Context: an optimization exercise on an open-source flow, tuned for small area, a short achievable clock period and few clock cycles. The choices shown serve that exercise and are no tape-out recipe. At most, simulation tests tie the RTL to the original design; equivalence was not proved. Not every run is shown, and edits may drop behaviour that the tests do not exercise. Function not checked in runs 2 and 3: the RTL went through the layout flow alone.

[flow/design.v]
`timescale 1ns / 1ps
module axi_slave_ram #
(
	parameter C_AXI_ADDR_WIDTH = 9,
	parameter C_AXI_DATA_WIDTH = 32,  
    parameter STRB_WIDTH = (C_AXI_DATA_WIDTH/8),
    parameter ID_WIDTH = 1,
    parameter PIPELINE_OUTPUT = 0
)
(
    input  wire                   clk,
    input  wire                   rst,
    input  wire [ID_WIDTH-1:0]    s_axi_awid,
    input  wire [C_AXI_ADDR_WIDTH-1:0]  s_axi_awaddr,
    input  wire [7:0]             s_axi_awlen,
    input  wire [2:0]             s_axi_awsize,
    input  wire [1:0]             s_axi_awburst,
    input  wire                   s_axi_awlock,
    input  wire [3:0]             s_axi_awcache,
    input  wire [2:0]             s_axi_awprot,
    input  wire                   s_axi_awvalid,
    output wire                   s_axi_awready,
    input  wire [C_AXI_DATA_WIDTH-1:0]  s_axi_wdata,
    input  wire [STRB_WIDTH-1:0]  s_axi_wstrb,
    input  wire                   s_axi_wlast,
    input  wire                   s_axi_wvalid,
    output wire                   s_axi_wready,
    output wire [ID_WIDTH-1:0]    s_axi_bid,
    output wire [1:0]             s_axi_bresp,
    output wire                   s_axi_bvalid,
    input  wire                   s_axi_bready,
    input  wire [ID_WIDTH-1:0]    s_axi_arid,
    input  wire [C_AXI_ADDR_WIDTH-1:0]  s_axi_araddr,
    input  wire [7:0]             s_axi_arlen,
    input  wire [2:0]             s_axi_arsize,
    input  wire [1:0]             s_axi_arburst,
    input  wire                   s_axi_arlock,
    input  wire [3:0]             s_axi_arcache,
    input  wire [2:0]             s_axi_arprot,
    input  wire                   s_axi_arvalid,
    output wire                   s_axi_arready,
    output wire [ID_WIDTH-1:0]    s_axi_rid,
    output wire [C_AXI_DATA_WIDTH-1:0]  s_axi_rdata,
    output wire [1:0]             s_axi_rresp,
    output wire                   s_axi_rlast,
    output wire                   s_axi_rvalid,
    input  wire                   s_axi_rready
);
parameter VALID_ADDR_WIDTH = C_AXI_ADDR_WIDTH - $clog2(STRB_WIDTH);
parameter WORD_WIDTH = STRB_WIDTH;
parameter WORD_SIZE = C_AXI_DATA_WIDTH/WORD_WIDTH;
localparam [0:0]
    READ_STATE_IDLE = 1'd0,
    READ_STATE_BURST = 1'd1;
reg [0:0] read_state_reg, read_state_next;
localparam [1:0]
    WRITE_STATE_IDLE = 2'd0,
    WRITE_STATE_BURST = 2'd1,
    WRITE_STATE_RESP = 2'd2;
reg [1:0] write_state_reg, write_state_next;
reg mem_wr_en;
reg mem_rd_en;
reg [ID_WIDTH-1:0] read_id_reg, read_id_next;
reg [C_AXI_ADDR_WIDTH-1:0] read_addr_reg, read_addr_next;
reg [7:0] read_count_reg, read_count_next;
reg [2:0] read_size_reg, read_size_next;
reg [1:0] read_burst_reg, read_burst_next;
reg [ID_WIDTH-1:0] write_id_reg, write_id_next;
reg [C_AXI_ADDR_WIDTH-1:0] write_addr_reg, write_addr_next;
reg [7:0] write_count_reg, write_count_next;
reg [2:0] write_size_reg, write_size_next;
reg [1:0] write_burst_reg, write_burst_next;
reg s_axi_awready_reg, s_axi_awready_next;
reg s_axi_wready_reg, s_axi_wready_next;
reg [ID_WIDTH-1:0] s_axi_bid_reg, s_axi_bid_next;
reg s_axi_bvalid_reg, s_axi_bvalid_next;
reg s_axi_arready_reg, s_axi_arready_next;
reg [ID_WIDTH-1:0] s_axi_rid_reg, s_axi_rid_next;
reg [C_AXI_DATA_WIDTH-1:0] s_axi_rdata_reg, s_axi_rdata_next;
reg s_axi_rlast_reg, s_axi_rlast_next;
reg s_axi_rvalid_reg, s_axi_rvalid_next;
reg [ID_WIDTH-1:0] s_axi_rid_pipe_reg;
reg [C_AXI_DATA_WIDTH-1:0] s_axi_rdata_pipe_reg;
reg s_axi_rlast_pipe_reg;
reg s_axi_rvalid_pipe_reg;
reg [C_AXI_DATA_WIDTH-1:0] mem[(2**VALID_ADDR_WIDTH)-1:0];
wire [VALID_ADDR_WIDTH-1:0] s_axi_awaddr_valid = s_axi_awaddr >> (C_AXI_ADDR_WIDTH - VALID_ADDR_WIDTH);
wire [VALID_ADDR_WIDTH-1:0] s_axi_araddr_valid = s_axi_araddr >> (C_AXI_ADDR_WIDTH - VALID_ADDR_WIDTH);
wire [VALID_ADDR_WIDTH-1:0] read_addr_valid = read_addr_reg >> (C_AXI_ADDR_WIDTH - VALID_ADDR_WIDTH);
wire [VALID_ADDR_WIDTH-1:0] write_addr_valid = write_addr_reg >> (C_AXI_ADDR_WIDTH - VALID_ADDR_WIDTH);
assign s_axi_awready = s_axi_awready_reg;
assign s_axi_wready = s_axi_wready_reg;
assign s_axi_bid = s_axi_bid_reg;
assign s_axi_bresp = 2'b00;
assign s_axi_bvalid = s_axi_bvalid_reg;
assign s_axi_arready = s_axi_arready_reg;
assign s_axi_rid = PIPELINE_OUTPUT ? s_axi_rid_pipe_reg : s_axi_rid_reg;
assign s_axi_rdata = PIPELINE_OUTPUT ? s_axi_rdata_pipe_reg : s_axi_rdata_reg;
assign s_axi_rresp = 2'b00;
assign s_axi_rlast = PIPELINE_OUTPUT ? s_axi_rlast_pipe_reg : s_axi_rlast_reg;
assign s_axi_rvalid = PIPELINE_OUTPUT ? s_axi_rvalid_pipe_reg : s_axi_rvalid_reg;
integer i;
wire either_AW_or_W_channel_had_accepted_transaction 
		= (s_axi_wvalid && s_axi_wready) || (s_axi_awvalid && s_axi_awready);
always @* begin
    write_state_next = WRITE_STATE_IDLE;
    mem_wr_en = 1'b0;
    write_id_next = write_id_reg;
    write_addr_next = write_addr_reg;
    write_count_next = write_count_reg;
    write_size_next = write_size_reg;
    write_burst_next = write_burst_reg;
    s_axi_awready_next = 1'b0;
    s_axi_wready_next = 1'b0;
    s_axi_bid_next = s_axi_bid_reg;
    s_axi_bvalid_next = s_axi_bvalid_reg && !s_axi_bready;
    case (write_state_reg)
        WRITE_STATE_IDLE: begin
            s_axi_awready_next = 1'b1;
            if (s_axi_awready && s_axi_awvalid) begin
                write_id_next = s_axi_awid;
                write_addr_next = s_axi_awaddr;
                write_count_next = s_axi_awlen;
                write_size_next = s_axi_awsize < $clog2(STRB_WIDTH) ? s_axi_awsize : $clog2(STRB_WIDTH);
                write_burst_next = s_axi_awburst;
                s_axi_awready_next = 1'b0;
                s_axi_wready_next = 1'b1;
                write_state_next = WRITE_STATE_BURST;
            end else begin
                write_state_next = WRITE_STATE_IDLE;
            end
        end
        WRITE_STATE_BURST: begin
            s_axi_wready_next = 1'b1;
            if (s_axi_wready && s_axi_wvalid) begin
                mem_wr_en = 1'b1;
                if (write_burst_reg != 2'b00) begin
                    write_addr_next = write_addr_reg + (1 << write_size_reg);
                end
                write_count_next = write_count_reg - 1;
                if (write_count_reg > 0) begin
                    write_state_next = WRITE_STATE_BURST;
                end else begin
                    s_axi_wready_next = 1'b0;
                    if ((s_axi_bready || !s_axi_bvalid) && either_AW_or_W_channel_had_accepted_transaction) begin
                        s_axi_bid_next = write_id_reg;
                        s_axi_bvalid_next = 1'b1;
                        s_axi_awready_next = 1'b1;
                        write_state_next = WRITE_STATE_IDLE;
                    end else begin
                        write_state_next = WRITE_STATE_RESP;
                    end
                end
            end else begin
                write_state_next = WRITE_STATE_BURST;
            end
        end
        WRITE_STATE_RESP: begin
            if (s_axi_bready || !s_axi_bvalid) begin
                s_axi_bid_next = write_id_reg;
                s_axi_bvalid_next = 1'b1;
                s_axi_awready_next = 1'b1;
                write_state_next = WRITE_STATE_IDLE;
            end else begin
                write_state_next = WRITE_STATE_RESP;
            end
        end
    endcase
end
always @(posedge clk) begin
    if (rst) begin
        write_state_reg <= WRITE_STATE_IDLE;
        s_axi_awready_reg <= 1'b0;
        s_axi_wready_reg <= 1'b0;
        s_axi_bvalid_reg <= 1'b0;
    end else begin
        write_state_reg <= write_state_next;
        s_axi_awready_reg <= s_axi_awready_next;
        s_axi_wready_reg <= s_axi_wready_next;
        s_axi_bvalid_reg <= s_axi_bvalid_next;
    end
    write_id_reg <= write_id_next;
    write_addr_reg <= write_addr_next;
    write_count_reg <= write_count_next;
    write_size_reg <= write_size_next;
    write_burst_reg <= write_burst_next;
    s_axi_bid_reg <= s_axi_bid_next;
    for (i = 0; i < WORD_WIDTH; i = i + 1) begin
        if (mem_wr_en & s_axi_wstrb[i]) begin
            mem[write_addr_valid][WORD_SIZE*i +: WORD_SIZE] <= s_axi_wdata[WORD_SIZE*i +: WORD_SIZE];
        end
    end
end
always @* begin
    read_state_next = READ_STATE_IDLE;
    mem_rd_en = 1'b0;
    s_axi_rid_next = s_axi_rid_reg;
    s_axi_rlast_next = s_axi_rlast_reg;
    s_axi_rvalid_next = s_axi_rvalid_reg && !(s_axi_rready || (PIPELINE_OUTPUT && !s_axi_rvalid_pipe_reg));
    read_id_next = read_id_reg;
    read_addr_next = read_addr_reg;
    read_count_next = read_count_reg;
    read_size_next = read_size_reg;
    read_burst_next = read_burst_reg;
    s_axi_arready_next = 1'b0;
    case (read_state_reg)
        READ_STATE_IDLE: begin
            s_axi_arready_next = 1'b1;
            if (s_axi_arready && s_axi_arvalid) begin
                read_id_next = s_axi_arid;
                read_addr_next = s_axi_araddr;
                read_count_next = s_axi_arlen;
                read_size_next = s_axi_arsize < $clog2(STRB_WIDTH) ? s_axi_arsize : $clog2(STRB_WIDTH);
                read_burst_next = s_axi_arburst;
                s_axi_arready_next = 1'b0;
                read_state_next = READ_STATE_BURST;
            end else begin
                read_state_next = READ_STATE_IDLE;
            end
        end
        READ_STATE_BURST: begin
            if (s_axi_rready || (PIPELINE_OUTPUT && !s_axi_rvalid_pipe_reg) || !s_axi_rvalid_reg) begin
                mem_rd_en = 1'b1;
                s_axi_rvalid_next = 1'b1;
                s_axi_rid_next = read_id_reg;
                s_axi_rlast_next = read_count_reg == 0;
                if (read_burst_reg != 2'b00) begin
                    read_addr_next = read_addr_reg + (1 << read_size_reg);
                end
                read_count_next = read_count_reg - 1;
                if (read_count_reg > 0) begin
                    read_state_next = READ_STATE_BURST;
                end else begin
                    s_axi_arready_next = 1'b1;
                    read_state_next = READ_STATE_IDLE;
                end
            end else begin
                read_state_next = READ_STATE_BURST;
            end
        end
    endcase
end
always @(posedge clk) begin
    if (rst) begin
        read_state_reg <= READ_STATE_IDLE;
        s_axi_arready_reg <= 1'b0;
        s_axi_rvalid_reg <= 1'b0;
        s_axi_rvalid_pipe_reg <= 1'b0;
    end else begin
        read_state_reg <= read_state_next;
        s_axi_arready_reg <= s_axi_arready_next;
        s_axi_rvalid_reg <= s_axi_rvalid_next;
        if (!s_axi_rvalid_pipe_reg || s_axi_rready) begin
            s_axi_rvalid_pipe_reg <= s_axi_rvalid_reg;
        end
    end
    read_id_reg <= read_id_next;
    read_addr_reg <= read_addr_next;
    read_count_reg <= read_count_next;
    read_size_reg <= read_size_next;
    read_burst_reg <= read_burst_next;
    s_axi_rid_reg <= s_axi_rid_next;
    s_axi_rlast_reg <= s_axi_rlast_next;
    if (mem_rd_en) begin
        s_axi_rdata_reg <= mem[read_addr_valid];
    end
    if (!s_axi_rvalid_pipe_reg || s_axi_rready) begin
        s_axi_rid_pipe_reg <= s_axi_rid_reg;
        s_axi_rdata_pipe_reg <= s_axi_rdata_reg;
        s_axi_rlast_pipe_reg <= s_axi_rlast_reg;
    end
end
endmodule
[flow/run.sh]
#!/bin/bash
# synth_recipe.tcl (not shown) runs the flow's synth.tcl, then flattens the netlist and writes it again
# the make line also repeats each setting of config.mk as NAME=value (left out here)
make -C /OpenROAD-flow-scripts/flow DESIGN_CONFIG=/design/flow/config.mk WORK_HOME=/design/flow/orfs CLKGATE_MAP_FILE= SYNTH_SCRIPT=/design/flow/synth_recipe.tcl finish
[flow/config.mk]
export PLATFORM = sky130hd
export DESIGN_NAME = axi_slave_ram
export DESIGN_NICKNAME = axi_slave_ram
export VERILOG_FILES = /design/flow/design.v
export SDC_FILE = /design/flow/constraint.sdc
export NUM_CORES = 8
export LEC_CHECK = 0
export CAP_MARGIN = 20
export CORE_MARGIN = 2
export CORE_UTILIZATION = 50
export PLACE_DENSITY = 0.6
export SLEW_MARGIN = 20
[flow/constraint.sdc]
create_clock -name core_clock -period 5.0 [get_ports {clk}]
set_input_delay 1.0000 -clock core_clock [delete_from_list [all_inputs] [get_ports {clk}]]
set_output_delay 1.0000 -clock core_clock [all_outputs]
set_load 0.01 [all_outputs]
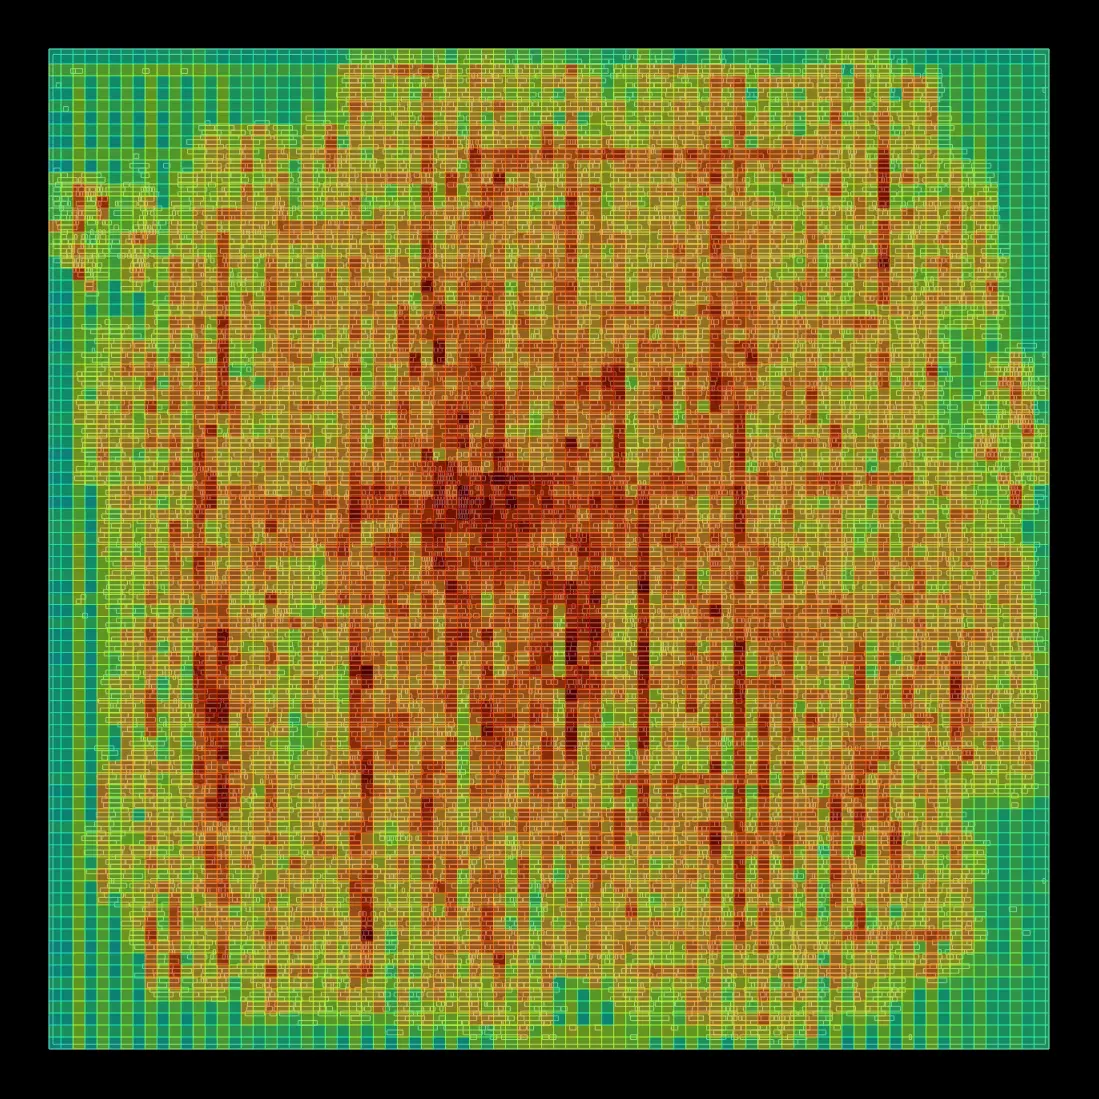
Figure 1: run 1, routing congestion map.
met1 Resource Use GR: 39.6%
GRT met3 Usage: 7.75%
fin util: 57.3%

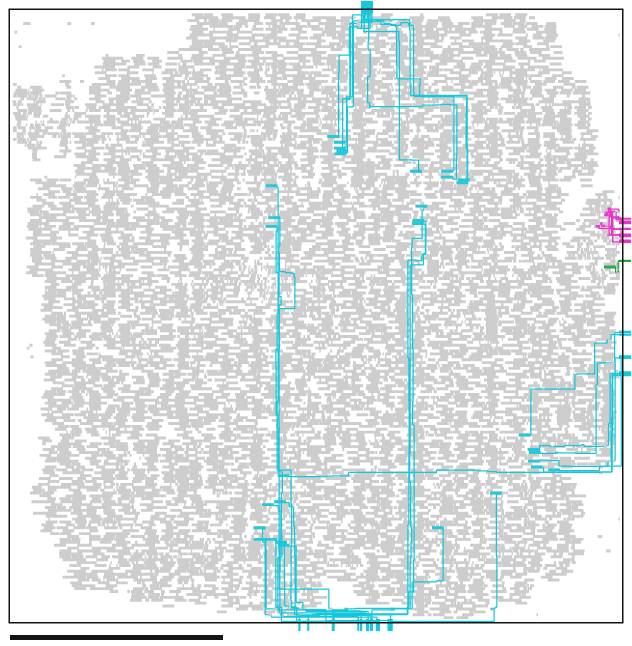
Figure 2: run 1, I/O nets highlighted.
The bar under the picture is 200 um long.
s_axi_rdata -> cyan  # direction output, edge 15 south, 10 north, 7 east, end cells 32, buffers 32, wire 7950 um
s_axi_arlen -> magenta  # direction input, edge east, end cells 8, buffers 8, wire 254 um
s_axi_rid -> green  # direction output, edge east, end cells 1, buffers 1, wire 19.9 um

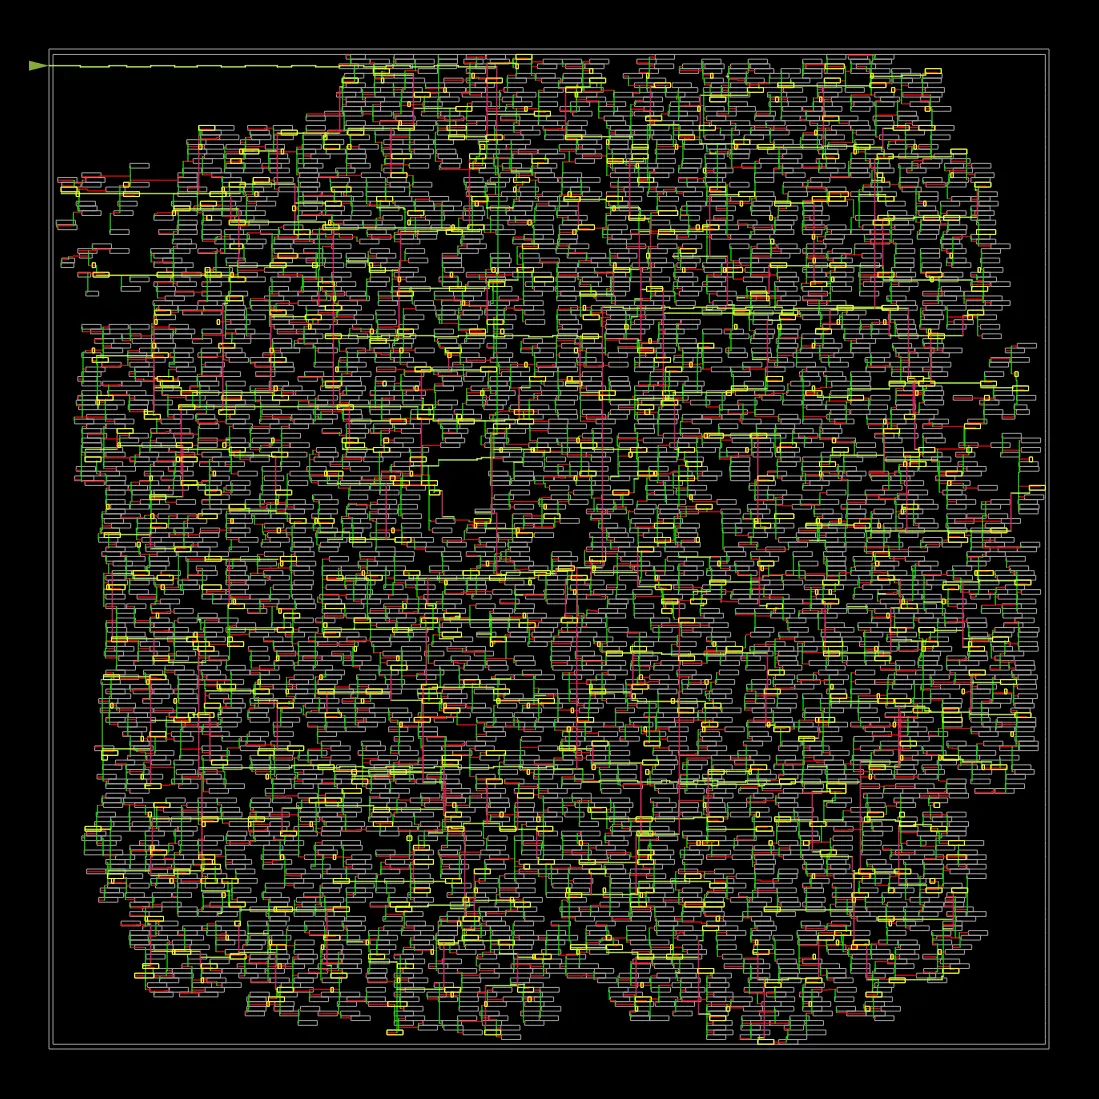
Figure 3: run 1, clock routing.
total CTS buffers: 427
clk_buf instances: 526
seq_cells: 4185

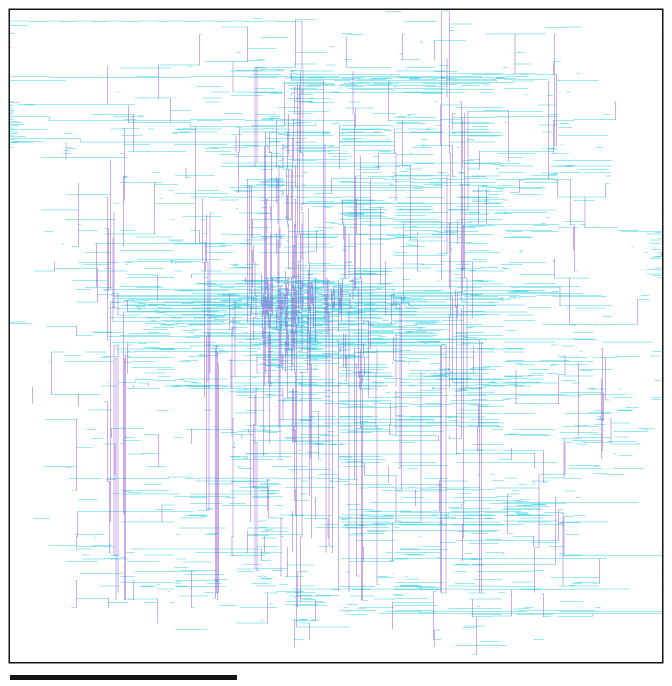
Figure 4: run 1, metal layers overlaid.
The bar under the picture is 200 um long. Only two layers are drawn.
M3 -> cyan  # wire length 50.8 mm
M4 -> purple  # wire length 22.6 mm

==> summary.txt, run 1 <==
outcome=finished clean; Post-Syn Instances=8155; largest net degree at the start of global routing=129; CP endpoint=mem[13][17]; most frequent cells in the layout=4177 x edfxtp_1, 801 x mux2i_1, 672 x mux4_2; HP Start=read_id_reg; worst setup path class=register to register; fin crit period=4.34 ns; largest family of logic cells by synthesized area=multiplexers; total gr overflow=0; metal3 WL=50800 um; Setup WS post-layout=0.662 ns; Worst R2R End=mem[13][17]; met1 WL=186000 um; Worst Path Required=5.59 ns; routed vias/inst=6.32; Final ANT Viol Nets=0; I/O pin count=150; routed len/inst=35.3 um; final instance area=186000 um^2; top sig layer=met5; Clock Sinks=4185; Area Overhead vs Synth=14.2%; vias=85500; Initial Util=50.2%; diode count=89; FMAX=0.231 GHz; met2 wire length=218000 um; die span in y=574 um; Filler cells=23700; Post-DP Area=172000 um^2; fraction of the mapped netlist area in adder cells=0.209%; Rows=209; #FFs+latches synth=4185; inverters=25; RSZ-0062 raised after global routing=no; Crit path max-delay family=simple AND/OR/NAND/NOR gates; Netlist Area Pre-Place=163000 um^2; Synth Area in Compound Gates=3.52%; post-synth cell types=57; top cells by count, synth=4177 x edfxtp_1, 801 x mux2i_1, 672 x mux4_2, 573 x nor2_1, 466 x a22oi_1; Worst-Margin Slew=1.34 ns; Register-to-Register Path Depth=4; multi-input combinational area share=18.8%; vias in the first global route=83000; Yosys warnings=1; DP HPWL=306000 um; Final nets=8885; worst r2r src=write_addr_reg[5]; Post-Synth XOR/XNOR Area=0.0969%; FF/Latch Area=126000 um^2; Leading cell kind=registers; critical path depth=4; tap cells=4325; wirelength, routed=478000 um; Longest Clk Path Bufs=4; H-tree depth=5; commonest non-fill, non-tap cell in the layout=edfxtp_1; cell taking the most area after synthesis=edfxtp_1; max cap viols=0; startpoint types=register; Final Max Tran Viols=0; Clk Tree Root Cell=clkbuf_16; CTS clk-pin slew, worst paths=0.06 ns; CP Max Fanout=8; insertion delay to the later sink of the worst-skew pair=1.01 ns; Finished Layout Cells=13500; Post-CTS Resized=0; Pre-antenna DRT Iters=29; port bufs=128; drt drc=0; multi-input gate count=3460; Post-CTS Hold Buffers=0; multi-input logic area=35000 um^2; Avg Cell Area, Syn=19.9 um^2; max incr delay on CP=1.07 ns; Most used DFF post-synth=edfxtp_1; DRT iter0 DRCs=12200; hold path endpoint=s_axi_rid_reg; Die ar.=330000 um^2; GRT Util Overall=28.7%; Critical path origin=write_addr_reg[5]; core area=324000 um^2; WP buf/inv=0; global-route wire length before repair=656000 um; max reg flops=4096; M2 GR Usage=43.0%; normalized max-slew margin=10.6%; chip width=574 um; critical path cell sequence=nand2b_1 -> nor3_1 -> nand2_1 -> nor2_1; ranking of synthesized cells by area=edfxtp_1 77%, mux4_2 9.3%, mux2i_1 4.9%; pre-CTS WS=0.832 ns; TritonCTS clock tree=done; setup violators final=0; Seq/total area=67.6%; post-synth top area share=77.1%; r2r setup slk=0.66 ns; Clock-cell share=7.29%; hold_ws=0.432 ns; post-synthesis sequential area ratio=77.2%; Final Cycle Share=86.8%; simple-gate area share of the yosys netlist=3.07%; Placed Cells=12600; mux cell area share after synthesis=14.5%; CP endpoint kind=register; Data arrival, critical path=4.92 ns; antenna violations before repair=97; Signal buffers=654; crit path max-delay cell type=nand2_1; layout cell share with drive strength beyond 1=21.0%; post-CTS setup buffer count=0; number of synthesized flops with an enable pin=4177; WHS Path Cells=0; Setup Skew=0.0523 ns; RePlAce Congestion=0.883; Hold WC Path Type=register to register; busiest grt layer=met2; async set-reset flop share out of synthesis=0%; most frequent cell after synthesis=edfxtp_1; non-clk buf share=3.17%; setup_tns=0 ns; Hold Fails Final Rpt=0
Testbench counts for the RTL of run 1, summed over its fixed seeds: cycles 14,140.
Figure 5. Sequential cells grouped by signal name (run 1).
Other sequential cells in the stronger gray, the rest of the logic in the fainter gray.
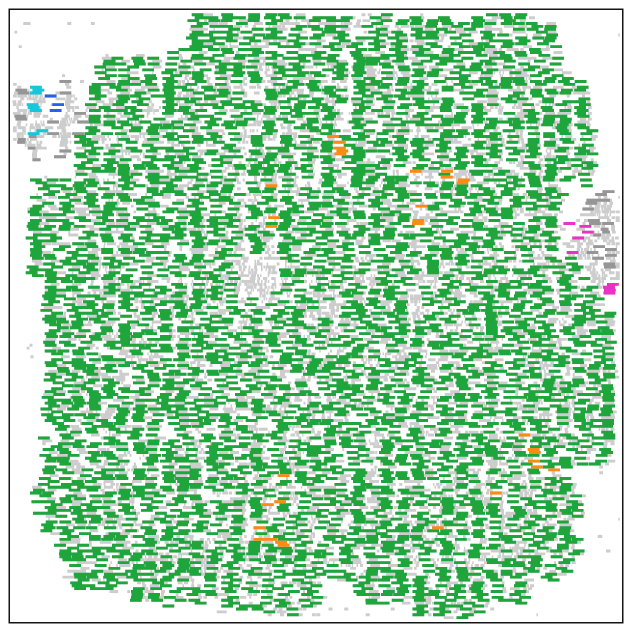

--- run 2 (changed files replaced; the others as in run 1) ---
==> flow/design.v <==
`timescale 1ns / 1ps
module axi_slave_ram #
(
    parameter C_AXI_ADDR_WIDTH = 9,
    parameter C_AXI_DATA_WIDTH = 32,
    parameter STRB_WIDTH = (C_AXI_DATA_WIDTH/8),
    parameter ID_WIDTH = 1,
    parameter PIPELINE_OUTPUT = 0
)
(
    input  wire                   clk,
    input  wire                   rst,
    input  wire [ID_WIDTH-1:0]    s_axi_awid,
    input  wire [C_AXI_ADDR_WIDTH-1:0]  s_axi_awaddr,
    input  wire [7:0]             s_axi_awlen,
    input  wire [2:0]             s_axi_awsize,
    input  wire [1:0]             s_axi_awburst,
    input  wire                   s_axi_awlock,
    input  wire [3:0]             s_axi_awcache,
    input  wire [2:0]             s_axi_awprot,
    input  wire                   s_axi_awvalid,
    output wire                   s_axi_awready,
    input  wire [C_AXI_DATA_WIDTH-1:0]  s_axi_wdata,
    input  wire [STRB_WIDTH-1:0]  s_axi_wstrb,
    input  wire                   s_axi_wlast,
    input  wire                   s_axi_wvalid,
    output wire                   s_axi_wready,
    output wire [ID_WIDTH-1:0]    s_axi_bid,
    output wire [1:0]             s_axi_bresp,
    output wire                   s_axi_bvalid,
    input  wire                   s_axi_bready,
    input  wire [ID_WIDTH-1:0]    s_axi_arid,
    input  wire [C_AXI_ADDR_WIDTH-1:0]  s_axi_araddr,
    input  wire [7:0]             s_axi_arlen,
    input  wire [2:0]             s_axi_arsize,
    input  wire [1:0]             s_axi_arburst,
    input  wire                   s_axi_arlock,
    input  wire [3:0]             s_axi_arcache,
    input  wire [2:0]             s_axi_arprot,
    input  wire                   s_axi_arvalid,
    output wire                   s_axi_arready,
    output wire [ID_WIDTH-1:0]    s_axi_rid,
    output wire [C_AXI_DATA_WIDTH-1:0]  s_axi_rdata,
    output wire [1:0]             s_axi_rresp,
    output wire                   s_axi_rlast,
    output wire                   s_axi_rvalid,
    input  wire                   s_axi_rready
);
localparam NWORDS = 128;
reg [31:0] mem [0:NWORDS-1];
reg                wc_v;           
reg [8:0]          wc_addr;
reg [1:0]          wc_size;
reg                wc_fixed;
reg [7:0]          wc_cnt;
reg [ID_WIDTH-1:0] wc_id;
reg                awq_v;          
reg [8:0]          awq_addr;
reg [1:0]          awq_size;
reg                awq_fixed;
reg [7:0]          awq_len;
reg [ID_WIDTH-1:0] awq_id;
reg                wq_v;           
reg [6:0]          wq_word;
reg [31:0]         wq_data;
reg [3:0]          wq_strb;
reg                bvalid_r;       
reg [ID_WIDTH-1:0] bid_r;
reg                bq1_v;
reg [ID_WIDTH-1:0] bq1_id;
reg                awready_r;
reg                wready_r;
assign s_axi_awready = awready_r;
assign s_axi_wready  = wready_r;
assign s_axi_bvalid  = bvalid_r;
assign s_axi_bid     = bid_r;
assign s_axi_bresp   = 2'b00;
wire aw_hs = s_axi_awvalid & awready_r;
wire w_hs  = s_axi_wvalid & wready_r;
wire b_hs  = bvalid_r & s_axi_bready;
wire w_last = (wc_cnt == 8'd0);
wire b_push = w_hs & w_last;
wire [1:0] awsize_c = (s_axi_awsize > 3'd2) ? 2'd2 : s_axi_awsize[1:0];
wire [8:0] wc_inc = (wc_size == 2'd0) ? 9'd1 : (wc_size == 2'd1) ? 9'd2 : 9'd4;
reg                wc_v_n;
reg [8:0]          wc_addr_n;
reg [1:0]          wc_size_n;
reg                wc_fixed_n;
reg [7:0]          wc_cnt_n;
reg [ID_WIDTH-1:0] wc_id_n;
reg                awq_v_n;
reg                bvalid_n, bq1_v_n;
reg [ID_WIDTH-1:0] bid_n, bq1_id_n;
wire wc_free = !wc_v | b_push;    
always @* begin
    wc_v_n = wc_v; wc_addr_n = wc_addr; wc_size_n = wc_size; wc_fixed_n = wc_fixed;
    wc_cnt_n = wc_cnt; wc_id_n = wc_id;
    awq_v_n = awq_v;
    if (w_hs && !w_last) begin
        if (!wc_fixed) wc_addr_n = wc_addr + wc_inc;
        wc_cnt_n = wc_cnt - 8'd1;
    end
    if (wc_free) begin
        if (awq_v) begin
            wc_v_n = 1'b1; wc_addr_n = awq_addr; wc_size_n = awq_size; wc_fixed_n = awq_fixed;
            wc_cnt_n = awq_len; wc_id_n = awq_id;
            awq_v_n = aw_hs;
        end else if (aw_hs) begin
            wc_v_n = 1'b1; wc_addr_n = s_axi_awaddr; wc_size_n = awsize_c;
            wc_fixed_n = (s_axi_awburst == 2'b00);
            wc_cnt_n = s_axi_awlen; wc_id_n = s_axi_awid;
        end else begin
            wc_v_n = 1'b0;
        end
    end else if (aw_hs) begin
        awq_v_n = 1'b1;
    end
    bvalid_n = bvalid_r; bid_n = bid_r; bq1_v_n = bq1_v; bq1_id_n = bq1_id;
    if (b_hs) begin
        bvalid_n = bq1_v; bid_n = bq1_id; bq1_v_n = 1'b0;
    end
    if (b_push) begin
        if (!bvalid_n) begin
            bvalid_n = 1'b1; bid_n = wc_id;
        end else begin
            bq1_v_n = 1'b1; bq1_id_n = wc_id;
        end
    end
end
always @(posedge clk) begin
    if (rst) begin
        wc_v <= 1'b0;
        awq_v <= 1'b0;
        wq_v <= 1'b0;
        bvalid_r <= 1'b0;
        bq1_v <= 1'b0;
        awready_r <= 1'b0;
        wready_r <= 1'b0;
    end else begin
        wc_v <= wc_v_n;
        awq_v <= awq_v_n;
        wq_v <= w_hs;
        bvalid_r <= bvalid_n;
        bq1_v <= bq1_v_n;
        awready_r <= !awq_v_n;
        wready_r <= wc_v_n && !(wc_cnt_n == 8'd0 && bvalid_n && bq1_v_n);
    end
    wc_addr <= wc_addr_n; wc_size <= wc_size_n; wc_fixed <= wc_fixed_n;
    wc_cnt <= wc_cnt_n; wc_id <= wc_id_n;
    bid_r <= bid_n; bq1_id <= bq1_id_n;
    if (aw_hs) begin
        awq_addr <= s_axi_awaddr; awq_size <= awsize_c; awq_fixed <= (s_axi_awburst == 2'b00);
        awq_len <= s_axi_awlen; awq_id <= s_axi_awid;
    end
    if (w_hs) begin
        wq_word <= wc_addr[8:2];
        wq_data <= s_axi_wdata;
        wq_strb <= s_axi_wstrb;
    end
end
genvar gi, gb;
generate
    for (gi = 0; gi < NWORDS; gi = gi + 1) begin : g_word
        wire wsel = wq_v && (wq_word == gi);
        for (gb = 0; gb < 4; gb = gb + 1) begin : g_byte
            always @(posedge clk) begin
                if (wsel && wq_strb[gb])
                    mem[gi][8*gb +: 8] <= wq_data[8*gb +: 8];
            end
        end
    end
endgenerate
reg                rc_v;
reg [8:0]          rc_addr;
reg [1:0]          rc_size;
reg                rc_fixed;
reg [7:0]          rc_cnt;
reg [ID_WIDTH-1:0] rc_id;
reg                arq_v;
reg [8:0]          arq_addr;
reg [1:0]          arq_size;
reg                arq_fixed;
reg [7:0]          arq_len;
reg [ID_WIDTH-1:0] arq_id;
reg                arready_r;
reg                rvalid_r;
reg [31:0]         rdata_r;
reg                rlast_r;
reg [ID_WIDTH-1:0] rid_r;
assign s_axi_arready = arready_r;
assign s_axi_rvalid  = rvalid_r;
assign s_axi_rdata   = rdata_r;
assign s_axi_rlast   = rlast_r;
assign s_axi_rid     = rid_r;
assign s_axi_rresp   = 2'b00;
wire ar_hs  = s_axi_arvalid & arready_r;
wire fetch  = rc_v & (!rvalid_r | s_axi_rready);
wire r_last = (rc_cnt == 8'd0);
wire rc_free = !rc_v | (fetch & r_last);
wire [1:0] arsize_c = (s_axi_arsize > 3'd2) ? 2'd2 : s_axi_arsize[1:0];
wire [8:0] rc_inc = (rc_size == 2'd0) ? 9'd1 : (rc_size == 2'd1) ? 9'd2 : 9'd4;
wire [6:0] rword = rc_addr[8:2];
wire [NWORDS-1:0] rsel;
genvar gs;
generate
    for (gs = 0; gs < NWORDS; gs = gs + 1) begin : g_rsel
        assign rsel[gs] = (rword == gs);
    end
endgenerate
wire [31:0] rd_mux;
genvar gj, gg;
generate
    for (gj = 0; gj < 32; gj = gj + 1) begin : g_rbit
        wire [43:0] l1;    
        wire [10:0] l2;    
        wire [2:0]  l3;    
        for (gg = 0; gg < 42; gg = gg + 1) begin : g_l1
            rm_aoi222 u (.a0(mem[3*gg][gj]), .s0(rsel[3*gg]),
                         .a1(mem[3*gg+1][gj]), .s1(rsel[3*gg+1]),
                         .a2(mem[3*gg+2][gj]), .s2(rsel[3*gg+2]), .y(l1[gg]));
        end
        rm_aoi22 u42 (.a0(mem[126][gj]), .s0(rsel[126]), .a1(mem[127][gj]), .s1(rsel[127]), .y(l1[42]));
        assign l1[43] = 1'b1;
        for (gg = 0; gg < 11; gg = gg + 1) begin : g_l2
            rm_nand4 u (.a(l1[4*gg]), .b(l1[4*gg+1]), .c(l1[4*gg+2]), .d(l1[4*gg+3]), .y(l2[gg]));
        end
        rm_nor4 u30 (.a(l2[0]), .b(l2[1]), .c(l2[2]), .d(l2[3]), .y(l3[0]));
        rm_nor4 u31 (.a(l2[4]), .b(l2[5]), .c(l2[6]), .d(l2[7]), .y(l3[1]));
        rm_nor3 u32 (.a(l2[8]), .b(l2[9]), .c(l2[10]), .y(l3[2]));
        rm_nand3 u4 (.a(l3[0]), .b(l3[1]), .c(l3[2]), .y(rd_mux[gj]));
    end
endgenerate
reg arq_v_n;
always @(posedge clk) begin
    if (rst) begin
        rc_v <= 1'b0;
        arq_v <= 1'b0;
        rvalid_r <= 1'b0;
        arready_r <= 1'b0;
    end else begin
        if (rc_free)
            rc_v <= arq_v | ar_hs;
        if (rc_free)
            arq_v <= arq_v & ar_hs;
        else if (ar_hs)
            arq_v <= 1'b1;
        arready_r <= !(rc_free ? (arq_v & ar_hs) : (arq_v | ar_hs));
        if (fetch)
            rvalid_r <= 1'b1;
        else if (s_axi_rready)
            rvalid_r <= 1'b0;
    end
    if (rc_free) begin
        if (arq_v) begin
            rc_addr <= arq_addr; rc_size <= arq_size; rc_fixed <= arq_fixed;
            rc_cnt <= arq_len; rc_id <= arq_id;
        end else begin
            rc_addr <= s_axi_araddr; rc_size <= arsize_c; rc_fixed <= (s_axi_arburst == 2'b00);
            rc_cnt <= s_axi_arlen; rc_id <= s_axi_arid;
        end
    end else if (fetch) begin
        if (!rc_fixed) rc_addr <= rc_addr + rc_inc;
        rc_cnt <= rc_cnt - 8'd1;
    end
    if (ar_hs) begin
        arq_addr <= s_axi_araddr; arq_size <= arsize_c; arq_fixed <= (s_axi_arburst == 2'b00);
        arq_len <= s_axi_arlen; arq_id <= s_axi_arid;
    end
    if (fetch) begin
        rdata_r <= rd_mux;
        rlast_r <= r_last;
        rid_r <= rc_id;
    end
end
endmodule
module rm_aoi222 (input wire a0, input wire s0, input wire a1, input wire s1,
                  input wire a2, input wire s2, output wire y);
    assign y = ~((a0 & s0) | (a1 & s1) | (a2 & s2));
endmodule
module rm_aoi22 (input wire a0, input wire s0, input wire a1, input wire s1, output wire y);
    assign y = ~((a0 & s0) | (a1 & s1));
endmodule
module rm_nand4 (input wire a, input wire b, input wire c, input wire d, output wire y);
    assign y = ~(a & b & c & d);
endmodule
module rm_nor4 (input wire a, input wire b, input wire c, input wire d, output wire y);
    assign y = ~(a | b | c | d);
endmodule
module rm_nor3 (input wire a, input wire b, input wire c, output wire y);
    assign y = ~(a | b | c);
endmodule
module rm_nand3 (input wire a, input wire b, input wire c, output wire y);
    assign y = ~(a & b & c);
endmodule
==> flow/config.mk <==
export PLATFORM = sky130hd
export DESIGN_NAME = axi_slave_ram
export DESIGN_NICKNAME = axi_slave_ram
export VERILOG_FILES = /design/flow/design.v
export SDC_FILE = /design/flow/constraint.sdc
export NUM_CORES = 8
export LEC_CHECK = 0
export CAP_MARGIN = 20
export CORE_MARGIN = 2
export CORE_UTILIZATION = 50
export PLACE_DENSITY = 0.6
export SLEW_MARGIN = 20
export SYNTH_HIERARCHICAL = 1
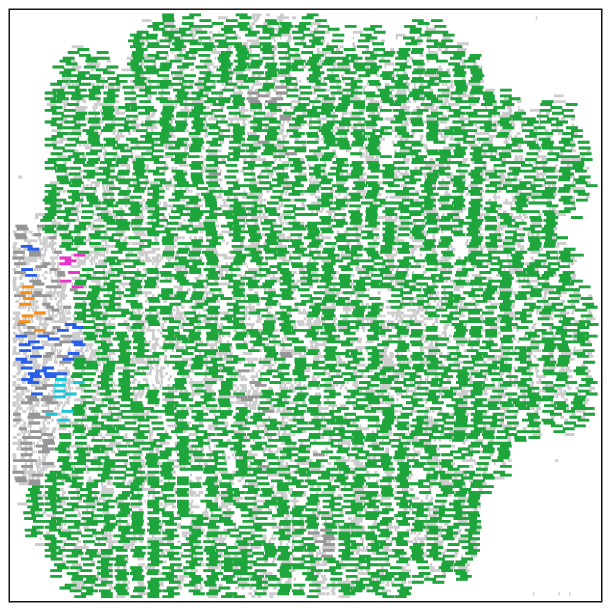
Figure 6: run 2, sequential cells grouped by signal name.
Other sequential cells in the stronger gray, the rest of the logic in the fainter gray.
mem -> green  # sequential cells 4096, where widely spread
wq_data -> blue  # sequential cells 32, where west
rc_addr -> cyan  # sequential cells 9
awq_len -> orange  # sequential cells 8, where west
wq_word -> magenta  # sequential cells 7, where west
not colored = 118

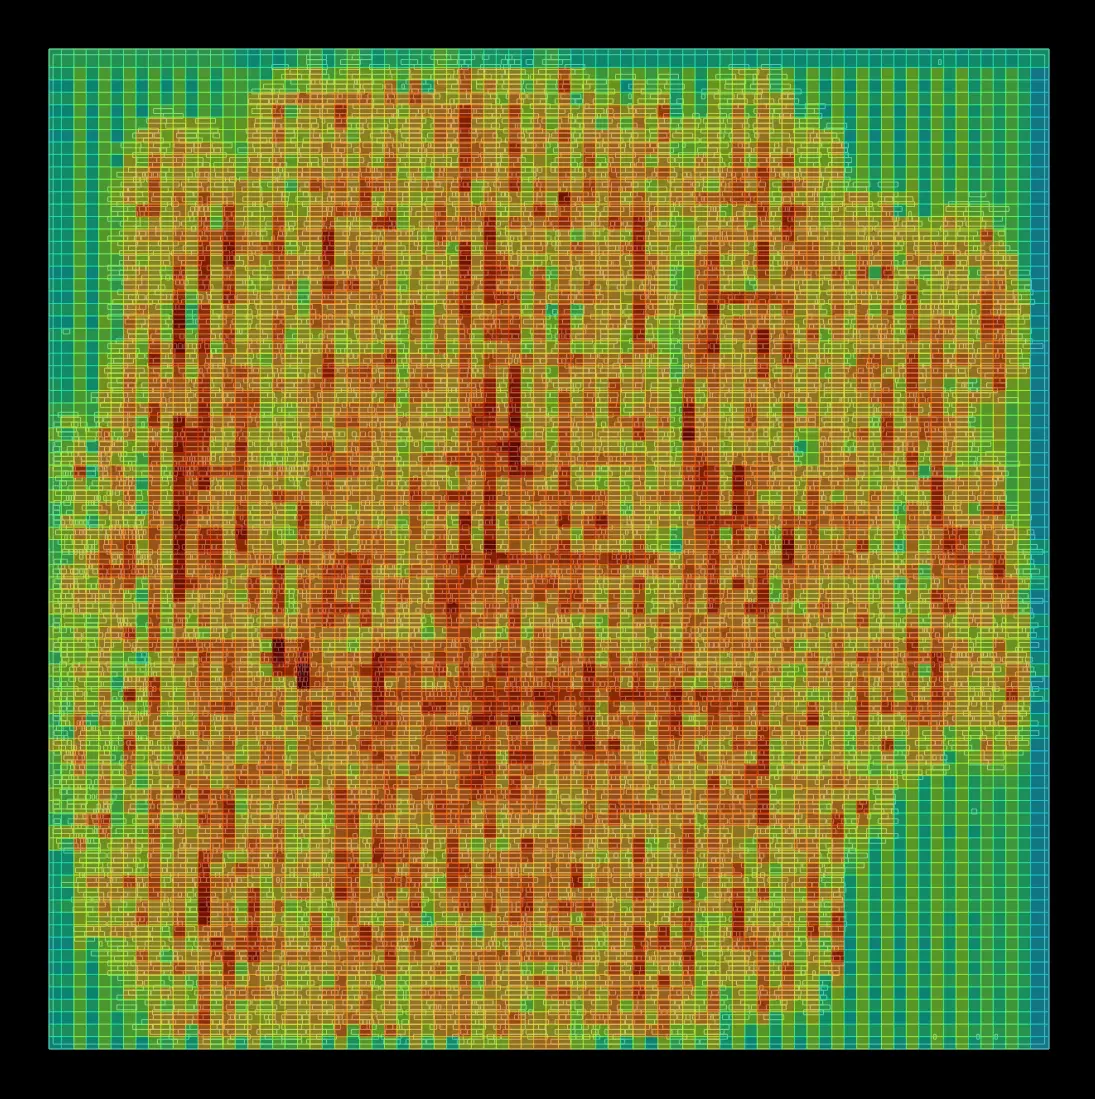
Figure 7: run 2, routing congestion map.
GRT met3 Usage: 6.19%
GRT Util Overall: 28.3%
M2 GR Usage: 43.3%
busiest grt layer: met2
fin util: 57.7%

==> summary.txt, run 2 <==
outcome=finished clean (unchanged); Data arrival, critical path=5.03 ns (was 4.92 ns); Seq/total area=73.3% (was 67.6%); worst r2r src=rc_addr[5] (was write_addr_reg[5]); ranking of synthesized cells by area=edfxtp_1 84%, a222oi_1 8.9%, and3_1 1.9% (was edfxtp_1 77%, mux4_2 9.3%, mux2i_1 4.9%); Synth Area in Compound Gates=9.52% (was 3.52%); pre-CTS WS=0.815 ns (was 0.832 ns); max reg flops=4096 (unchanged); clk_buf instances=522 (was 526); Placed Cells=11600 (was 12600); metal3 WL=55100 um (was 50800 um); async set-reset flop share out of synthesis=0% (unchanged); insertion delay to the later sink of the worst-skew pair=0.97 ns (was 1.01 ns); antenna violations before repair=40 (was 97); post-synth cell types=57 (unchanged); Final Cycle Share=87.8% (was 86.8%); core area=303000 um^2 (was 324000 um^2); post-synthesis sequential area ratio=84.2% (was 77.2%); met1 WL=166000 um (was 186000 um); critical path depth=9 (was 4); I/O pin count=150 (unchanged); total CTS buffers=422 (was 427); WP buf/inv=2 (was 0); Hold Fails Final Rpt=0 (unchanged); Yosys warnings=9 (was 1); Critical path origin=rc_addr[5] (was write_addr_reg[5]); non-clk buf share=2.31% (was 3.17%); largest net degree at the start of global routing=129 (unchanged); tap cells=3978 (was 4325); crit path max-delay cell type=edfxtp_1 (was nand2_1); commonest non-fill, non-tap cell in the layout=edfxtp_1 (unchanged); Initial Util=50.2% (about the same); routed vias/inst=6.91 (was 6.32); Avg Cell Area, Syn=20.7 um^2 (was 19.9 um^2); Finished Layout Cells=12400 (was 13500); Filler cells=22100 (was 23700); met2 wire length=206000 um (was 218000 um); Netlist Area Pre-Place=152000 um^2 (was 163000 um^2); Longest Clk Path Bufs=4 (unchanged); setup violators final=0 (unchanged); multi-input combinational area share=13.7% (was 18.8%); TritonCTS clock tree=done (unchanged); Post-Synth XOR/XNOR Area=0.127% (was 0.0969%); Die ar.=308000 um^2 (was 330000 um^2); RePlAce Congestion=0.879 (was 0.883); Area Overhead vs Synth=14.8% (was 14.2%); number of synthesized flops with an enable pin=4241 (was 4177); die span in y=555 um (was 574 um); vias=86000 (was 85500); Signal buffers=438 (was 654); routed len/inst=35.8 um (was 35.3 um); CTS clk-pin slew, worst paths=0.06 ns (about the same); setup_tns=0 ns (unchanged); Worst R2R End=rdata_r[30] (was mem[13][17]); startpoint types=register (unchanged); Clock Sinks=4270 (was 4185); total gr overflow=0 (unchanged); H-tree depth=5 (unchanged); Final ANT Viol Nets=0 (unchanged); Post-CTS Resized=0 (unchanged); most frequent cells in the layout=4241 x edfxtp_1, 1344 x a222oi_1, 466 x and3_1 (was 4177 x edfxtp_1, 801 x mux2i_1, 672 x mux4_2); HP Start=rc_id (was read_id_reg); post-synth top area share=83.8% (was 77.1%); chip width=555 um (was 574 um); Worst Path Required=5.64 ns (was 5.59 ns); DP HPWL=275000 um (was 306000 um); Setup Skew=0.0598 ns (was 0.0523 ns); max incr delay on CP=0.64 ns (was 1.07 ns); Post-Syn Instances=7332 (was 8155); inverters=20 (was 25); DRT iter0 DRCs=17800 (was 12200); cell taking the most area after synthesis=edfxtp_1 (unchanged); Setup WS post-layout=0.610 ns (was 0.662 ns); Hold WC Path Type=register to register (unchanged); CP Max Fanout=32 (was 8); Most used DFF post-synth=edfxtp_1 (unchanged); Register-to-Register Path Depth=9 (was 4); largest family of logic cells by synthesized area=compound AO/OA/AOI/OAI gates (was multiplexers); port bufs=128 (unchanged); Final Max Tran Viols=0 (unchanged); normalized max-slew margin=19.0% (was 10.6%); Clk Tree Root Cell=clkbuf_16 (unchanged); simple-gate area share of the yosys netlist=5.40% (was 3.07%); hold path endpoint=rid_r (was s_axi_rid_reg); Crit path max-delay family=simple AND/OR/NAND/NOR gates (unchanged); fraction of the mapped netlist area in adder cells=0.107% (was 0.209%); RSZ-0062 raised after global routing=no (unchanged); mux cell area share after synthesis=0.165% (was 14.5%); top cells by count, synth=4241 x edfxtp_1, 1344 x a222oi_1, 467 x and3_1, 357 x nand4_1, 198 x nor2_1 (was 4177 x edfxtp_1, 801 x mux2i_1, 672 x mux4_2, 573 x nor2_1, 466 x a22oi_1); Leading cell kind=registers (unchanged); Pre-antenna DRT Iters=14 (was 29); r2r setup slk=0.61 ns (was 0.66 ns); Final nets=8167 (was 8885); FMAX=0.228 GHz (was 0.231 GHz); diode count=63 (was 89); FF/Latch Area=128000 um^2 (was 126000 um^2); worst setup path class=register to register (unchanged); multi-input gate count=2898 (was 3460); final instance area=175000 um^2 (was 186000 um^2); layout cell share with drive strength beyond 1=14.3% (was 21.0%); post-CTS setup buffer count=0 (unchanged); fin crit period=4.39 ns (was 4.34 ns); Worst-Margin Slew=1.21 ns (was 1.34 ns); Rows=202 (was 209); critical path cell sequence=nor2b_1 -> nand3_1 -> buf_4 -> nor2_2 -> buf_4 -> a222oi_1 -> nand4_1 -> nor4_2 -> nand3_1 (was nand2b_1 -> nor3_1 -> nand2_1 -> nor2_1); #FFs+latches synth=4270 (was 4185); most frequent cell after synthesis=edfxtp_1 (unchanged); wirelength, routed=446000 um (was 478000 um); seq_cells=4270 (was 4185); hold_ws=0.426 ns (was 0.432 ns); Clock-cell share=7.68% (was 7.29%); CP endpoint kind=register (unchanged); top sig layer=met5 (unchanged); max cap viols=0 (unchanged); WHS Path Cells=0 (unchanged)
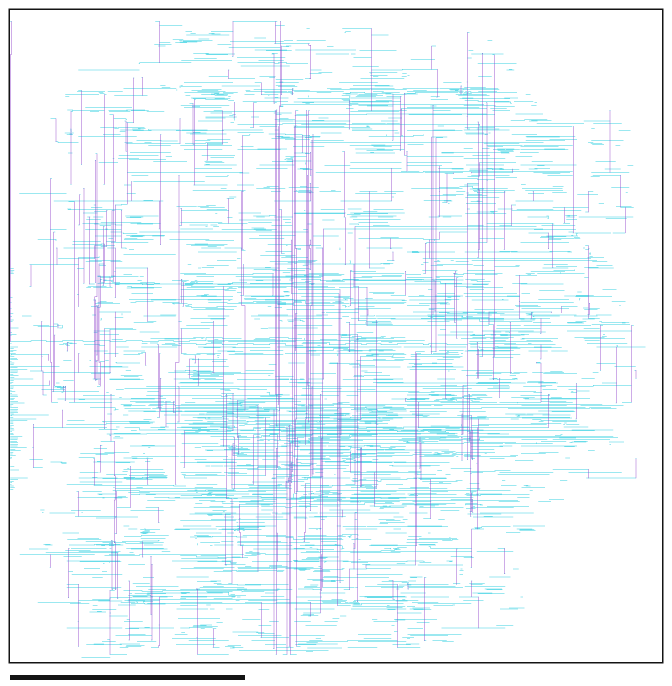
Figure 8: run 2, metal layers overlaid.
The bar under the picture is 200 um long. Only two layers are drawn.
M3 -> cyan  # wire length 55.1 mm
M4 -> purple  # wire length 17900 um

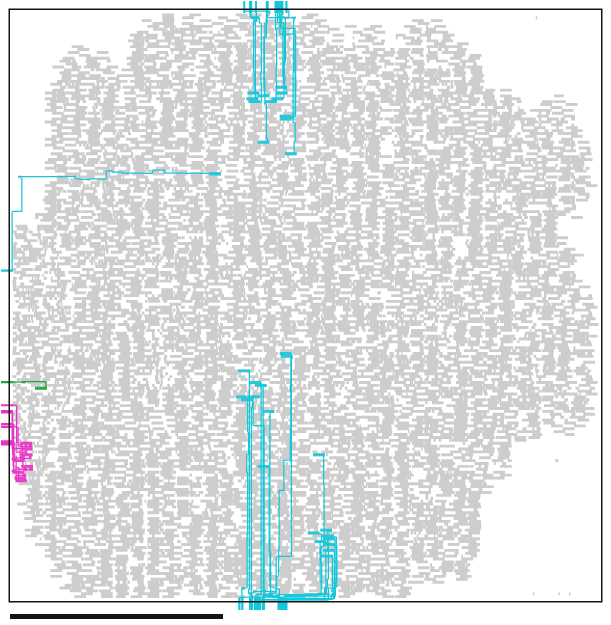
Figure 9: run 2, I/O nets highlighted.
The bar under the picture is 200 um long.
s_axi_arlen -> magenta  # direction input, edge west, end cells 16, buffers 8, wire 393 um
s_axi_rdata -> cyan  # direction output, edge 19 south, 12 north, 1 west, end cells 32, buffers 32, wire 4820 um
s_axi_rid -> green  # direction output, edge west, end cells 1, buffers 1, wire 44.1 um

## Run 3: files that changed since run 2, shown whole
==> flow/design.v <==
`timescale 1ns / 1ps
module axi_slave_ram #
(
    parameter C_AXI_ADDR_WIDTH = 9,
    parameter C_AXI_DATA_WIDTH = 32,
    parameter STRB_WIDTH = (C_AXI_DATA_WIDTH/8),
    parameter ID_WIDTH = 1,
    parameter PIPELINE_OUTPUT = 0
)
(
    input  wire                   clk,
    input  wire                   rst,
    input  wire [ID_WIDTH-1:0]    s_axi_awid,
    input  wire [C_AXI_ADDR_WIDTH-1:0]  s_axi_awaddr,
    input  wire [7:0]             s_axi_awlen,
    input  wire [2:0]             s_axi_awsize,
    input  wire [1:0]             s_axi_awburst,
    input  wire                   s_axi_awlock,
    input  wire [3:0]             s_axi_awcache,
    input  wire [2:0]             s_axi_awprot,
    input  wire                   s_axi_awvalid,
    output wire                   s_axi_awready,
    input  wire [C_AXI_DATA_WIDTH-1:0]  s_axi_wdata,
    input  wire [STRB_WIDTH-1:0]  s_axi_wstrb,
    input  wire                   s_axi_wlast,
    input  wire                   s_axi_wvalid,
    output wire                   s_axi_wready,
    output wire [ID_WIDTH-1:0]    s_axi_bid,
    output wire [1:0]             s_axi_bresp,
    output wire                   s_axi_bvalid,
    input  wire                   s_axi_bready,
    input  wire [ID_WIDTH-1:0]    s_axi_arid,
    input  wire [C_AXI_ADDR_WIDTH-1:0]  s_axi_araddr,
    input  wire [7:0]             s_axi_arlen,
    input  wire [2:0]             s_axi_arsize,
    input  wire [1:0]             s_axi_arburst,
    input  wire                   s_axi_arlock,
    input  wire [3:0]             s_axi_arcache,
    input  wire [2:0]             s_axi_arprot,
    input  wire                   s_axi_arvalid,
    output wire                   s_axi_arready,
    output wire [ID_WIDTH-1:0]    s_axi_rid,
    output wire [C_AXI_DATA_WIDTH-1:0]  s_axi_rdata,
    output wire [1:0]             s_axi_rresp,
    output wire                   s_axi_rlast,
    output wire                   s_axi_rvalid,
    input  wire                   s_axi_rready
);
localparam NWORDS = 128;
integer h;
reg [31:0] mem [0:NWORDS-1];
reg                wc_v;           
reg [8:0]          wc_addr;
reg [1:0]          wc_size;
reg                wc_fixed;
reg [7:0]          wc_cnt;
reg [ID_WIDTH-1:0] wc_id;
reg                awq_v;          
reg [8:0]          awq_addr;
reg [1:0]          awq_size;
reg                awq_fixed;
reg [7:0]          awq_len;
reg [ID_WIDTH-1:0] awq_id;
reg [7:0]          wq_hi;
reg [15:0]         wq_lo;
reg [31:0]         wq_data;
reg [3:0]          wq_strb;
reg                bvalid_r;       
reg [ID_WIDTH-1:0] bid_r;
reg                bq1_v;
reg [ID_WIDTH-1:0] bq1_id;
reg                awready_r;
reg                wready_r;
assign s_axi_awready = awready_r;
assign s_axi_wready  = wready_r;
assign s_axi_bvalid  = bvalid_r;
assign s_axi_bid     = bid_r;
assign s_axi_bresp   = 2'b00;
wire aw_hs = s_axi_awvalid & awready_r;
wire w_hs  = s_axi_wvalid & wready_r;
wire b_hs  = bvalid_r & s_axi_bready;
wire w_last = (wc_cnt == 8'd0);
wire b_push = w_hs & w_last;
wire [1:0] awsize_c = (s_axi_awsize > 3'd2) ? 2'd2 : s_axi_awsize[1:0];
wire [8:0] wc_inc = (wc_size == 2'd0) ? 9'd1 : (wc_size == 2'd1) ? 9'd2 : 9'd4;
reg                wc_v_n;
reg [8:0]          wc_addr_n;
reg [1:0]          wc_size_n;
reg                wc_fixed_n;
reg [7:0]          wc_cnt_n;
reg [ID_WIDTH-1:0] wc_id_n;
reg                awq_v_n;
reg                bvalid_n, bq1_v_n;
reg [ID_WIDTH-1:0] bid_n, bq1_id_n;
wire wc_free = !wc_v | b_push;    
always @* begin
    wc_v_n = wc_v; wc_addr_n = wc_addr; wc_size_n = wc_size; wc_fixed_n = wc_fixed;
    wc_cnt_n = wc_cnt; wc_id_n = wc_id;
    awq_v_n = awq_v;
    if (w_hs && !w_last) begin
        if (!wc_fixed) wc_addr_n = wc_addr + wc_inc;
        wc_cnt_n = wc_cnt - 8'd1;
    end
    if (wc_free) begin
        if (awq_v) begin
            wc_v_n = 1'b1; wc_addr_n = awq_addr; wc_size_n = awq_size; wc_fixed_n = awq_fixed;
            wc_cnt_n = awq_len; wc_id_n = awq_id;
            awq_v_n = aw_hs;
        end else if (aw_hs) begin
            wc_v_n = 1'b1; wc_addr_n = s_axi_awaddr; wc_size_n = awsize_c;
            wc_fixed_n = (s_axi_awburst == 2'b00);
            wc_cnt_n = s_axi_awlen; wc_id_n = s_axi_awid;
        end else begin
            wc_v_n = 1'b0;
        end
    end else if (aw_hs) begin
        awq_v_n = 1'b1;
    end
    bvalid_n = bvalid_r; bid_n = bid_r; bq1_v_n = bq1_v; bq1_id_n = bq1_id;
    if (b_hs) begin
        bvalid_n = bq1_v; bid_n = bq1_id; bq1_v_n = 1'b0;
    end
    if (b_push) begin
        if (!bvalid_n) begin
            bvalid_n = 1'b1; bid_n = wc_id;
        end else begin
            bq1_v_n = 1'b1; bq1_id_n = wc_id;
        end
    end
end
always @(posedge clk) begin
    if (rst) begin
        wc_v <= 1'b0;
        awq_v <= 1'b0;
        bvalid_r <= 1'b0;
        bq1_v <= 1'b0;
        awready_r <= 1'b0;
        wready_r <= 1'b0;
    end else begin
        wc_v <= wc_v_n;
        awq_v <= awq_v_n;
        bvalid_r <= bvalid_n;
        bq1_v <= bq1_v_n;
        awready_r <= !awq_v_n;
        wready_r <= wc_v_n && !(wc_cnt_n == 8'd0 && bvalid_n && bq1_v_n);
    end
    wc_addr <= wc_addr_n; wc_size <= wc_size_n; wc_fixed <= wc_fixed_n;
    wc_cnt <= wc_cnt_n; wc_id <= wc_id_n;
    bid_r <= bid_n; bq1_id <= bq1_id_n;
    if (aw_hs) begin
        awq_addr <= s_axi_awaddr; awq_size <= awsize_c; awq_fixed <= (s_axi_awburst == 2'b00);
        awq_len <= s_axi_awlen; awq_id <= s_axi_awid;
    end
    for (h = 0; h < 8; h = h + 1)
        wq_hi[h] <= !rst && w_hs && (wc_addr[8:6] == h);
    for (h = 0; h < 16; h = h + 1)
        wq_lo[h] <= (wc_addr[5:2] == h);
    wq_data <= s_axi_wdata;
    wq_strb <= s_axi_wstrb;
end
genvar gi, gb;
generate
    for (gi = 0; gi < NWORDS; gi = gi + 1) begin : g_word
        for (gb = 0; gb < 4; gb = gb + 1) begin : g_byte
            wire wen;
            rm_and3 u_en (.a(wq_hi[gi / 16]), .b(wq_lo[gi % 16]), .c(wq_strb[gb]), .y(wen));
            always @(posedge clk) begin
                if (wen)
                    mem[gi][8*gb +: 8] <= wq_data[8*gb +: 8];
            end
        end
    end
endgenerate
reg                rc_v;
reg [1:0]          rc_off;
reg [1:0]          rc_size;
reg                rc_fixed;
reg [7:0]          rc_cnt;
reg [ID_WIDTH-1:0] rc_id;
reg [31:0]         rs_lo;
reg [3:0]          rs_hi;
reg                arq_v;
reg [8:0]          arq_addr;
reg [1:0]          arq_size;
reg                arq_fixed;
reg [7:0]          arq_len;
reg [ID_WIDTH-1:0] arq_id;
reg                s2_v;
reg                s2_last;
reg [ID_WIDTH-1:0] s2_id;
reg [31:0]         p_n [0:3];
reg                arready_r;
reg                rvalid_r;
wire [31:0]        rdata_r;
wire               rlast_r;
wire [ID_WIDTH-1:0] rid_r;
assign s_axi_arready = arready_r;
assign s_axi_rvalid  = rvalid_r;
assign s_axi_rdata   = rdata_r;
assign s_axi_rlast   = rlast_r;
assign s_axi_rid     = rid_r;
assign s_axi_rresp   = 2'b00;
wire ar_hs    = s_axi_arvalid & arready_r;
wire out_free = !rvalid_r | s_axi_rready;
wire s2_adv   = s2_v & out_free;
wire fetch    = rc_v & (!s2_v | out_free);
wire r_last   = (rc_cnt == 8'd0);
wire rc_free  = !rc_v | (fetch & r_last);
wire [1:0] arsize_c = (s_axi_arsize > 3'd2) ? 2'd2 : s_axi_arsize[1:0];
wire rc_carry = !rc_fixed && ((rc_size == 2'd2) || (rc_size == 2'd1 && rc_off[1]) ||
                              (rc_size == 2'd0 && rc_off == 2'd3));
wire [1:0] rc_off_inc = (rc_size == 2'd0) ? rc_off + 2'd1 : (rc_size == 2'd1) ? rc_off + 2'd2 : rc_off;
wire [8:0] new_addr = arq_v ? arq_addr : s_axi_araddr;
wire [31:0] p_mux [0:3];
genvar gj, gg, gk;
generate
    for (gk = 0; gk < 4; gk = gk + 1) begin : g_grp
        for (gj = 0; gj < 32; gj = gj + 1) begin : g_rbit
            wire [11:0] l1;    
            wire [2:0]  l2;    
            for (gg = 0; gg < 10; gg = gg + 1) begin : g_l1
                rm_aoi222 u (.a0(mem[32*gk+3*gg][gj]), .s0(rs_lo[3*gg]),
                             .a1(mem[32*gk+3*gg+1][gj]), .s1(rs_lo[3*gg+1]),
                             .a2(mem[32*gk+3*gg+2][gj]), .s2(rs_lo[3*gg+2]), .y(l1[gg]));
            end
            rm_aoi22 u10 (.a0(mem[32*gk+30][gj]), .s0(rs_lo[30]),
                          .a1(mem[32*gk+31][gj]), .s1(rs_lo[31]), .y(l1[10]));
            assign l1[11] = 1'b1;
            rm_nand4 u20 (.a(l1[0]), .b(l1[1]), .c(l1[2]),  .d(l1[3]),  .y(l2[0]));
            rm_nand4 u21 (.a(l1[4]), .b(l1[5]), .c(l1[6]),  .d(l1[7]),  .y(l2[1]));
            rm_nand3 u22 (.a(l1[8]), .b(l1[9]), .c(l1[10]), .y(l2[2]));
            rm_oai31 u3 (.a(l2[0]), .b(l2[1]), .c(l2[2]), .s(rs_hi[gk]), .y(p_mux[gk][gj]));
        end
    end
endgenerate
wire [31:0] rdata_d = ~(p_n[0] & p_n[1] & p_n[2] & p_n[3]);
reg  [31:0] rdata_q;
reg         rlast_q;
reg  [ID_WIDTH-1:0] rid_q;
wire [31:0] rdata_nd;
wire        rlast_nd;
wire [ID_WIDTH-1:0] rid_nd;
genvar go;
generate
    for (go = 0; go < 32; go = go + 1) begin : g_rdata
        rm_mux2 u (.s(s2_adv), .a0(rdata_q[go]), .a1(rdata_d[go]), .y(rdata_nd[go]));
    end
    for (go = 0; go < ID_WIDTH; go = go + 1) begin : g_rid
        rm_mux2 u (.s(s2_adv), .a0(rid_q[go]), .a1(s2_id[go]), .y(rid_nd[go]));
    end
endgenerate
rm_mux2 u_rlast (.s(s2_adv), .a0(rlast_q), .a1(s2_last), .y(rlast_nd));
always @(posedge clk) begin
    rdata_q <= rdata_nd;
    rlast_q <= rlast_nd;
    rid_q <= rid_nd;
end
assign rdata_r = rdata_q;
assign rlast_r = rlast_q;
assign rid_r = rid_q;
integer k;
always @(posedge clk) begin
    if (rst) begin
        rc_v <= 1'b0;
        arq_v <= 1'b0;
        s2_v <= 1'b0;
        rvalid_r <= 1'b0;
        arready_r <= 1'b0;
    end else begin
        if (rc_free)
            rc_v <= arq_v | ar_hs;
        if (rc_free)
            arq_v <= 1'b0;
        else if (ar_hs)
            arq_v <= 1'b1;
        arready_r <= !(rc_free ? 1'b0 : (arq_v | ar_hs));
        if (fetch)
            s2_v <= 1'b1;
        else if (s2_adv)
            s2_v <= 1'b0;
        if (s2_adv)
            rvalid_r <= 1'b1;
        else if (s_axi_rready)
            rvalid_r <= 1'b0;
    end
    if (rc_free) begin
        rc_off <= new_addr[1:0];
        if (arq_v) begin
            rc_size <= arq_size; rc_fixed <= arq_fixed; rc_cnt <= arq_len; rc_id <= arq_id;
        end else begin
            rc_size <= arsize_c; rc_fixed <= (s_axi_arburst == 2'b00);
            rc_cnt <= s_axi_arlen; rc_id <= s_axi_arid;
        end
        for (h = 0; h < 32; h = h + 1)
            rs_lo[h] <= (new_addr[6:2] == h);
        for (h = 0; h < 4; h = h + 1)
            rs_hi[h] <= (new_addr[8:7] == h);
    end else if (fetch) begin
        rc_cnt <= rc_cnt - 8'd1;
        if (!rc_fixed)
            rc_off <= rc_off_inc;
        if (rc_carry) begin
            rs_lo <= {rs_lo[30:0], rs_lo[31]};
            if (rs_lo[31])
                rs_hi <= {rs_hi[2:0], rs_hi[3]};
        end
    end
    if (ar_hs) begin
        arq_addr <= s_axi_araddr; arq_size <= arsize_c; arq_fixed <= (s_axi_arburst == 2'b00);
        arq_len <= s_axi_arlen; arq_id <= s_axi_arid;
    end
    if (fetch) begin
        for (k = 0; k < 4; k = k + 1)
            p_n[k] <= p_mux[k];
        s2_last <= r_last;
        s2_id <= rc_id;
    end
end
endmodule
module rm_aoi222 (input wire a0, input wire s0, input wire a1, input wire s1,
                  input wire a2, input wire s2, output wire y);
    assign y = ~((a0 & s0) | (a1 & s1) | (a2 & s2));
endmodule
module rm_aoi22 (input wire a0, input wire s0, input wire a1, input wire s1, output wire y);
    assign y = ~((a0 & s0) | (a1 & s1));
endmodule
module rm_nand4 (input wire a, input wire b, input wire c, input wire d, output wire y);
    assign y = ~(a & b & c & d);
endmodule
module rm_nand3 (input wire a, input wire b, input wire c, output wire y);
    assign y = ~(a & b & c);
endmodule
module rm_and3 (input wire a, input wire b, input wire c, output wire y);
    assign y = a & b & c;
endmodule
module rm_oai31 (input wire a, input wire b, input wire c, input wire s, output wire y);
    assign y = ~((a | b | c) & s);
endmodule
module rm_mux2 (input wire s, input wire a0, input wire a1, output wire y);
    assign y = s ? a1 : a0;
endmodule
==> flow/config.mk <==
export PLATFORM = sky130hd
export DESIGN_NAME = axi_slave_ram
export DESIGN_NICKNAME = axi_slave_ram
export VERILOG_FILES = /design/flow/design.v
export SDC_FILE = /design/flow/constraint.sdc
export NUM_CORES = 8
export LEC_CHECK = 0
export CAP_MARGIN = 20
export CORE_MARGIN = 2
export CORE_UTILIZATION = 60
export CTS_CLUSTER_DIAMETER = 150
export CTS_CLUSTER_SIZE = 30
export PLACE_DENSITY = 0.7
export SETUP_SLACK_MARGIN = 2.6
export SLEW_MARGIN = 20
export SYNTH_HIERARCHICAL = 1
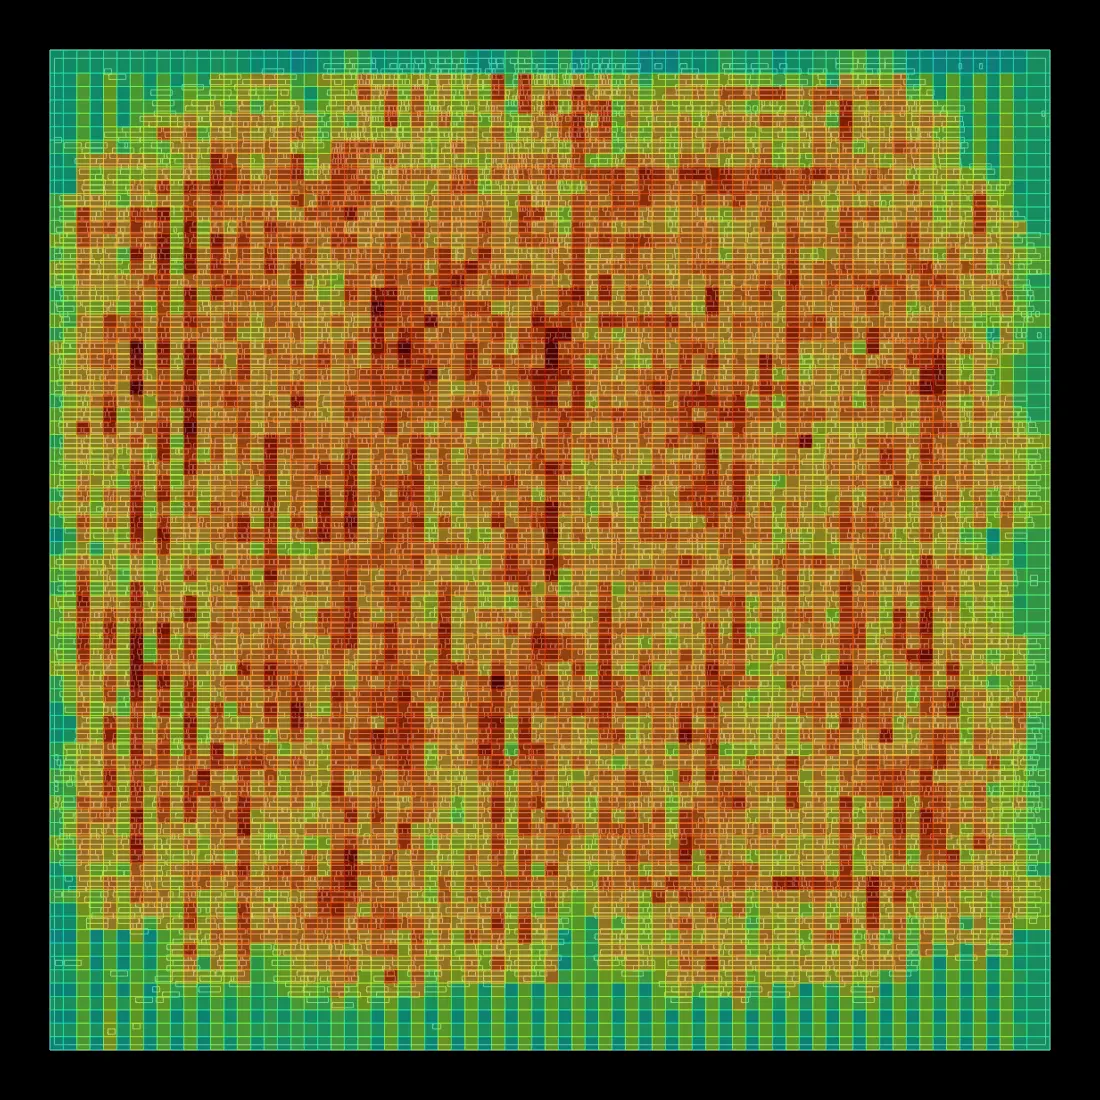
Figure 10: run 3, routing congestion map.
met1 Resource Use GR: 44.3%
M2 GR Usage: 50.0%

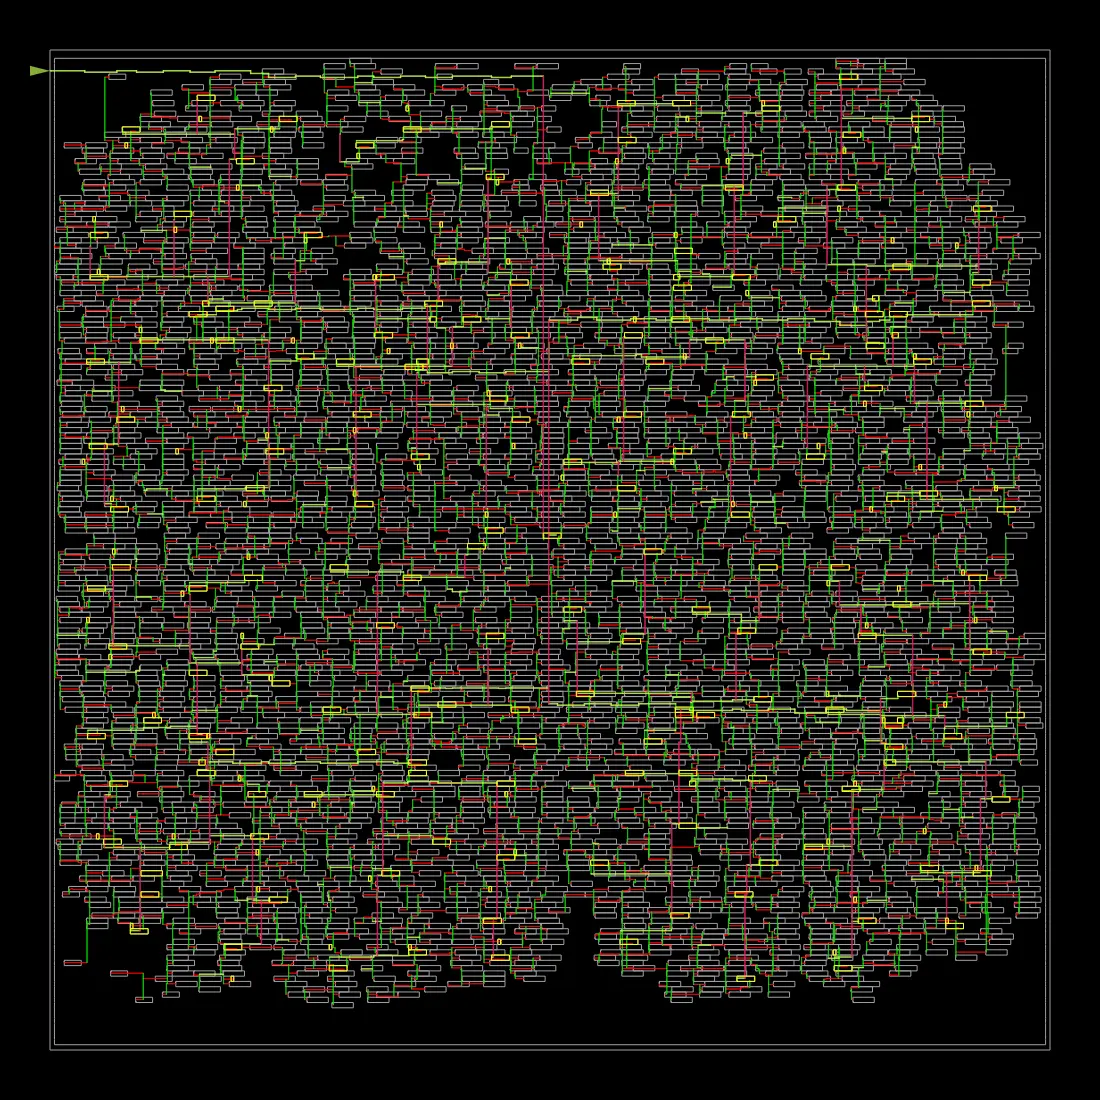
Figure 11: run 3, clock routing.
clk_buf instances: 276
Clock Sinks: 4446
total CTS buffers: 166
insertion delay to the later sink of the worst-skew pair: 0.87 ns

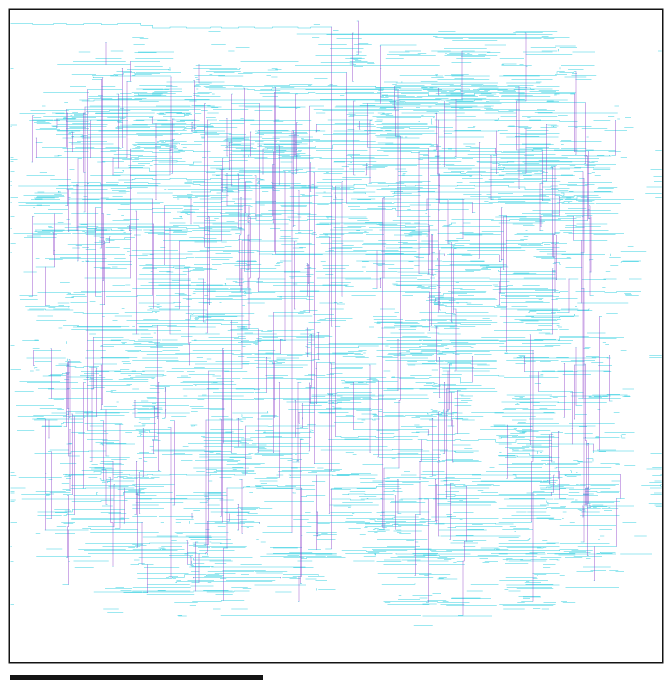
Figure 12: run 3, metal layers overlaid.
The bar under the picture is 200 um long. Only two layers are drawn.
M3 -> cyan  # wire length 59.5 mm
M4 -> purple  # wire length 16800 um

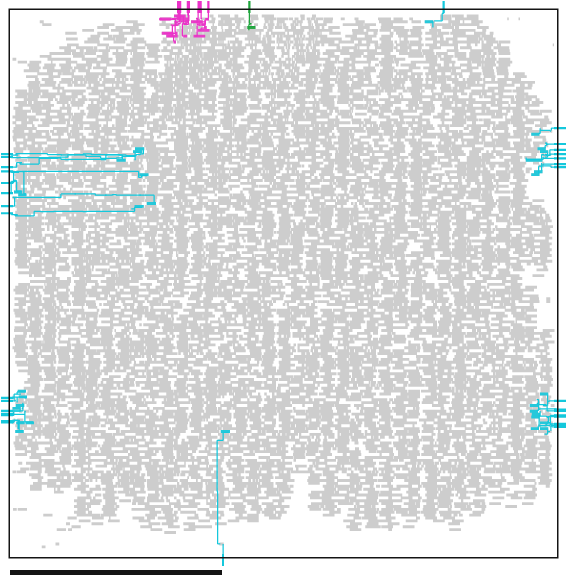
Figure 13: run 3, I/O nets highlighted.
The bar under the picture is 200 um long.
s_axi_arlen -> magenta  # direction input, edge north, end cells 16, buffers 8, wire 287 um
s_axi_rid -> green  # direction output, edge north, end cells 1, buffers 1, wire 26.9 um
s_axi_rdata -> cyan  # direction output, edge 15 east, 15 west, 1 south, 1 north, end cells 32, buffers 32, wire 1600 um

==> summary.txt, run 3 <==
Register-to-Register Path Depth=4 (was 9); mux cell area share after synthesis=0.479% (was 0.165%); Seq/total area=77.5% (was 73.3%); post-synth cell types=64 (was 57); layout cell share with drive strength beyond 1=11.5% (was 14.3%); Clk Tree Root Cell=clkbuf_16 (unchanged); Finished Layout Cells=11600 (was 12400); most frequent cell after synthesis=edfxtp_1 (unchanged); worst r2r src=rs_lo[13] (was rc_addr[5]); DP HPWL=232000 um (was 275000 um); Rows=187 (was 202); async set-reset flop share out of synthesis=0% (unchanged); Netlist Area Pre-Place=157000 um^2 (was 152000 um^2); inverters=15 (was 20); Final nets=8026 (was 8167); wirelength, routed=435000 um (was 446000 um); fin util=65.8% (was 57.7%); Data arrival, critical path=3.19 ns (was 5.03 ns); setup_tns=0 ns (unchanged); global-route wire length before repair=598000 um (was 618000 um); chip width=516 um (was 555 um); Area Overhead vs Synth=8.96% (was 14.8%); multi-input combinational area share=14.6% (was 13.7%); Most used DFF post-synth=edfxtp_1 (unchanged); #FFs+latches synth=4446 (was 4270); critical path cell sequence=buf_12 -> a222oi_1 -> nand4_1 -> o31ai_2 (was nor2b_1 -> nand3_1 -> buf_4 -> nor2_2 -> buf_4 -> a222oi_1 -> nand4_1 -> nor4_2 -> nand3_1); GRT Util Overall=31.8% (was 28.3%); Die ar.=266000 um^2 (was 308000 um^2); HP Start=rc_id (unchanged); FF/Latch Area=133000 um^2 (was 128000 um^2); H-tree depth=4 (was 5); Post-DP Area=164000 um^2 (was 161000 um^2); Post-CTS Resized=267 (was 0); die span in y=516 um (was 555 um); busiest grt layer=met2 (unchanged); tap cells=3496 (was 3978); Setup WS post-layout=2.49 ns (was 0.610 ns); seq_cells=4446 (was 4270); outcome=failed layout checks (was finished clean); met1 WL=152000 um (was 166000 um); WHS Path Cells=0 (unchanged); metal3 WL=59500 um (was 55100 um); Post-Synth XOR/XNOR Area=0.0725% (was 0.127%); I/O pin count=150 (unchanged); Final ANT Viol Nets=1 (was 0); drt drc=0 (unchanged); max reg flops=4096 (unchanged); CP Max Fanout=97 (was 32); setup violators final=0 (unchanged); Worst R2R End=p_n[0][8] (was rdata_r[30]); Hold WC Path Type=register to register (unchanged); diode count=73 (was 63); Crit path max-delay family=compound AO/OA/AOI/OAI gates (was simple AND/OR/NAND/NOR gates); non-clk buf share=2.45% (was 2.31%); post-synthesis sequential area ratio=84.2% (about the same); hold path endpoint=s2_id (was rid_r); RSZ-0062 raised after global routing=yes (was no); crit path max-delay cell type=a222oi_1 (was edfxtp_1); Pre-antenna DRT Iters=15 (was 14); port bufs=128 (unchanged); ranking of synthesized cells by area=edfxtp_1 83%, a222oi_1 8.2%, and3_1 2.0% (was edfxtp_1 84%, a222oi_1 8.9%, and3_1 1.9%); Filler cells=16700 (was 22100); vias in the first global route=82300 (was 82700); CP endpoint kind=register (unchanged); largest family of logic cells by synthesized area=compound AO/OA/AOI/OAI gates (unchanged); max incr delay on CP=0.66 ns (was 0.64 ns); Synth Area in Compound Gates=10.8% (was 9.52%); Post-Syn Instances=7386 (was 7332); vias=87500 (was 86000); total gr overflow=0 (unchanged); Setup Skew=0.0403 ns (was 0.0598 ns); critical path depth=4 (was 9); top sig layer=met5 (unchanged); Yosys warnings=11 (was 9); hold_ws=0.457 ns (was 0.426 ns); Critical path origin=rs_lo[13] (was rc_addr[5]); SO Faults=antenna rules; most frequent cells in the layout=4323 x edfxtp_1, 1280 x a222oi_1, 514 x and3_1 (was 4241 x edfxtp_1, 1344 x a222oi_1, 466 x and3_1); RePlAce Congestion=0.834 (was 0.879); Avg Cell Area, Syn=21.3 um^2 (was 20.7 um^2); multi-input logic area=24900 um^2 (was 24000 um^2); post-CTS setup buffer count=68 (was 0); Clock-cell share=2.81% (was 7.68%); Longest Clk Path Bufs=3 (was 4); final instance area=171000 um^2 (was 175000 um^2); CP endpoint=p_n[0][8] (was rdata_r[30]); multi-input gate count=2897 (was 2898); FMAX=0.398 GHz (was 0.228 GHz); met2 wire length=207000 um (was 206000 um); pre-CTS WS=1.52 ns (was 0.815 ns); worst setup path class=register to register (unchanged); commonest non-fill, non-tap cell in the layout=edfxtp_1 (unchanged); simple-gate area share of the yosys netlist=4.25% (was 5.40%); Placed Cells=11100 (was 11600); TritonCTS clock tree=done (unchanged); DRT iter0 DRCs=19100 (was 17800); CTS clk-pin slew, worst paths=0.12 ns (was 0.06 ns); fin crit period=2.51 ns (was 4.39 ns); fraction of the mapped netlist area in adder cells=0.0605% (was 0.107%); largest net degree at the start of global routing=130 (was 129); Hold Fails Final Rpt=0 (unchanged); top cells by count, synth=4323 x edfxtp_1, 1280 x a222oi_1, 514 x and3_1, 288 x nand4_1, 136 x nand3_1 (was 4241 x edfxtp_1, 1344 x a222oi_1, 467 x and3_1, 357 x nand4_1, 198 x nor2_1); Worst-Margin Slew=1.24 ns (was 1.21 ns); number of synthesized flops with an enable pin=4323 (was 4241); post-synth top area share=82.6% (was 83.8%); Signal buffers=387 (was 438); Initial Util=60.4% (was 50.2%); r2r setup slk=2.49 ns (was 0.61 ns); Final Max Tran Viols=0 (unchanged); Biggest register=mem (unchanged); Leading cell kind=registers (unchanged); Worst Path Required=5.68 ns (was 5.64 ns); GRT met3 Usage=6.54% (was 6.19%); core area=260000 um^2 (was 303000 um^2); max cap viols=0 (unchanged); startpoint types=register (unchanged); Post-CTS Hold Buffers=0 (unchanged); WP buf/inv=1 (was 2); cell taking the most area after synthesis=edfxtp_1 (unchanged); Final Cycle Share=50.3% (was 87.8%); antenna violations before repair=31 (was 40); routed len/inst=37.5 um (was 35.8 um); routed vias/inst=7.54 (was 6.91); normalized max-slew margin=16.7% (was 19.0%)
Figure 14. Sequential cells grouped by signal name (run 3).
Other sequential cells in the stronger gray, the rest of the logic in the fainter gray.
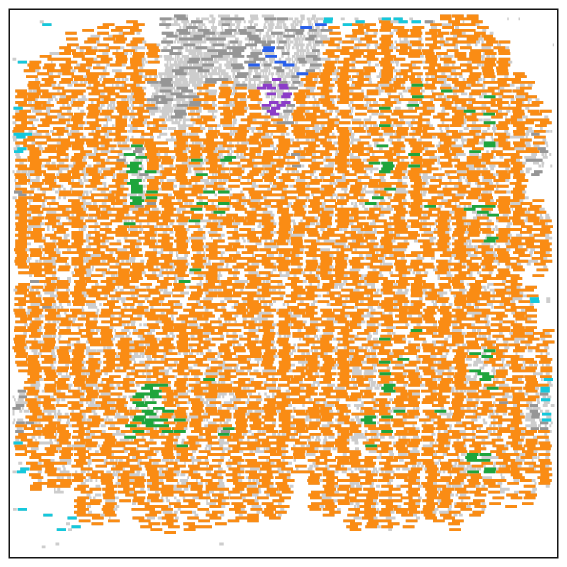

## Run 4: what changed since run 3
--- a/flow/design.v
+++ b/flow/design.v
@@ -54,6 +54,7 @@
 reg [1:0]          wc_size;
 reg                wc_fixed;
 reg [7:0]          wc_cnt;
+reg                wc_last;        
 reg [ID_WIDTH-1:0] wc_id;
 reg                awq_v;          
 reg [8:0]          awq_addr;
@@ -79,7 +80,7 @@
 wire aw_hs = s_axi_awvalid & awready_r;
 wire w_hs  = s_axi_wvalid & wready_r;
 wire b_hs  = bvalid_r & s_axi_bready;
-wire w_last = (wc_cnt == 8'd0);
+wire w_last = wc_last;
 wire b_push = w_hs & w_last;
 wire [1:0] awsize_c = (s_axi_awsize > 3'd2) ? 2'd2 : s_axi_awsize[1:0];
 wire [8:0] wc_inc = (wc_size == 2'd0) ? 9'd1 : (wc_size == 2'd1) ? 9'd2 : 9'd4;
@@ -146,6 +147,7 @@
     end
     wc_addr <= wc_addr_n; wc_size <= wc_size_n; wc_fixed <= wc_fixed_n;
     wc_cnt <= wc_cnt_n; wc_id <= wc_id_n;
+    wc_last <= (wc_cnt_n == 8'd0);
     bid_r <= bid_n; bq1_id <= bq1_id_n;
     if (aw_hs) begin
         awq_addr <= s_axi_awaddr; awq_size <= awsize_c; awq_fixed <= (s_axi_awburst == 2'b00);
@@ -176,6 +178,7 @@
 reg [1:0]          rc_size;
 reg                rc_fixed;
 reg [7:0]          rc_cnt;
+reg                rc_last;        
 reg [ID_WIDTH-1:0] rc_id;
 reg [31:0]         rs_lo;
 reg [3:0]          rs_hi;
@@ -204,7 +207,7 @@
 wire out_free = !rvalid_r | s_axi_rready;
 wire s2_adv   = s2_v & out_free;
 wire fetch    = rc_v & (!s2_v | out_free);
-wire r_last   = (rc_cnt == 8'd0);
+wire r_last   = rc_last;
 wire rc_free  = !rc_v | (fetch & r_last);
 wire [1:0] arsize_c = (s_axi_arsize > 3'd2) ? 2'd2 : s_axi_arsize[1:0];
 wire rc_carry = !rc_fixed && ((rc_size == 2'd2) || (rc_size == 2'd1 && rc_off[1]) ||
@@ -291,12 +294,14 @@
             rc_size <= arsize_c; rc_fixed <= (s_axi_arburst == 2'b00);
             rc_cnt <= s_axi_arlen; rc_id <= s_axi_arid;
         end
+        rc_last <= arq_v ? (arq_len == 8'd0) : (s_axi_arlen == 8'd0);
         for (h = 0; h < 32; h = h + 1)
             rs_lo[h] <= (new_addr[6:2] == h);
         for (h = 0; h < 4; h = h + 1)
             rs_hi[h] <= (new_addr[8:7] == h);
     end else if (fetch) begin
         rc_cnt <= rc_cnt - 8'd1;
+        rc_last <= (rc_cnt == 8'd1);
         if (!rc_fixed)
             rc_off <= rc_off_inc;
         if (rc_carry) begin
@@ -330,12 +335,12 @@
 module rm_nand3 (input wire a, input wire b, input wire c, output wire y);
     assign y = ~(a & b & c);
 endmodule
-module rm_and3 (input wire a, input wire b, input wire c, output wire y);
-    assign y = a & b & c;
-endmodule
 module rm_oai31 (input wire a, input wire b, input wire c, input wire s, output wire y);
     assign y = ~((a | b | c) & s);
 endmodule
 module rm_mux2 (input wire s, input wire a0, input wire a1, output wire y);
     assign y = s ? a1 : a0;
 endmodule
+module rm_and3 (input wire a, input wire b, input wire c, output wire y);
+    assign y = a & b & c;
+endmodule
--- a/flow/config.mk
+++ b/flow/config.mk
@@ -8,8 +8,8 @@
 export CAP_MARGIN = 20
 export CORE_MARGIN = 2
 export CORE_UTILIZATION = 60
-export CTS_CLUSTER_DIAMETER = 150
-export CTS_CLUSTER_SIZE = 30
+export CTS_CLUSTER_DIAMETER = 120
+export CTS_CLUSTER_SIZE = 25
 export PLACE_DENSITY = 0.7
 export SETUP_SLACK_MARGIN = 2.6
 export SLEW_MARGIN = 20
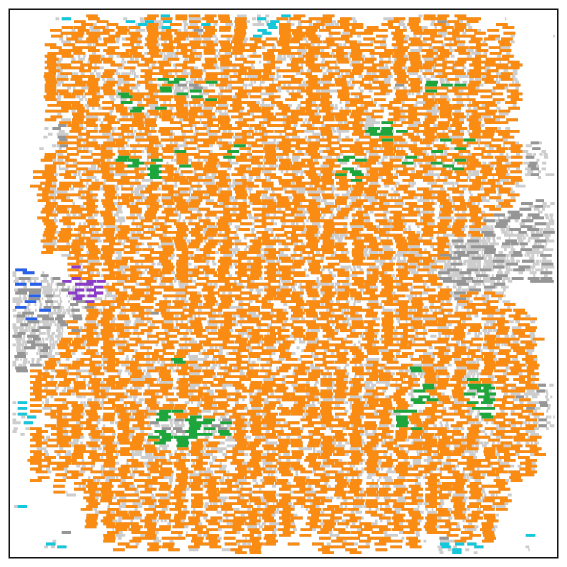
Figure 15: run 4, sequential cells grouped by signal name.
Other sequential cells in the stronger gray, the rest of the logic in the fainter gray.
wq_lo -> purple  # sequential cells 16, where west
p_n -> green  # sequential cells 128
wq_data -> cyan  # sequential cells 32, where widely spread
mem -> orange  # sequential cells 4096, where widely spread
awq_addr -> blue  # sequential cells 9, where west
not colored = 167

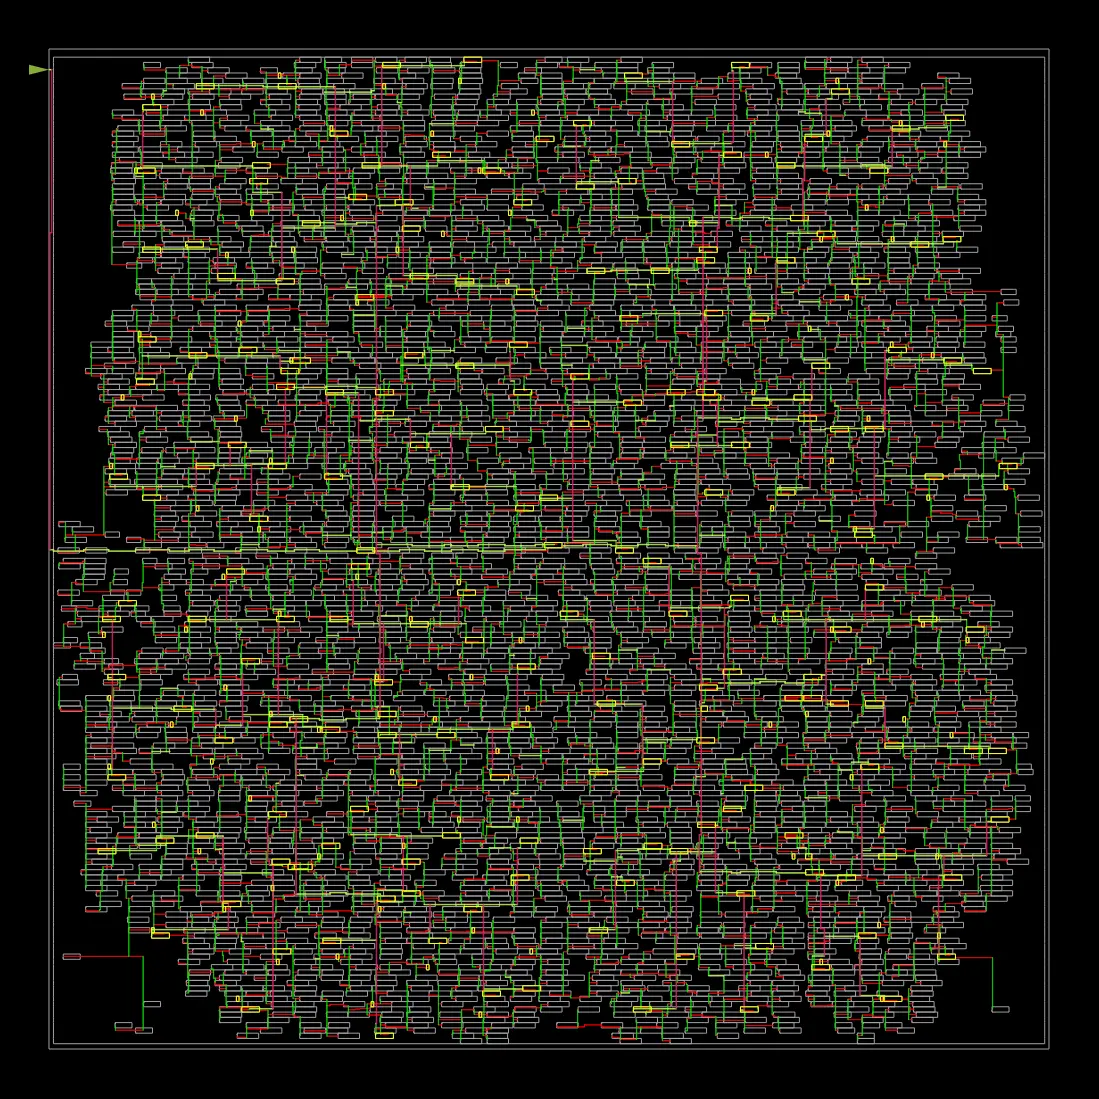
Figure 16: run 4, clock routing.
total CTS buffers: 195
insertion delay to the later sink of the worst-skew pair: 0.90 ns
clk_buf instances: 311
seq_cells: 4448

==> summary.txt, run 4 <==
chip width=516 um (about the same); Hold Fails Final Rpt=0 (unchanged); Avg Cell Area, Syn=21.3 um^2 (about the same); hold_ws=0.433 ns (was 0.457 ns); Clock Sinks=4448 (was 4446); Netlist Area Pre-Place=157000 um^2 (about the same); Data arrival, critical path=3.19 ns (about the same); setup_tns=0 ns (unchanged); ranking of synthesized cells by area=edfxtp_1 83%, a222oi_1 8.2%, and3_1 2.0% (unchanged); r2r setup slk=2.49 ns (about the same); DRT iter0 DRCs=20800 (was 19100); HP Start=rc_id (unchanged); Post-Syn Instances=7366 (was 7386); fraction of the mapped netlist area in adder cells=0.0685% (was 0.0605%); Final Cycle Share=50.2% (was 50.3%); met1 Resource Use GR=45.7% (was 44.3%); Finished Layout Cells=11700 (was 11600); cell taking the most area after synthesis=edfxtp_1 (unchanged); pre-CTS WS=1.46 ns (was 1.52 ns); top cells by count, synth=4324 x edfxtp_1, 1280 x a222oi_1, 514 x and3_1, 292 x nand4_1, 131 x nand3_1 (was 4323 x edfxtp_1, 1280 x a222oi_1, 514 x and3_1, 288 x nand4_1, 136 x nand3_1); RSZ-0062 raised after global routing=yes (unchanged); hold path endpoint=s2_id (unchanged); Setup WS post-layout=2.49 ns (about the same); port bufs=128 (unchanged); Final ANT Viol Nets=0 (was 1); total gr overflow=0 (unchanged); critical path depth=6 (was 4); setup violators final=0 (unchanged); multi-input combinational area share=14.4% (was 14.6%); FF/Latch Area=133000 um^2 (about the same); max reg flops=4096 (unchanged); Synth Area in Compound Gates=10.7% (was 10.8%); Initial Util=60.4% (about the same); Register-to-Register Path Depth=6 (was 4); outcome=finished clean (was failed layout checks); Rows=187 (unchanged); Filler cells=16700 (about the same); mux cell area share after synthesis=0.505% (was 0.479%); Yosys warnings=11 (unchanged); drt drc=0 (unchanged); Crit path max-delay family=compound AO/OA/AOI/OAI gates (unchanged); wirelength, routed=439000 um (was 435000 um); Signal buffers=373 (was 387); non-clk buf share=2.38% (was 2.45%); DP HPWL=232000 um (about the same); I/O pin count=150 (unchanged); number of synthesized flops with an enable pin=4324 (was 4323); WHS Path Cells=0 (unchanged); Clock-cell share=3.19% (was 2.81%); Post-Synth XOR/XNOR Area=0.117% (was 0.0725%); Worst-Margin Slew=1.27 ns (was 1.24 ns); Longest Clk Path Bufs=3 (unchanged); CTS clk-pin slew, worst paths=0.11 ns (was 0.12 ns); worst r2r src=rs_lo[18] (was rs_lo[13]); post-CTS setup buffer count=57 (was 68); Final Max Tran Viols=0 (unchanged); Critical path origin=rs_lo[18] (was rs_lo[13]); commonest non-fill, non-tap cell in the layout=edfxtp_1 (unchanged); max incr delay on CP=0.53 ns (was 0.66 ns); layout cell share with drive strength beyond 1=11.3% (was 11.5%); tap cells=3496 (unchanged); Final nets=8023 (was 8026); worst setup path class=register to register (unchanged); antenna violations before repair=42 (was 31); most frequent cells in the layout=4324 x edfxtp_1, 1280 x a222oi_1, 514 x and3_1 (was 4323 x edfxtp_1, 1280 x a222oi_1, 514 x and3_1); largest family of logic cells by synthesized area=compound AO/OA/AOI/OAI gates (unchanged); fin util=66.1% (was 65.8%); Post-DP Area=164000 um^2 (about the same); busiest grt layer=met2 (unchanged); largest net degree at the start of global routing=130 (unchanged); WP buf/inv=3 (was 1); Placed Cells=11100 (about the same); H-tree depth=4 (unchanged); top sig layer=met5 (unchanged); Clk Tree Root Cell=clkbuf_16 (unchanged); post-synthesis sequential area ratio=84.3% (was 84.2%); normalized max-slew margin=15.5% (was 16.7%); Seq/total area=77.2% (was 77.5%); die span in y=516 um (about the same); GRT met3 Usage=6.88% (was 6.54%); CP endpoint=p_n[3][5] (was p_n[0][8]); post-synth cell types=67 (was 64); vias=87700 (was 87500); RePlAce Congestion=0.812 (was 0.834); most frequent cell after synthesis=edfxtp_1 (unchanged); Setup Skew=0.0355 ns (was 0.0403 ns); multi-input logic area=24800 um^2 (was 24900 um^2); Worst R2R End=p_n[3][5] (was p_n[0][8]); Hold WC Path Type=register to register (unchanged); startpoint types=register (unchanged); multi-input gate count=2873 (was 2897); post-synth top area share=82.7% (was 82.6%); met2 wire length=204000 um (was 207000 um); FMAX=0.399 GHz (was 0.398 GHz); crit path max-delay cell type=a222oi_1 (unchanged); TritonCTS clock tree=done (unchanged); Post-CTS Hold Buffers=0 (unchanged); met1 WL=152000 um (about the same); fin crit period=2.51 ns (about the same); critical path cell sequence=buf_8 -> buf_4 -> buf_12 -> a222oi_1 -> nand4_1 -> o31ai_2 (was buf_12 -> a222oi_1 -> nand4_1 -> o31ai_2); Area Overhead vs Synth=9.36% (was 8.96%); inverters=18 (was 15); Die ar.=266000 um^2 (about the same); CP Max Fanout=16 (was 97); Leading cell kind=registers (unchanged); async set-reset flop share out of synthesis=0% (unchanged); core area=260000 um^2 (unchanged); Biggest register=mem (unchanged); #FFs+latches synth=4448 (was 4446)
Testbench counts for the RTL of run 4, summed over its fixed seeds: cycles 11,739.
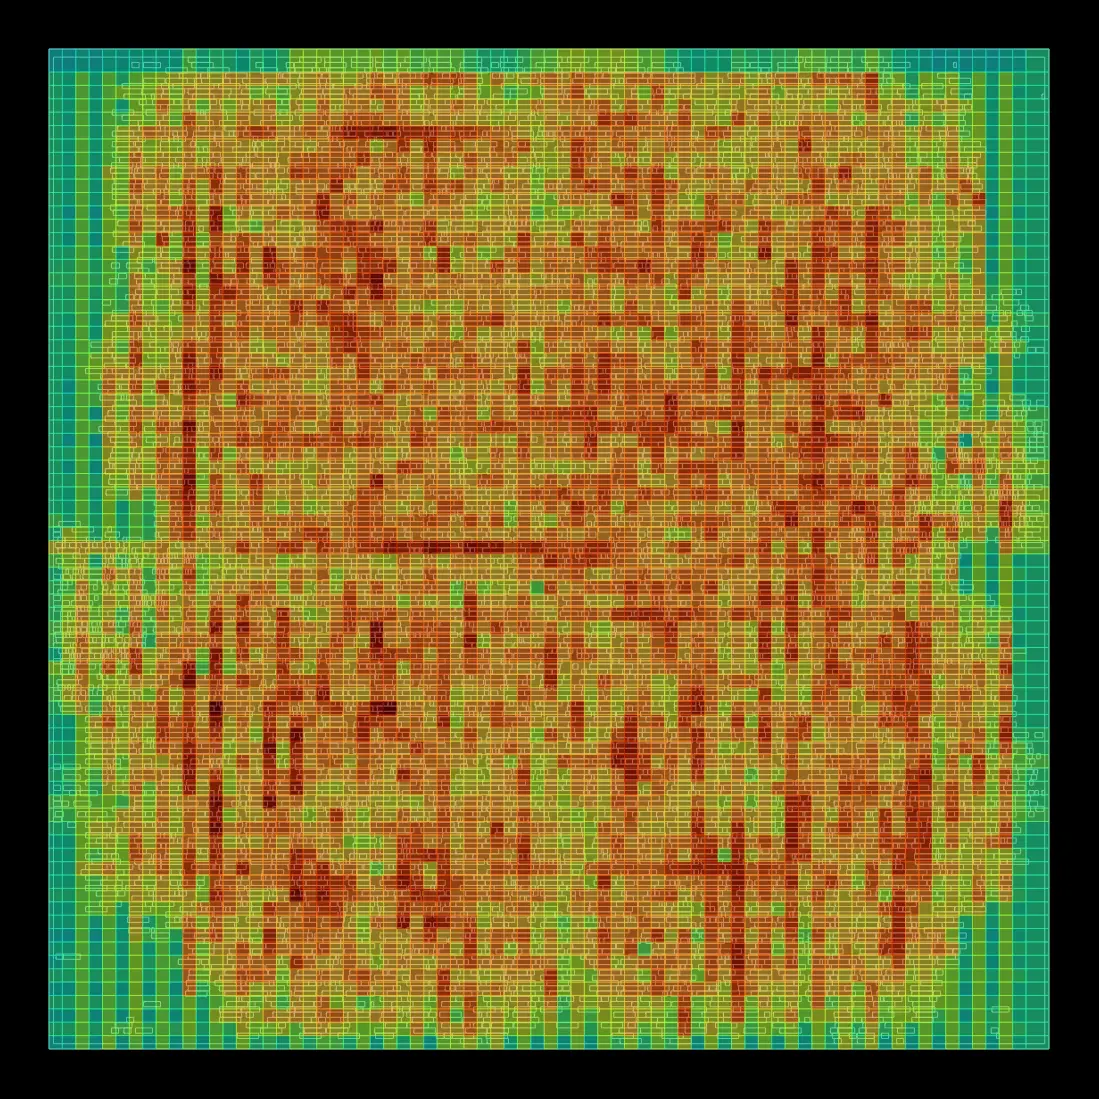
Figure 17: run 4, routing congestion map.
routed len/inst: 37.7 um
M2 GR Usage: 47.8%
GRT Util Overall: 31.3%

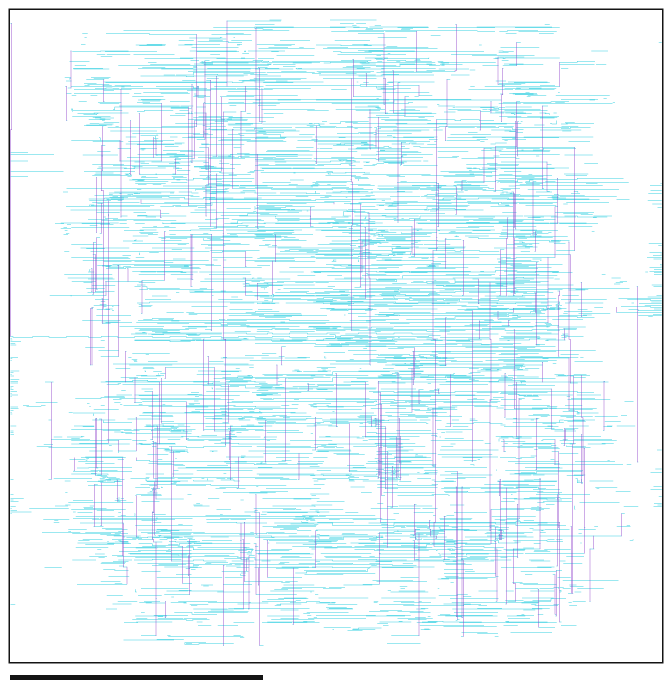
Figure 18: run 4, metal layers overlaid.
The bar under the picture is 200 um long. Only two layers are drawn.
M4 -> purple  # wire length 11800 um
M3 -> cyan  # wire length 70.7 mm

## Run 5: what changed since run 4
--- a/flow/design.v
+++ b/flow/design.v
@@ -48,7 +48,19 @@
 );
 localparam NWORDS = 128;
 integer h;
-reg [31:0] mem [0:NWORDS-1];
+reg [31:0] ra [0:NWORDS/2-1];
+reg [31:0] rb [0:NWORDS/2-1];
+reg        ph;
+wire [31:0] mem [0:NWORDS-1];
+genvar gp;
+generate
+    for (gp = 0; gp < NWORDS/2; gp = gp + 1) begin : g_phys
+        assign mem[2*gp]   = ra[gp];
+        assign mem[2*gp+1] = rb[gp];
+    end
+endgenerate
+always @(posedge clk)
+    ph <= !ph;
 reg                wc_v;           
 reg [8:0]          wc_addr;
 reg [1:0]          wc_size;
@@ -62,10 +74,17 @@
 reg                awq_fixed;
 reg [7:0]          awq_len;
 reg [ID_WIDTH-1:0] awq_id;
+reg                wq_v;
 reg [7:0]          wq_hi;
-reg [15:0]         wq_lo;
+reg [7:0]          wq_lo;
+reg                wq_w0;
 reg [31:0]         wq_data;
 reg [3:0]          wq_strb;
+reg                wq2_v;
+reg [7:0]          wq2_hi;
+reg [7:0]          wq2_lo;
+reg [31:0]         wq2_data;
+reg [3:0]          wq2_strb;
 reg                bvalid_r;       
 reg [ID_WIDTH-1:0] bid_r;
 reg                bq1_v;
@@ -143,7 +162,8 @@
         bvalid_r <= bvalid_n;
         bq1_v <= bq1_v_n;
         awready_r <= !awq_v_n;
-        wready_r <= wc_v_n && !(wc_cnt_n == 8'd0 && bvalid_n && bq1_v_n);
+        wready_r <= wc_v_n && !(wc_cnt_n == 8'd0 && bvalid_n && bq1_v_n) &&
+                    !(w_hs && (wc_addr_n[2] == wc_addr[2]));
     end
     wc_addr <= wc_addr_n; wc_size <= wc_size_n; wc_fixed <= wc_fixed_n;
     wc_cnt <= wc_cnt_n; wc_id <= wc_id_n;
@@ -155,22 +175,40 @@
     end
     for (h = 0; h < 8; h = h + 1)
         wq_hi[h] <= !rst && w_hs && (wc_addr[8:6] == h);
-    for (h = 0; h < 16; h = h + 1)
-        wq_lo[h] <= (wc_addr[5:2] == h);
+    for (h = 0; h < 8; h = h + 1)
+        wq_lo[h] <= (wc_addr[5:3] == h);
+    wq_v <= !rst && w_hs;
+    wq_w0 <= wc_addr[2];
     wq_data <= s_axi_wdata;
     wq_strb <= s_axi_wstrb;
+    wq2_v <= wq_v && wq_defer;
+    wq2_hi <= wq_hi & {8{wq_defer}};
+    wq2_lo <= wq_lo;
+    wq2_data <= wq_data;
+    wq2_strb <= wq_strb;
 end
-genvar gi, gb;
+wire       wq_defer = wq_w0 == ph;
+wire [7:0] ws_hi    = wq2_hi | (wq_hi & {8{!wq_defer}});
+wire [7:0] ws_lo    = wq2_v ? wq2_lo : wq_lo;
+wire [3:0] ws_strb  = wq2_v ? wq2_strb : wq_strb;
+wire [31:0] ws_data = wq2_v ? wq2_data : wq_data;
+genvar gi, gb, gt;
 generate
-    for (gi = 0; gi < NWORDS; gi = gi + 1) begin : g_word
+    for (gi = 0; gi < NWORDS/2; gi = gi + 1) begin : g_pair
+        wire [31:0] na;
         for (gb = 0; gb < 4; gb = gb + 1) begin : g_byte
-            wire wen;
-            rm_and3 u_en (.a(wq_hi[gi / 16]), .b(wq_lo[gi % 16]), .c(wq_strb[gb]), .y(wen));
-            always @(posedge clk) begin
-                if (wen)
-                    mem[gi][8*gb +: 8] <= wq_data[8*gb +: 8];
+            wire wen, wen_n;
+            rm_and3  u_en  (.a(ws_hi[gi / 8]), .b(ws_lo[gi % 8]), .c(ws_strb[gb]), .y(wen));
+            rm_nand3 u_enn (.a(ws_hi[gi / 8]), .b(ws_lo[gi % 8]), .c(ws_strb[gb]), .y(wen_n));
+            for (gt = 0; gt < 8; gt = gt + 1) begin : g_bit
+                rm_ao22 u_m (.a0(wen), .a1(ws_data[8*gb+gt]), .b0(wen_n), .b1(rb[gi][8*gb+gt]),
+                             .y(na[8*gb+gt]));
             end
         end
+        always @(posedge clk) begin
+            ra[gi] <= na;
+            rb[gi] <= ra[gi];
+        end
     end
 endgenerate
 reg                rc_v;
@@ -180,6 +218,7 @@
 reg [7:0]          rc_cnt;
 reg                rc_last;        
 reg [ID_WIDTH-1:0] rc_id;
+reg                rc_w0;          
 reg [31:0]         rs_lo;
 reg [3:0]          rs_hi;
 reg                arq_v;
@@ -295,8 +334,9 @@
             rc_cnt <= s_axi_arlen; rc_id <= s_axi_arid;
         end
         rc_last <= arq_v ? (arq_len == 8'd0) : (s_axi_arlen == 8'd0);
+        rc_w0 <= new_addr[2];
         for (h = 0; h < 32; h = h + 1)
-            rs_lo[h] <= (new_addr[6:2] == h);
+            rs_lo[h] <= ({new_addr[6:3], new_addr[2] ^ !ph} == h);
         for (h = 0; h < 4; h = h + 1)
             rs_hi[h] <= (new_addr[8:7] == h);
     end else if (fetch) begin
@@ -305,9 +345,22 @@
         if (!rc_fixed)
             rc_off <= rc_off_inc;
         if (rc_carry) begin
-            rs_lo <= {rs_lo[30:0], rs_lo[31]};
-            if (rs_lo[31])
-                rs_hi <= {rs_hi[2:0], rs_hi[3]};
+            rc_w0 <= !rc_w0;
+            if (rc_w0) begin
+                rs_lo <= {rs_lo[29:0], rs_lo[31:30]};
+                if (rs_lo[31] | rs_lo[30])
+                    rs_hi <= {rs_hi[2:0], rs_hi[3]};
+            end
+        end else begin
+            for (h = 0; h < 16; h = h + 1) begin
+                rs_lo[2*h]   <= rs_lo[2*h+1];
+                rs_lo[2*h+1] <= rs_lo[2*h];
+            end
+        end
+    end else begin
+        for (h = 0; h < 16; h = h + 1) begin
+            rs_lo[2*h]   <= rs_lo[2*h+1];
+            rs_lo[2*h+1] <= rs_lo[2*h];
         end
     end
     if (ar_hs) begin
@@ -344,3 +397,6 @@
 module rm_and3 (input wire a, input wire b, input wire c, output wire y);
     assign y = a & b & c;
 endmodule
+module rm_ao22 (input wire a0, input wire a1, input wire b0, input wire b1, output wire y);
+    assign y = (a0 & a1) | (b0 & b1);
+endmodule
==> summary.txt, run 5 <==
busiest grt layer=met2 (unchanged); HP Start=ra[17][28] (was rc_id); WP buf/inv=2 (was 3); I/O pin count=150 (unchanged); max cap viols=0 (unchanged); vias=101000 (was 87700); global-route wire length before repair=645000 um (was 591000 um); routed vias/inst=7.65 (was 7.53); core area=225000 um^2 (was 260000 um^2); multi-input combinational area share=29.6% (was 14.4%); DP HPWL=245000 um (was 232000 um); Worst R2R End=p_n[2][26] (was p_n[3][5]); ranking of synthesized cells by area=dfxtp_1 63%, a22o_1 13%, a222oi_1 9.4% (was edfxtp_1 83%, a222oi_1 8.2%, and3_1 2.0%); non-clk buf share=3.40% (was 2.38%); cell taking the most area after synthesis=dfxtp_1 (was edfxtp_1); TritonCTS clock tree=done (unchanged); final instance area=152000 um^2 (was 172000 um^2); Filler cells=16000 (was 16700); most frequent cells in the layout=4223 x dfxtp_1, 2048 x a22o_1, 1280 x a222oi_1 (was 4324 x edfxtp_1, 1280 x a222oi_1, 514 x and3_1); Leading cell kind=registers (unchanged); startpoint types=register (unchanged); Most used DFF post-synth=dfxtp_1 (was edfxtp_1); RePlAce Congestion=0.851 (was 0.812); outcome=finished clean (unchanged); Signal buffers=430 (was 373); critical path depth=5 (was 6); multi-input logic area=44800 um^2 (was 24800 um^2); Pre-antenna DRT Iters=14 (unchanged); Clock-cell share=3.53% (was 3.19%); CP Max Fanout=32 (was 16); mux cell area share after synthesis=1.19% (was 0.505%); diode count=25 (was 126); fin util=67.5% (was 66.1%); antenna violations before repair=27 (was 42); Critical path origin=rs_lo[9] (was rs_lo[18]); CP endpoint kind=register (unchanged); Clk Tree Root Cell=clkbuf_16 (unchanged); worst r2r src=rs_lo[9] (was rs_lo[18]); Final Max Tran Viols=0 (unchanged); total gr overflow=0 (unchanged); Final ANT Viol Nets=0 (unchanged); crit path max-delay cell type=a222oi_1 (unchanged); post-CTS setup buffer count=51 (was 57); r2r setup slk=2.44 ns (was 2.49 ns); post-synth top area share=63.0% (was 82.7%); routed len/inst=36.0 um (was 37.7 um); die span in y=479 um (was 516 um); Die ar.=230000 um^2 (was 266000 um^2); drt drc=0 (unchanged); Post-Syn Instances=9538 (was 7366); chip width=479 um (was 516 um); GRT met3 Usage=8.28% (was 6.88%); number of synthesized flops with an enable pin=229 (was 4324); pre-CTS WS=1.33 ns (was 1.46 ns); wirelength, routed=476000 um (was 439000 um); worst setup path class=register to register (unchanged); inverters=17 (was 18); Post-Synth XOR/XNOR Area=0.174% (was 0.117%); port bufs=128 (unchanged); RSZ-0062 raised after global routing=yes (unchanged); Synth Area in Compound Gates=25.6% (was 10.7%); Final Cycle Share=51.3% (was 50.2%); Data arrival, critical path=3.29 ns (was 3.19 ns); FMAX=0.390 GHz (was 0.399 GHz); post-synth cell types=74 (was 67); Worst-Margin Slew=1.15 ns (was 1.27 ns); async set-reset flop share out of synthesis=0% (unchanged); Area Overhead vs Synth=11.8% (was 9.36%); vias in the first global route=98400 (was 82500); Setup WS post-layout=2.44 ns (was 2.49 ns); top cells by count, synth=4268 x dfxtp_1, 2048 x a22o_1, 1280 x a222oi_1, 388 x nand3_1, 290 x nand4_1 (was 4324 x edfxtp_1, 1280 x a222oi_1, 514 x and3_1, 292 x nand4_1, 131 x nand3_1); hold path endpoint=rb[17][28] (was s2_id); fin crit period=2.56 ns (was 2.51 ns); largest family of logic cells by synthesized area=compound AO/OA/AOI/OAI gates (unchanged); Final nets=10300 (was 8023); insertion delay to the later sink of the worst-skew pair=0.91 ns (was 0.90 ns); Post-DP Area=142000 um^2 (was 164000 um^2); Avg Cell Area, Syn=14.2 um^2 (was 21.3 um^2); Post-CTS Hold Buffers=0 (unchanged); Register-to-Register Path Depth=5 (was 6); Crit path max-delay family=compound AO/OA/AOI/OAI gates (unchanged); met2 wire length=206000 um (was 204000 um); tap cells=2992 (was 3496); max incr delay on CP=0.76 ns (was 0.53 ns); Finished Layout Cells=13200 (was 11700); most frequent cell after synthesis=dfxtp_1 (was edfxtp_1); GRT Util Overall=36.9% (was 31.3%)
Testbench counts for the RTL of run 5, summed over its fixed seeds: cycles 12,407.
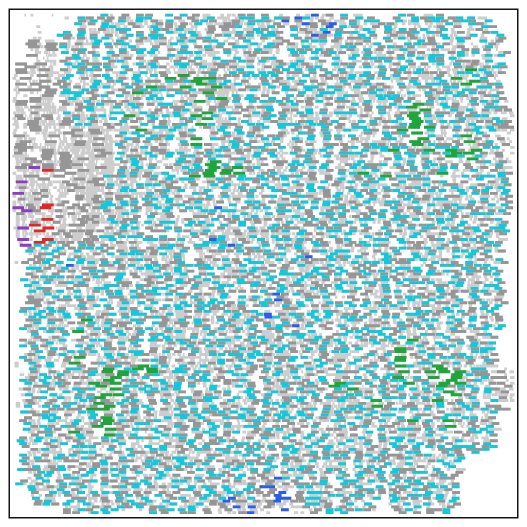
Figure 19: run 5, sequential cells grouped by signal name.
Other sequential cells in the stronger gray, the rest of the logic in the fainter gray.
awq_addr -> red  # sequential cells 9, where west
awq_len -> purple  # sequential cells 8, where west
wq2_data -> blue  # sequential cells 32, where a column down the middle
p_n -> green  # sequential cells 128, where widely spread
ra -> cyan  # sequential cells 2048, where widely spread

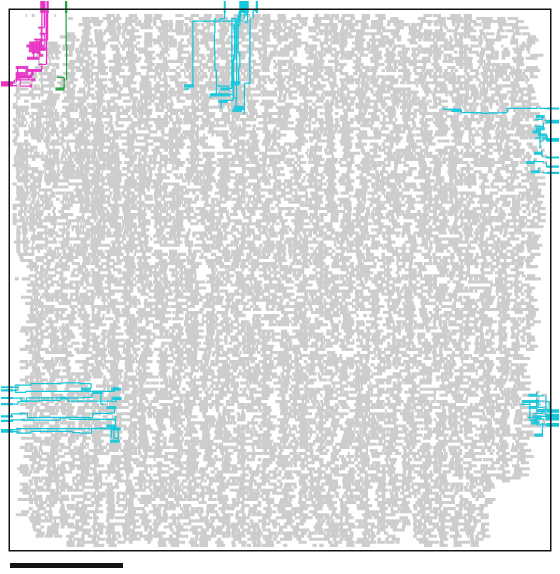
Figure 20: run 5, I/O nets highlighted.
The bar under the picture is 100 um long.
s_axi_rdata -> cyan  # direction output, edge 16 east, 8 west, 8 north, end cells 32, buffers 32, wire 2040 um
s_axi_arlen -> magenta  # direction input, edge 5 north, 3 west, end cells 18, buffers 8, wire 412 um
s_axi_rid -> green  # direction output, edge north, end cells 1, buffers 1, wire 78.1 um

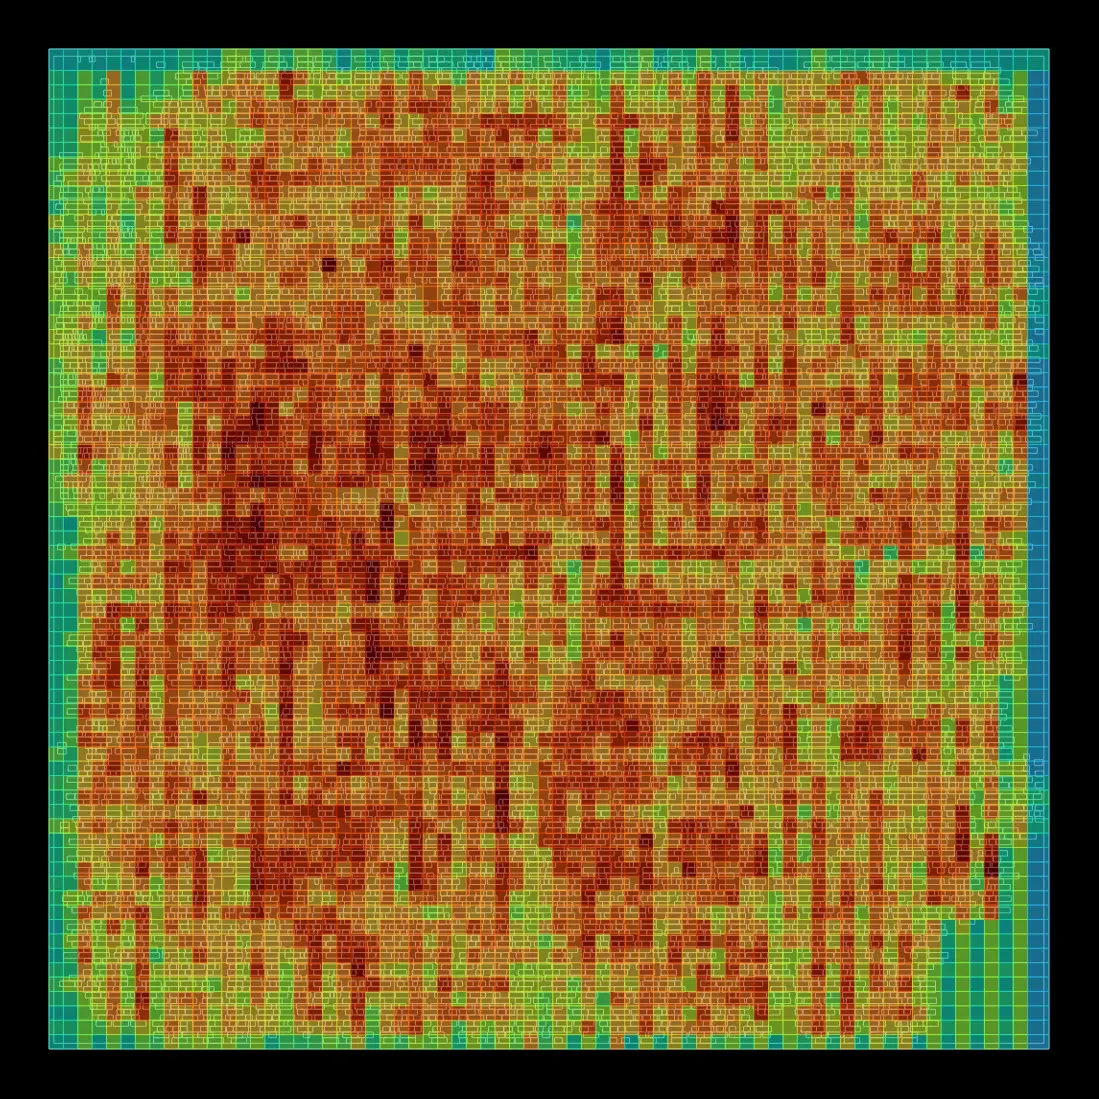
Figure 21: run 5, routing congestion map.
M2 GR Usage: 56.0%
met1 Resource Use GR: 50.2%

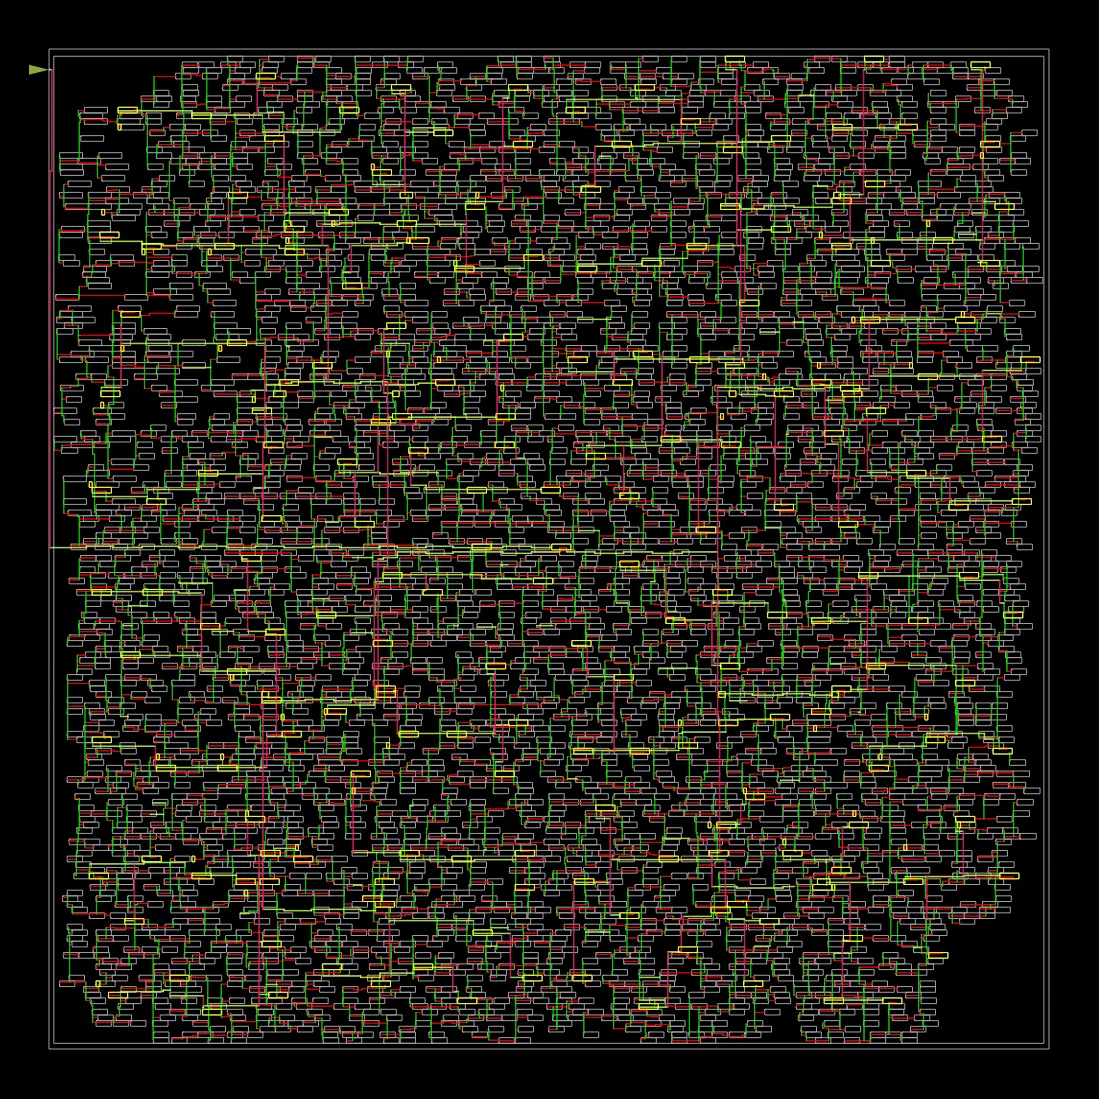
Figure 22: run 5, clock routing.
seq_cells: 4497
total CTS buffers: 197
clk_buf instances: 252

==> what the ideal ports hide <==
In the flow no input, the clock included, has a driving cell. The finished layouts below were timed again as built, in two steps. Step 1, drivers: a clkbuf_16 drives clk and a buf_2 each remaining input, both assumed. Step 2 also shifts input and output timing later by t, the mid clock arrival at the registers, as if the neighbouring blocks saw the same clock. a / b / c = no drivers / after step 1 / after step 2; a / b = the first two.
| run | t, ns | setup slack, ns | hold slack, ns | worst slew at a driven data input, ns | pins driven straight from the clock port |
|---|---|---|---|---|---|
| run 1 | 1.094 | 0.662 / 0.662 / 0.662 | 0.432 / 0.426 / 0.432 | 0.30 | 1 |
| run 2 | 1.045 | 0.610 / 0.610 / 0.610 | 0.426 / 0.426 / 0.426 | 0.09 | 1 |
| run 3 | 0.956 | 2.486 / 2.486 / 1.753 | 0.457 / 0.457 / 0.457 | 0.05 | 1 |
| run 4 | 0.982 | 2.492 / 2.483 / 1.772 | 0.433 / 0.433 / 0.433 | 0.07 | 1 |
| run 5 | 0.994 | 2.437 / 2.437 / 1.747 | 0.328 / 0.328 / 0.328 | 0.06 | 1 |
The setup slack of run 3, which loses most, moves by 0.000 ns with the drivers and by -0.733 ns with both steps.
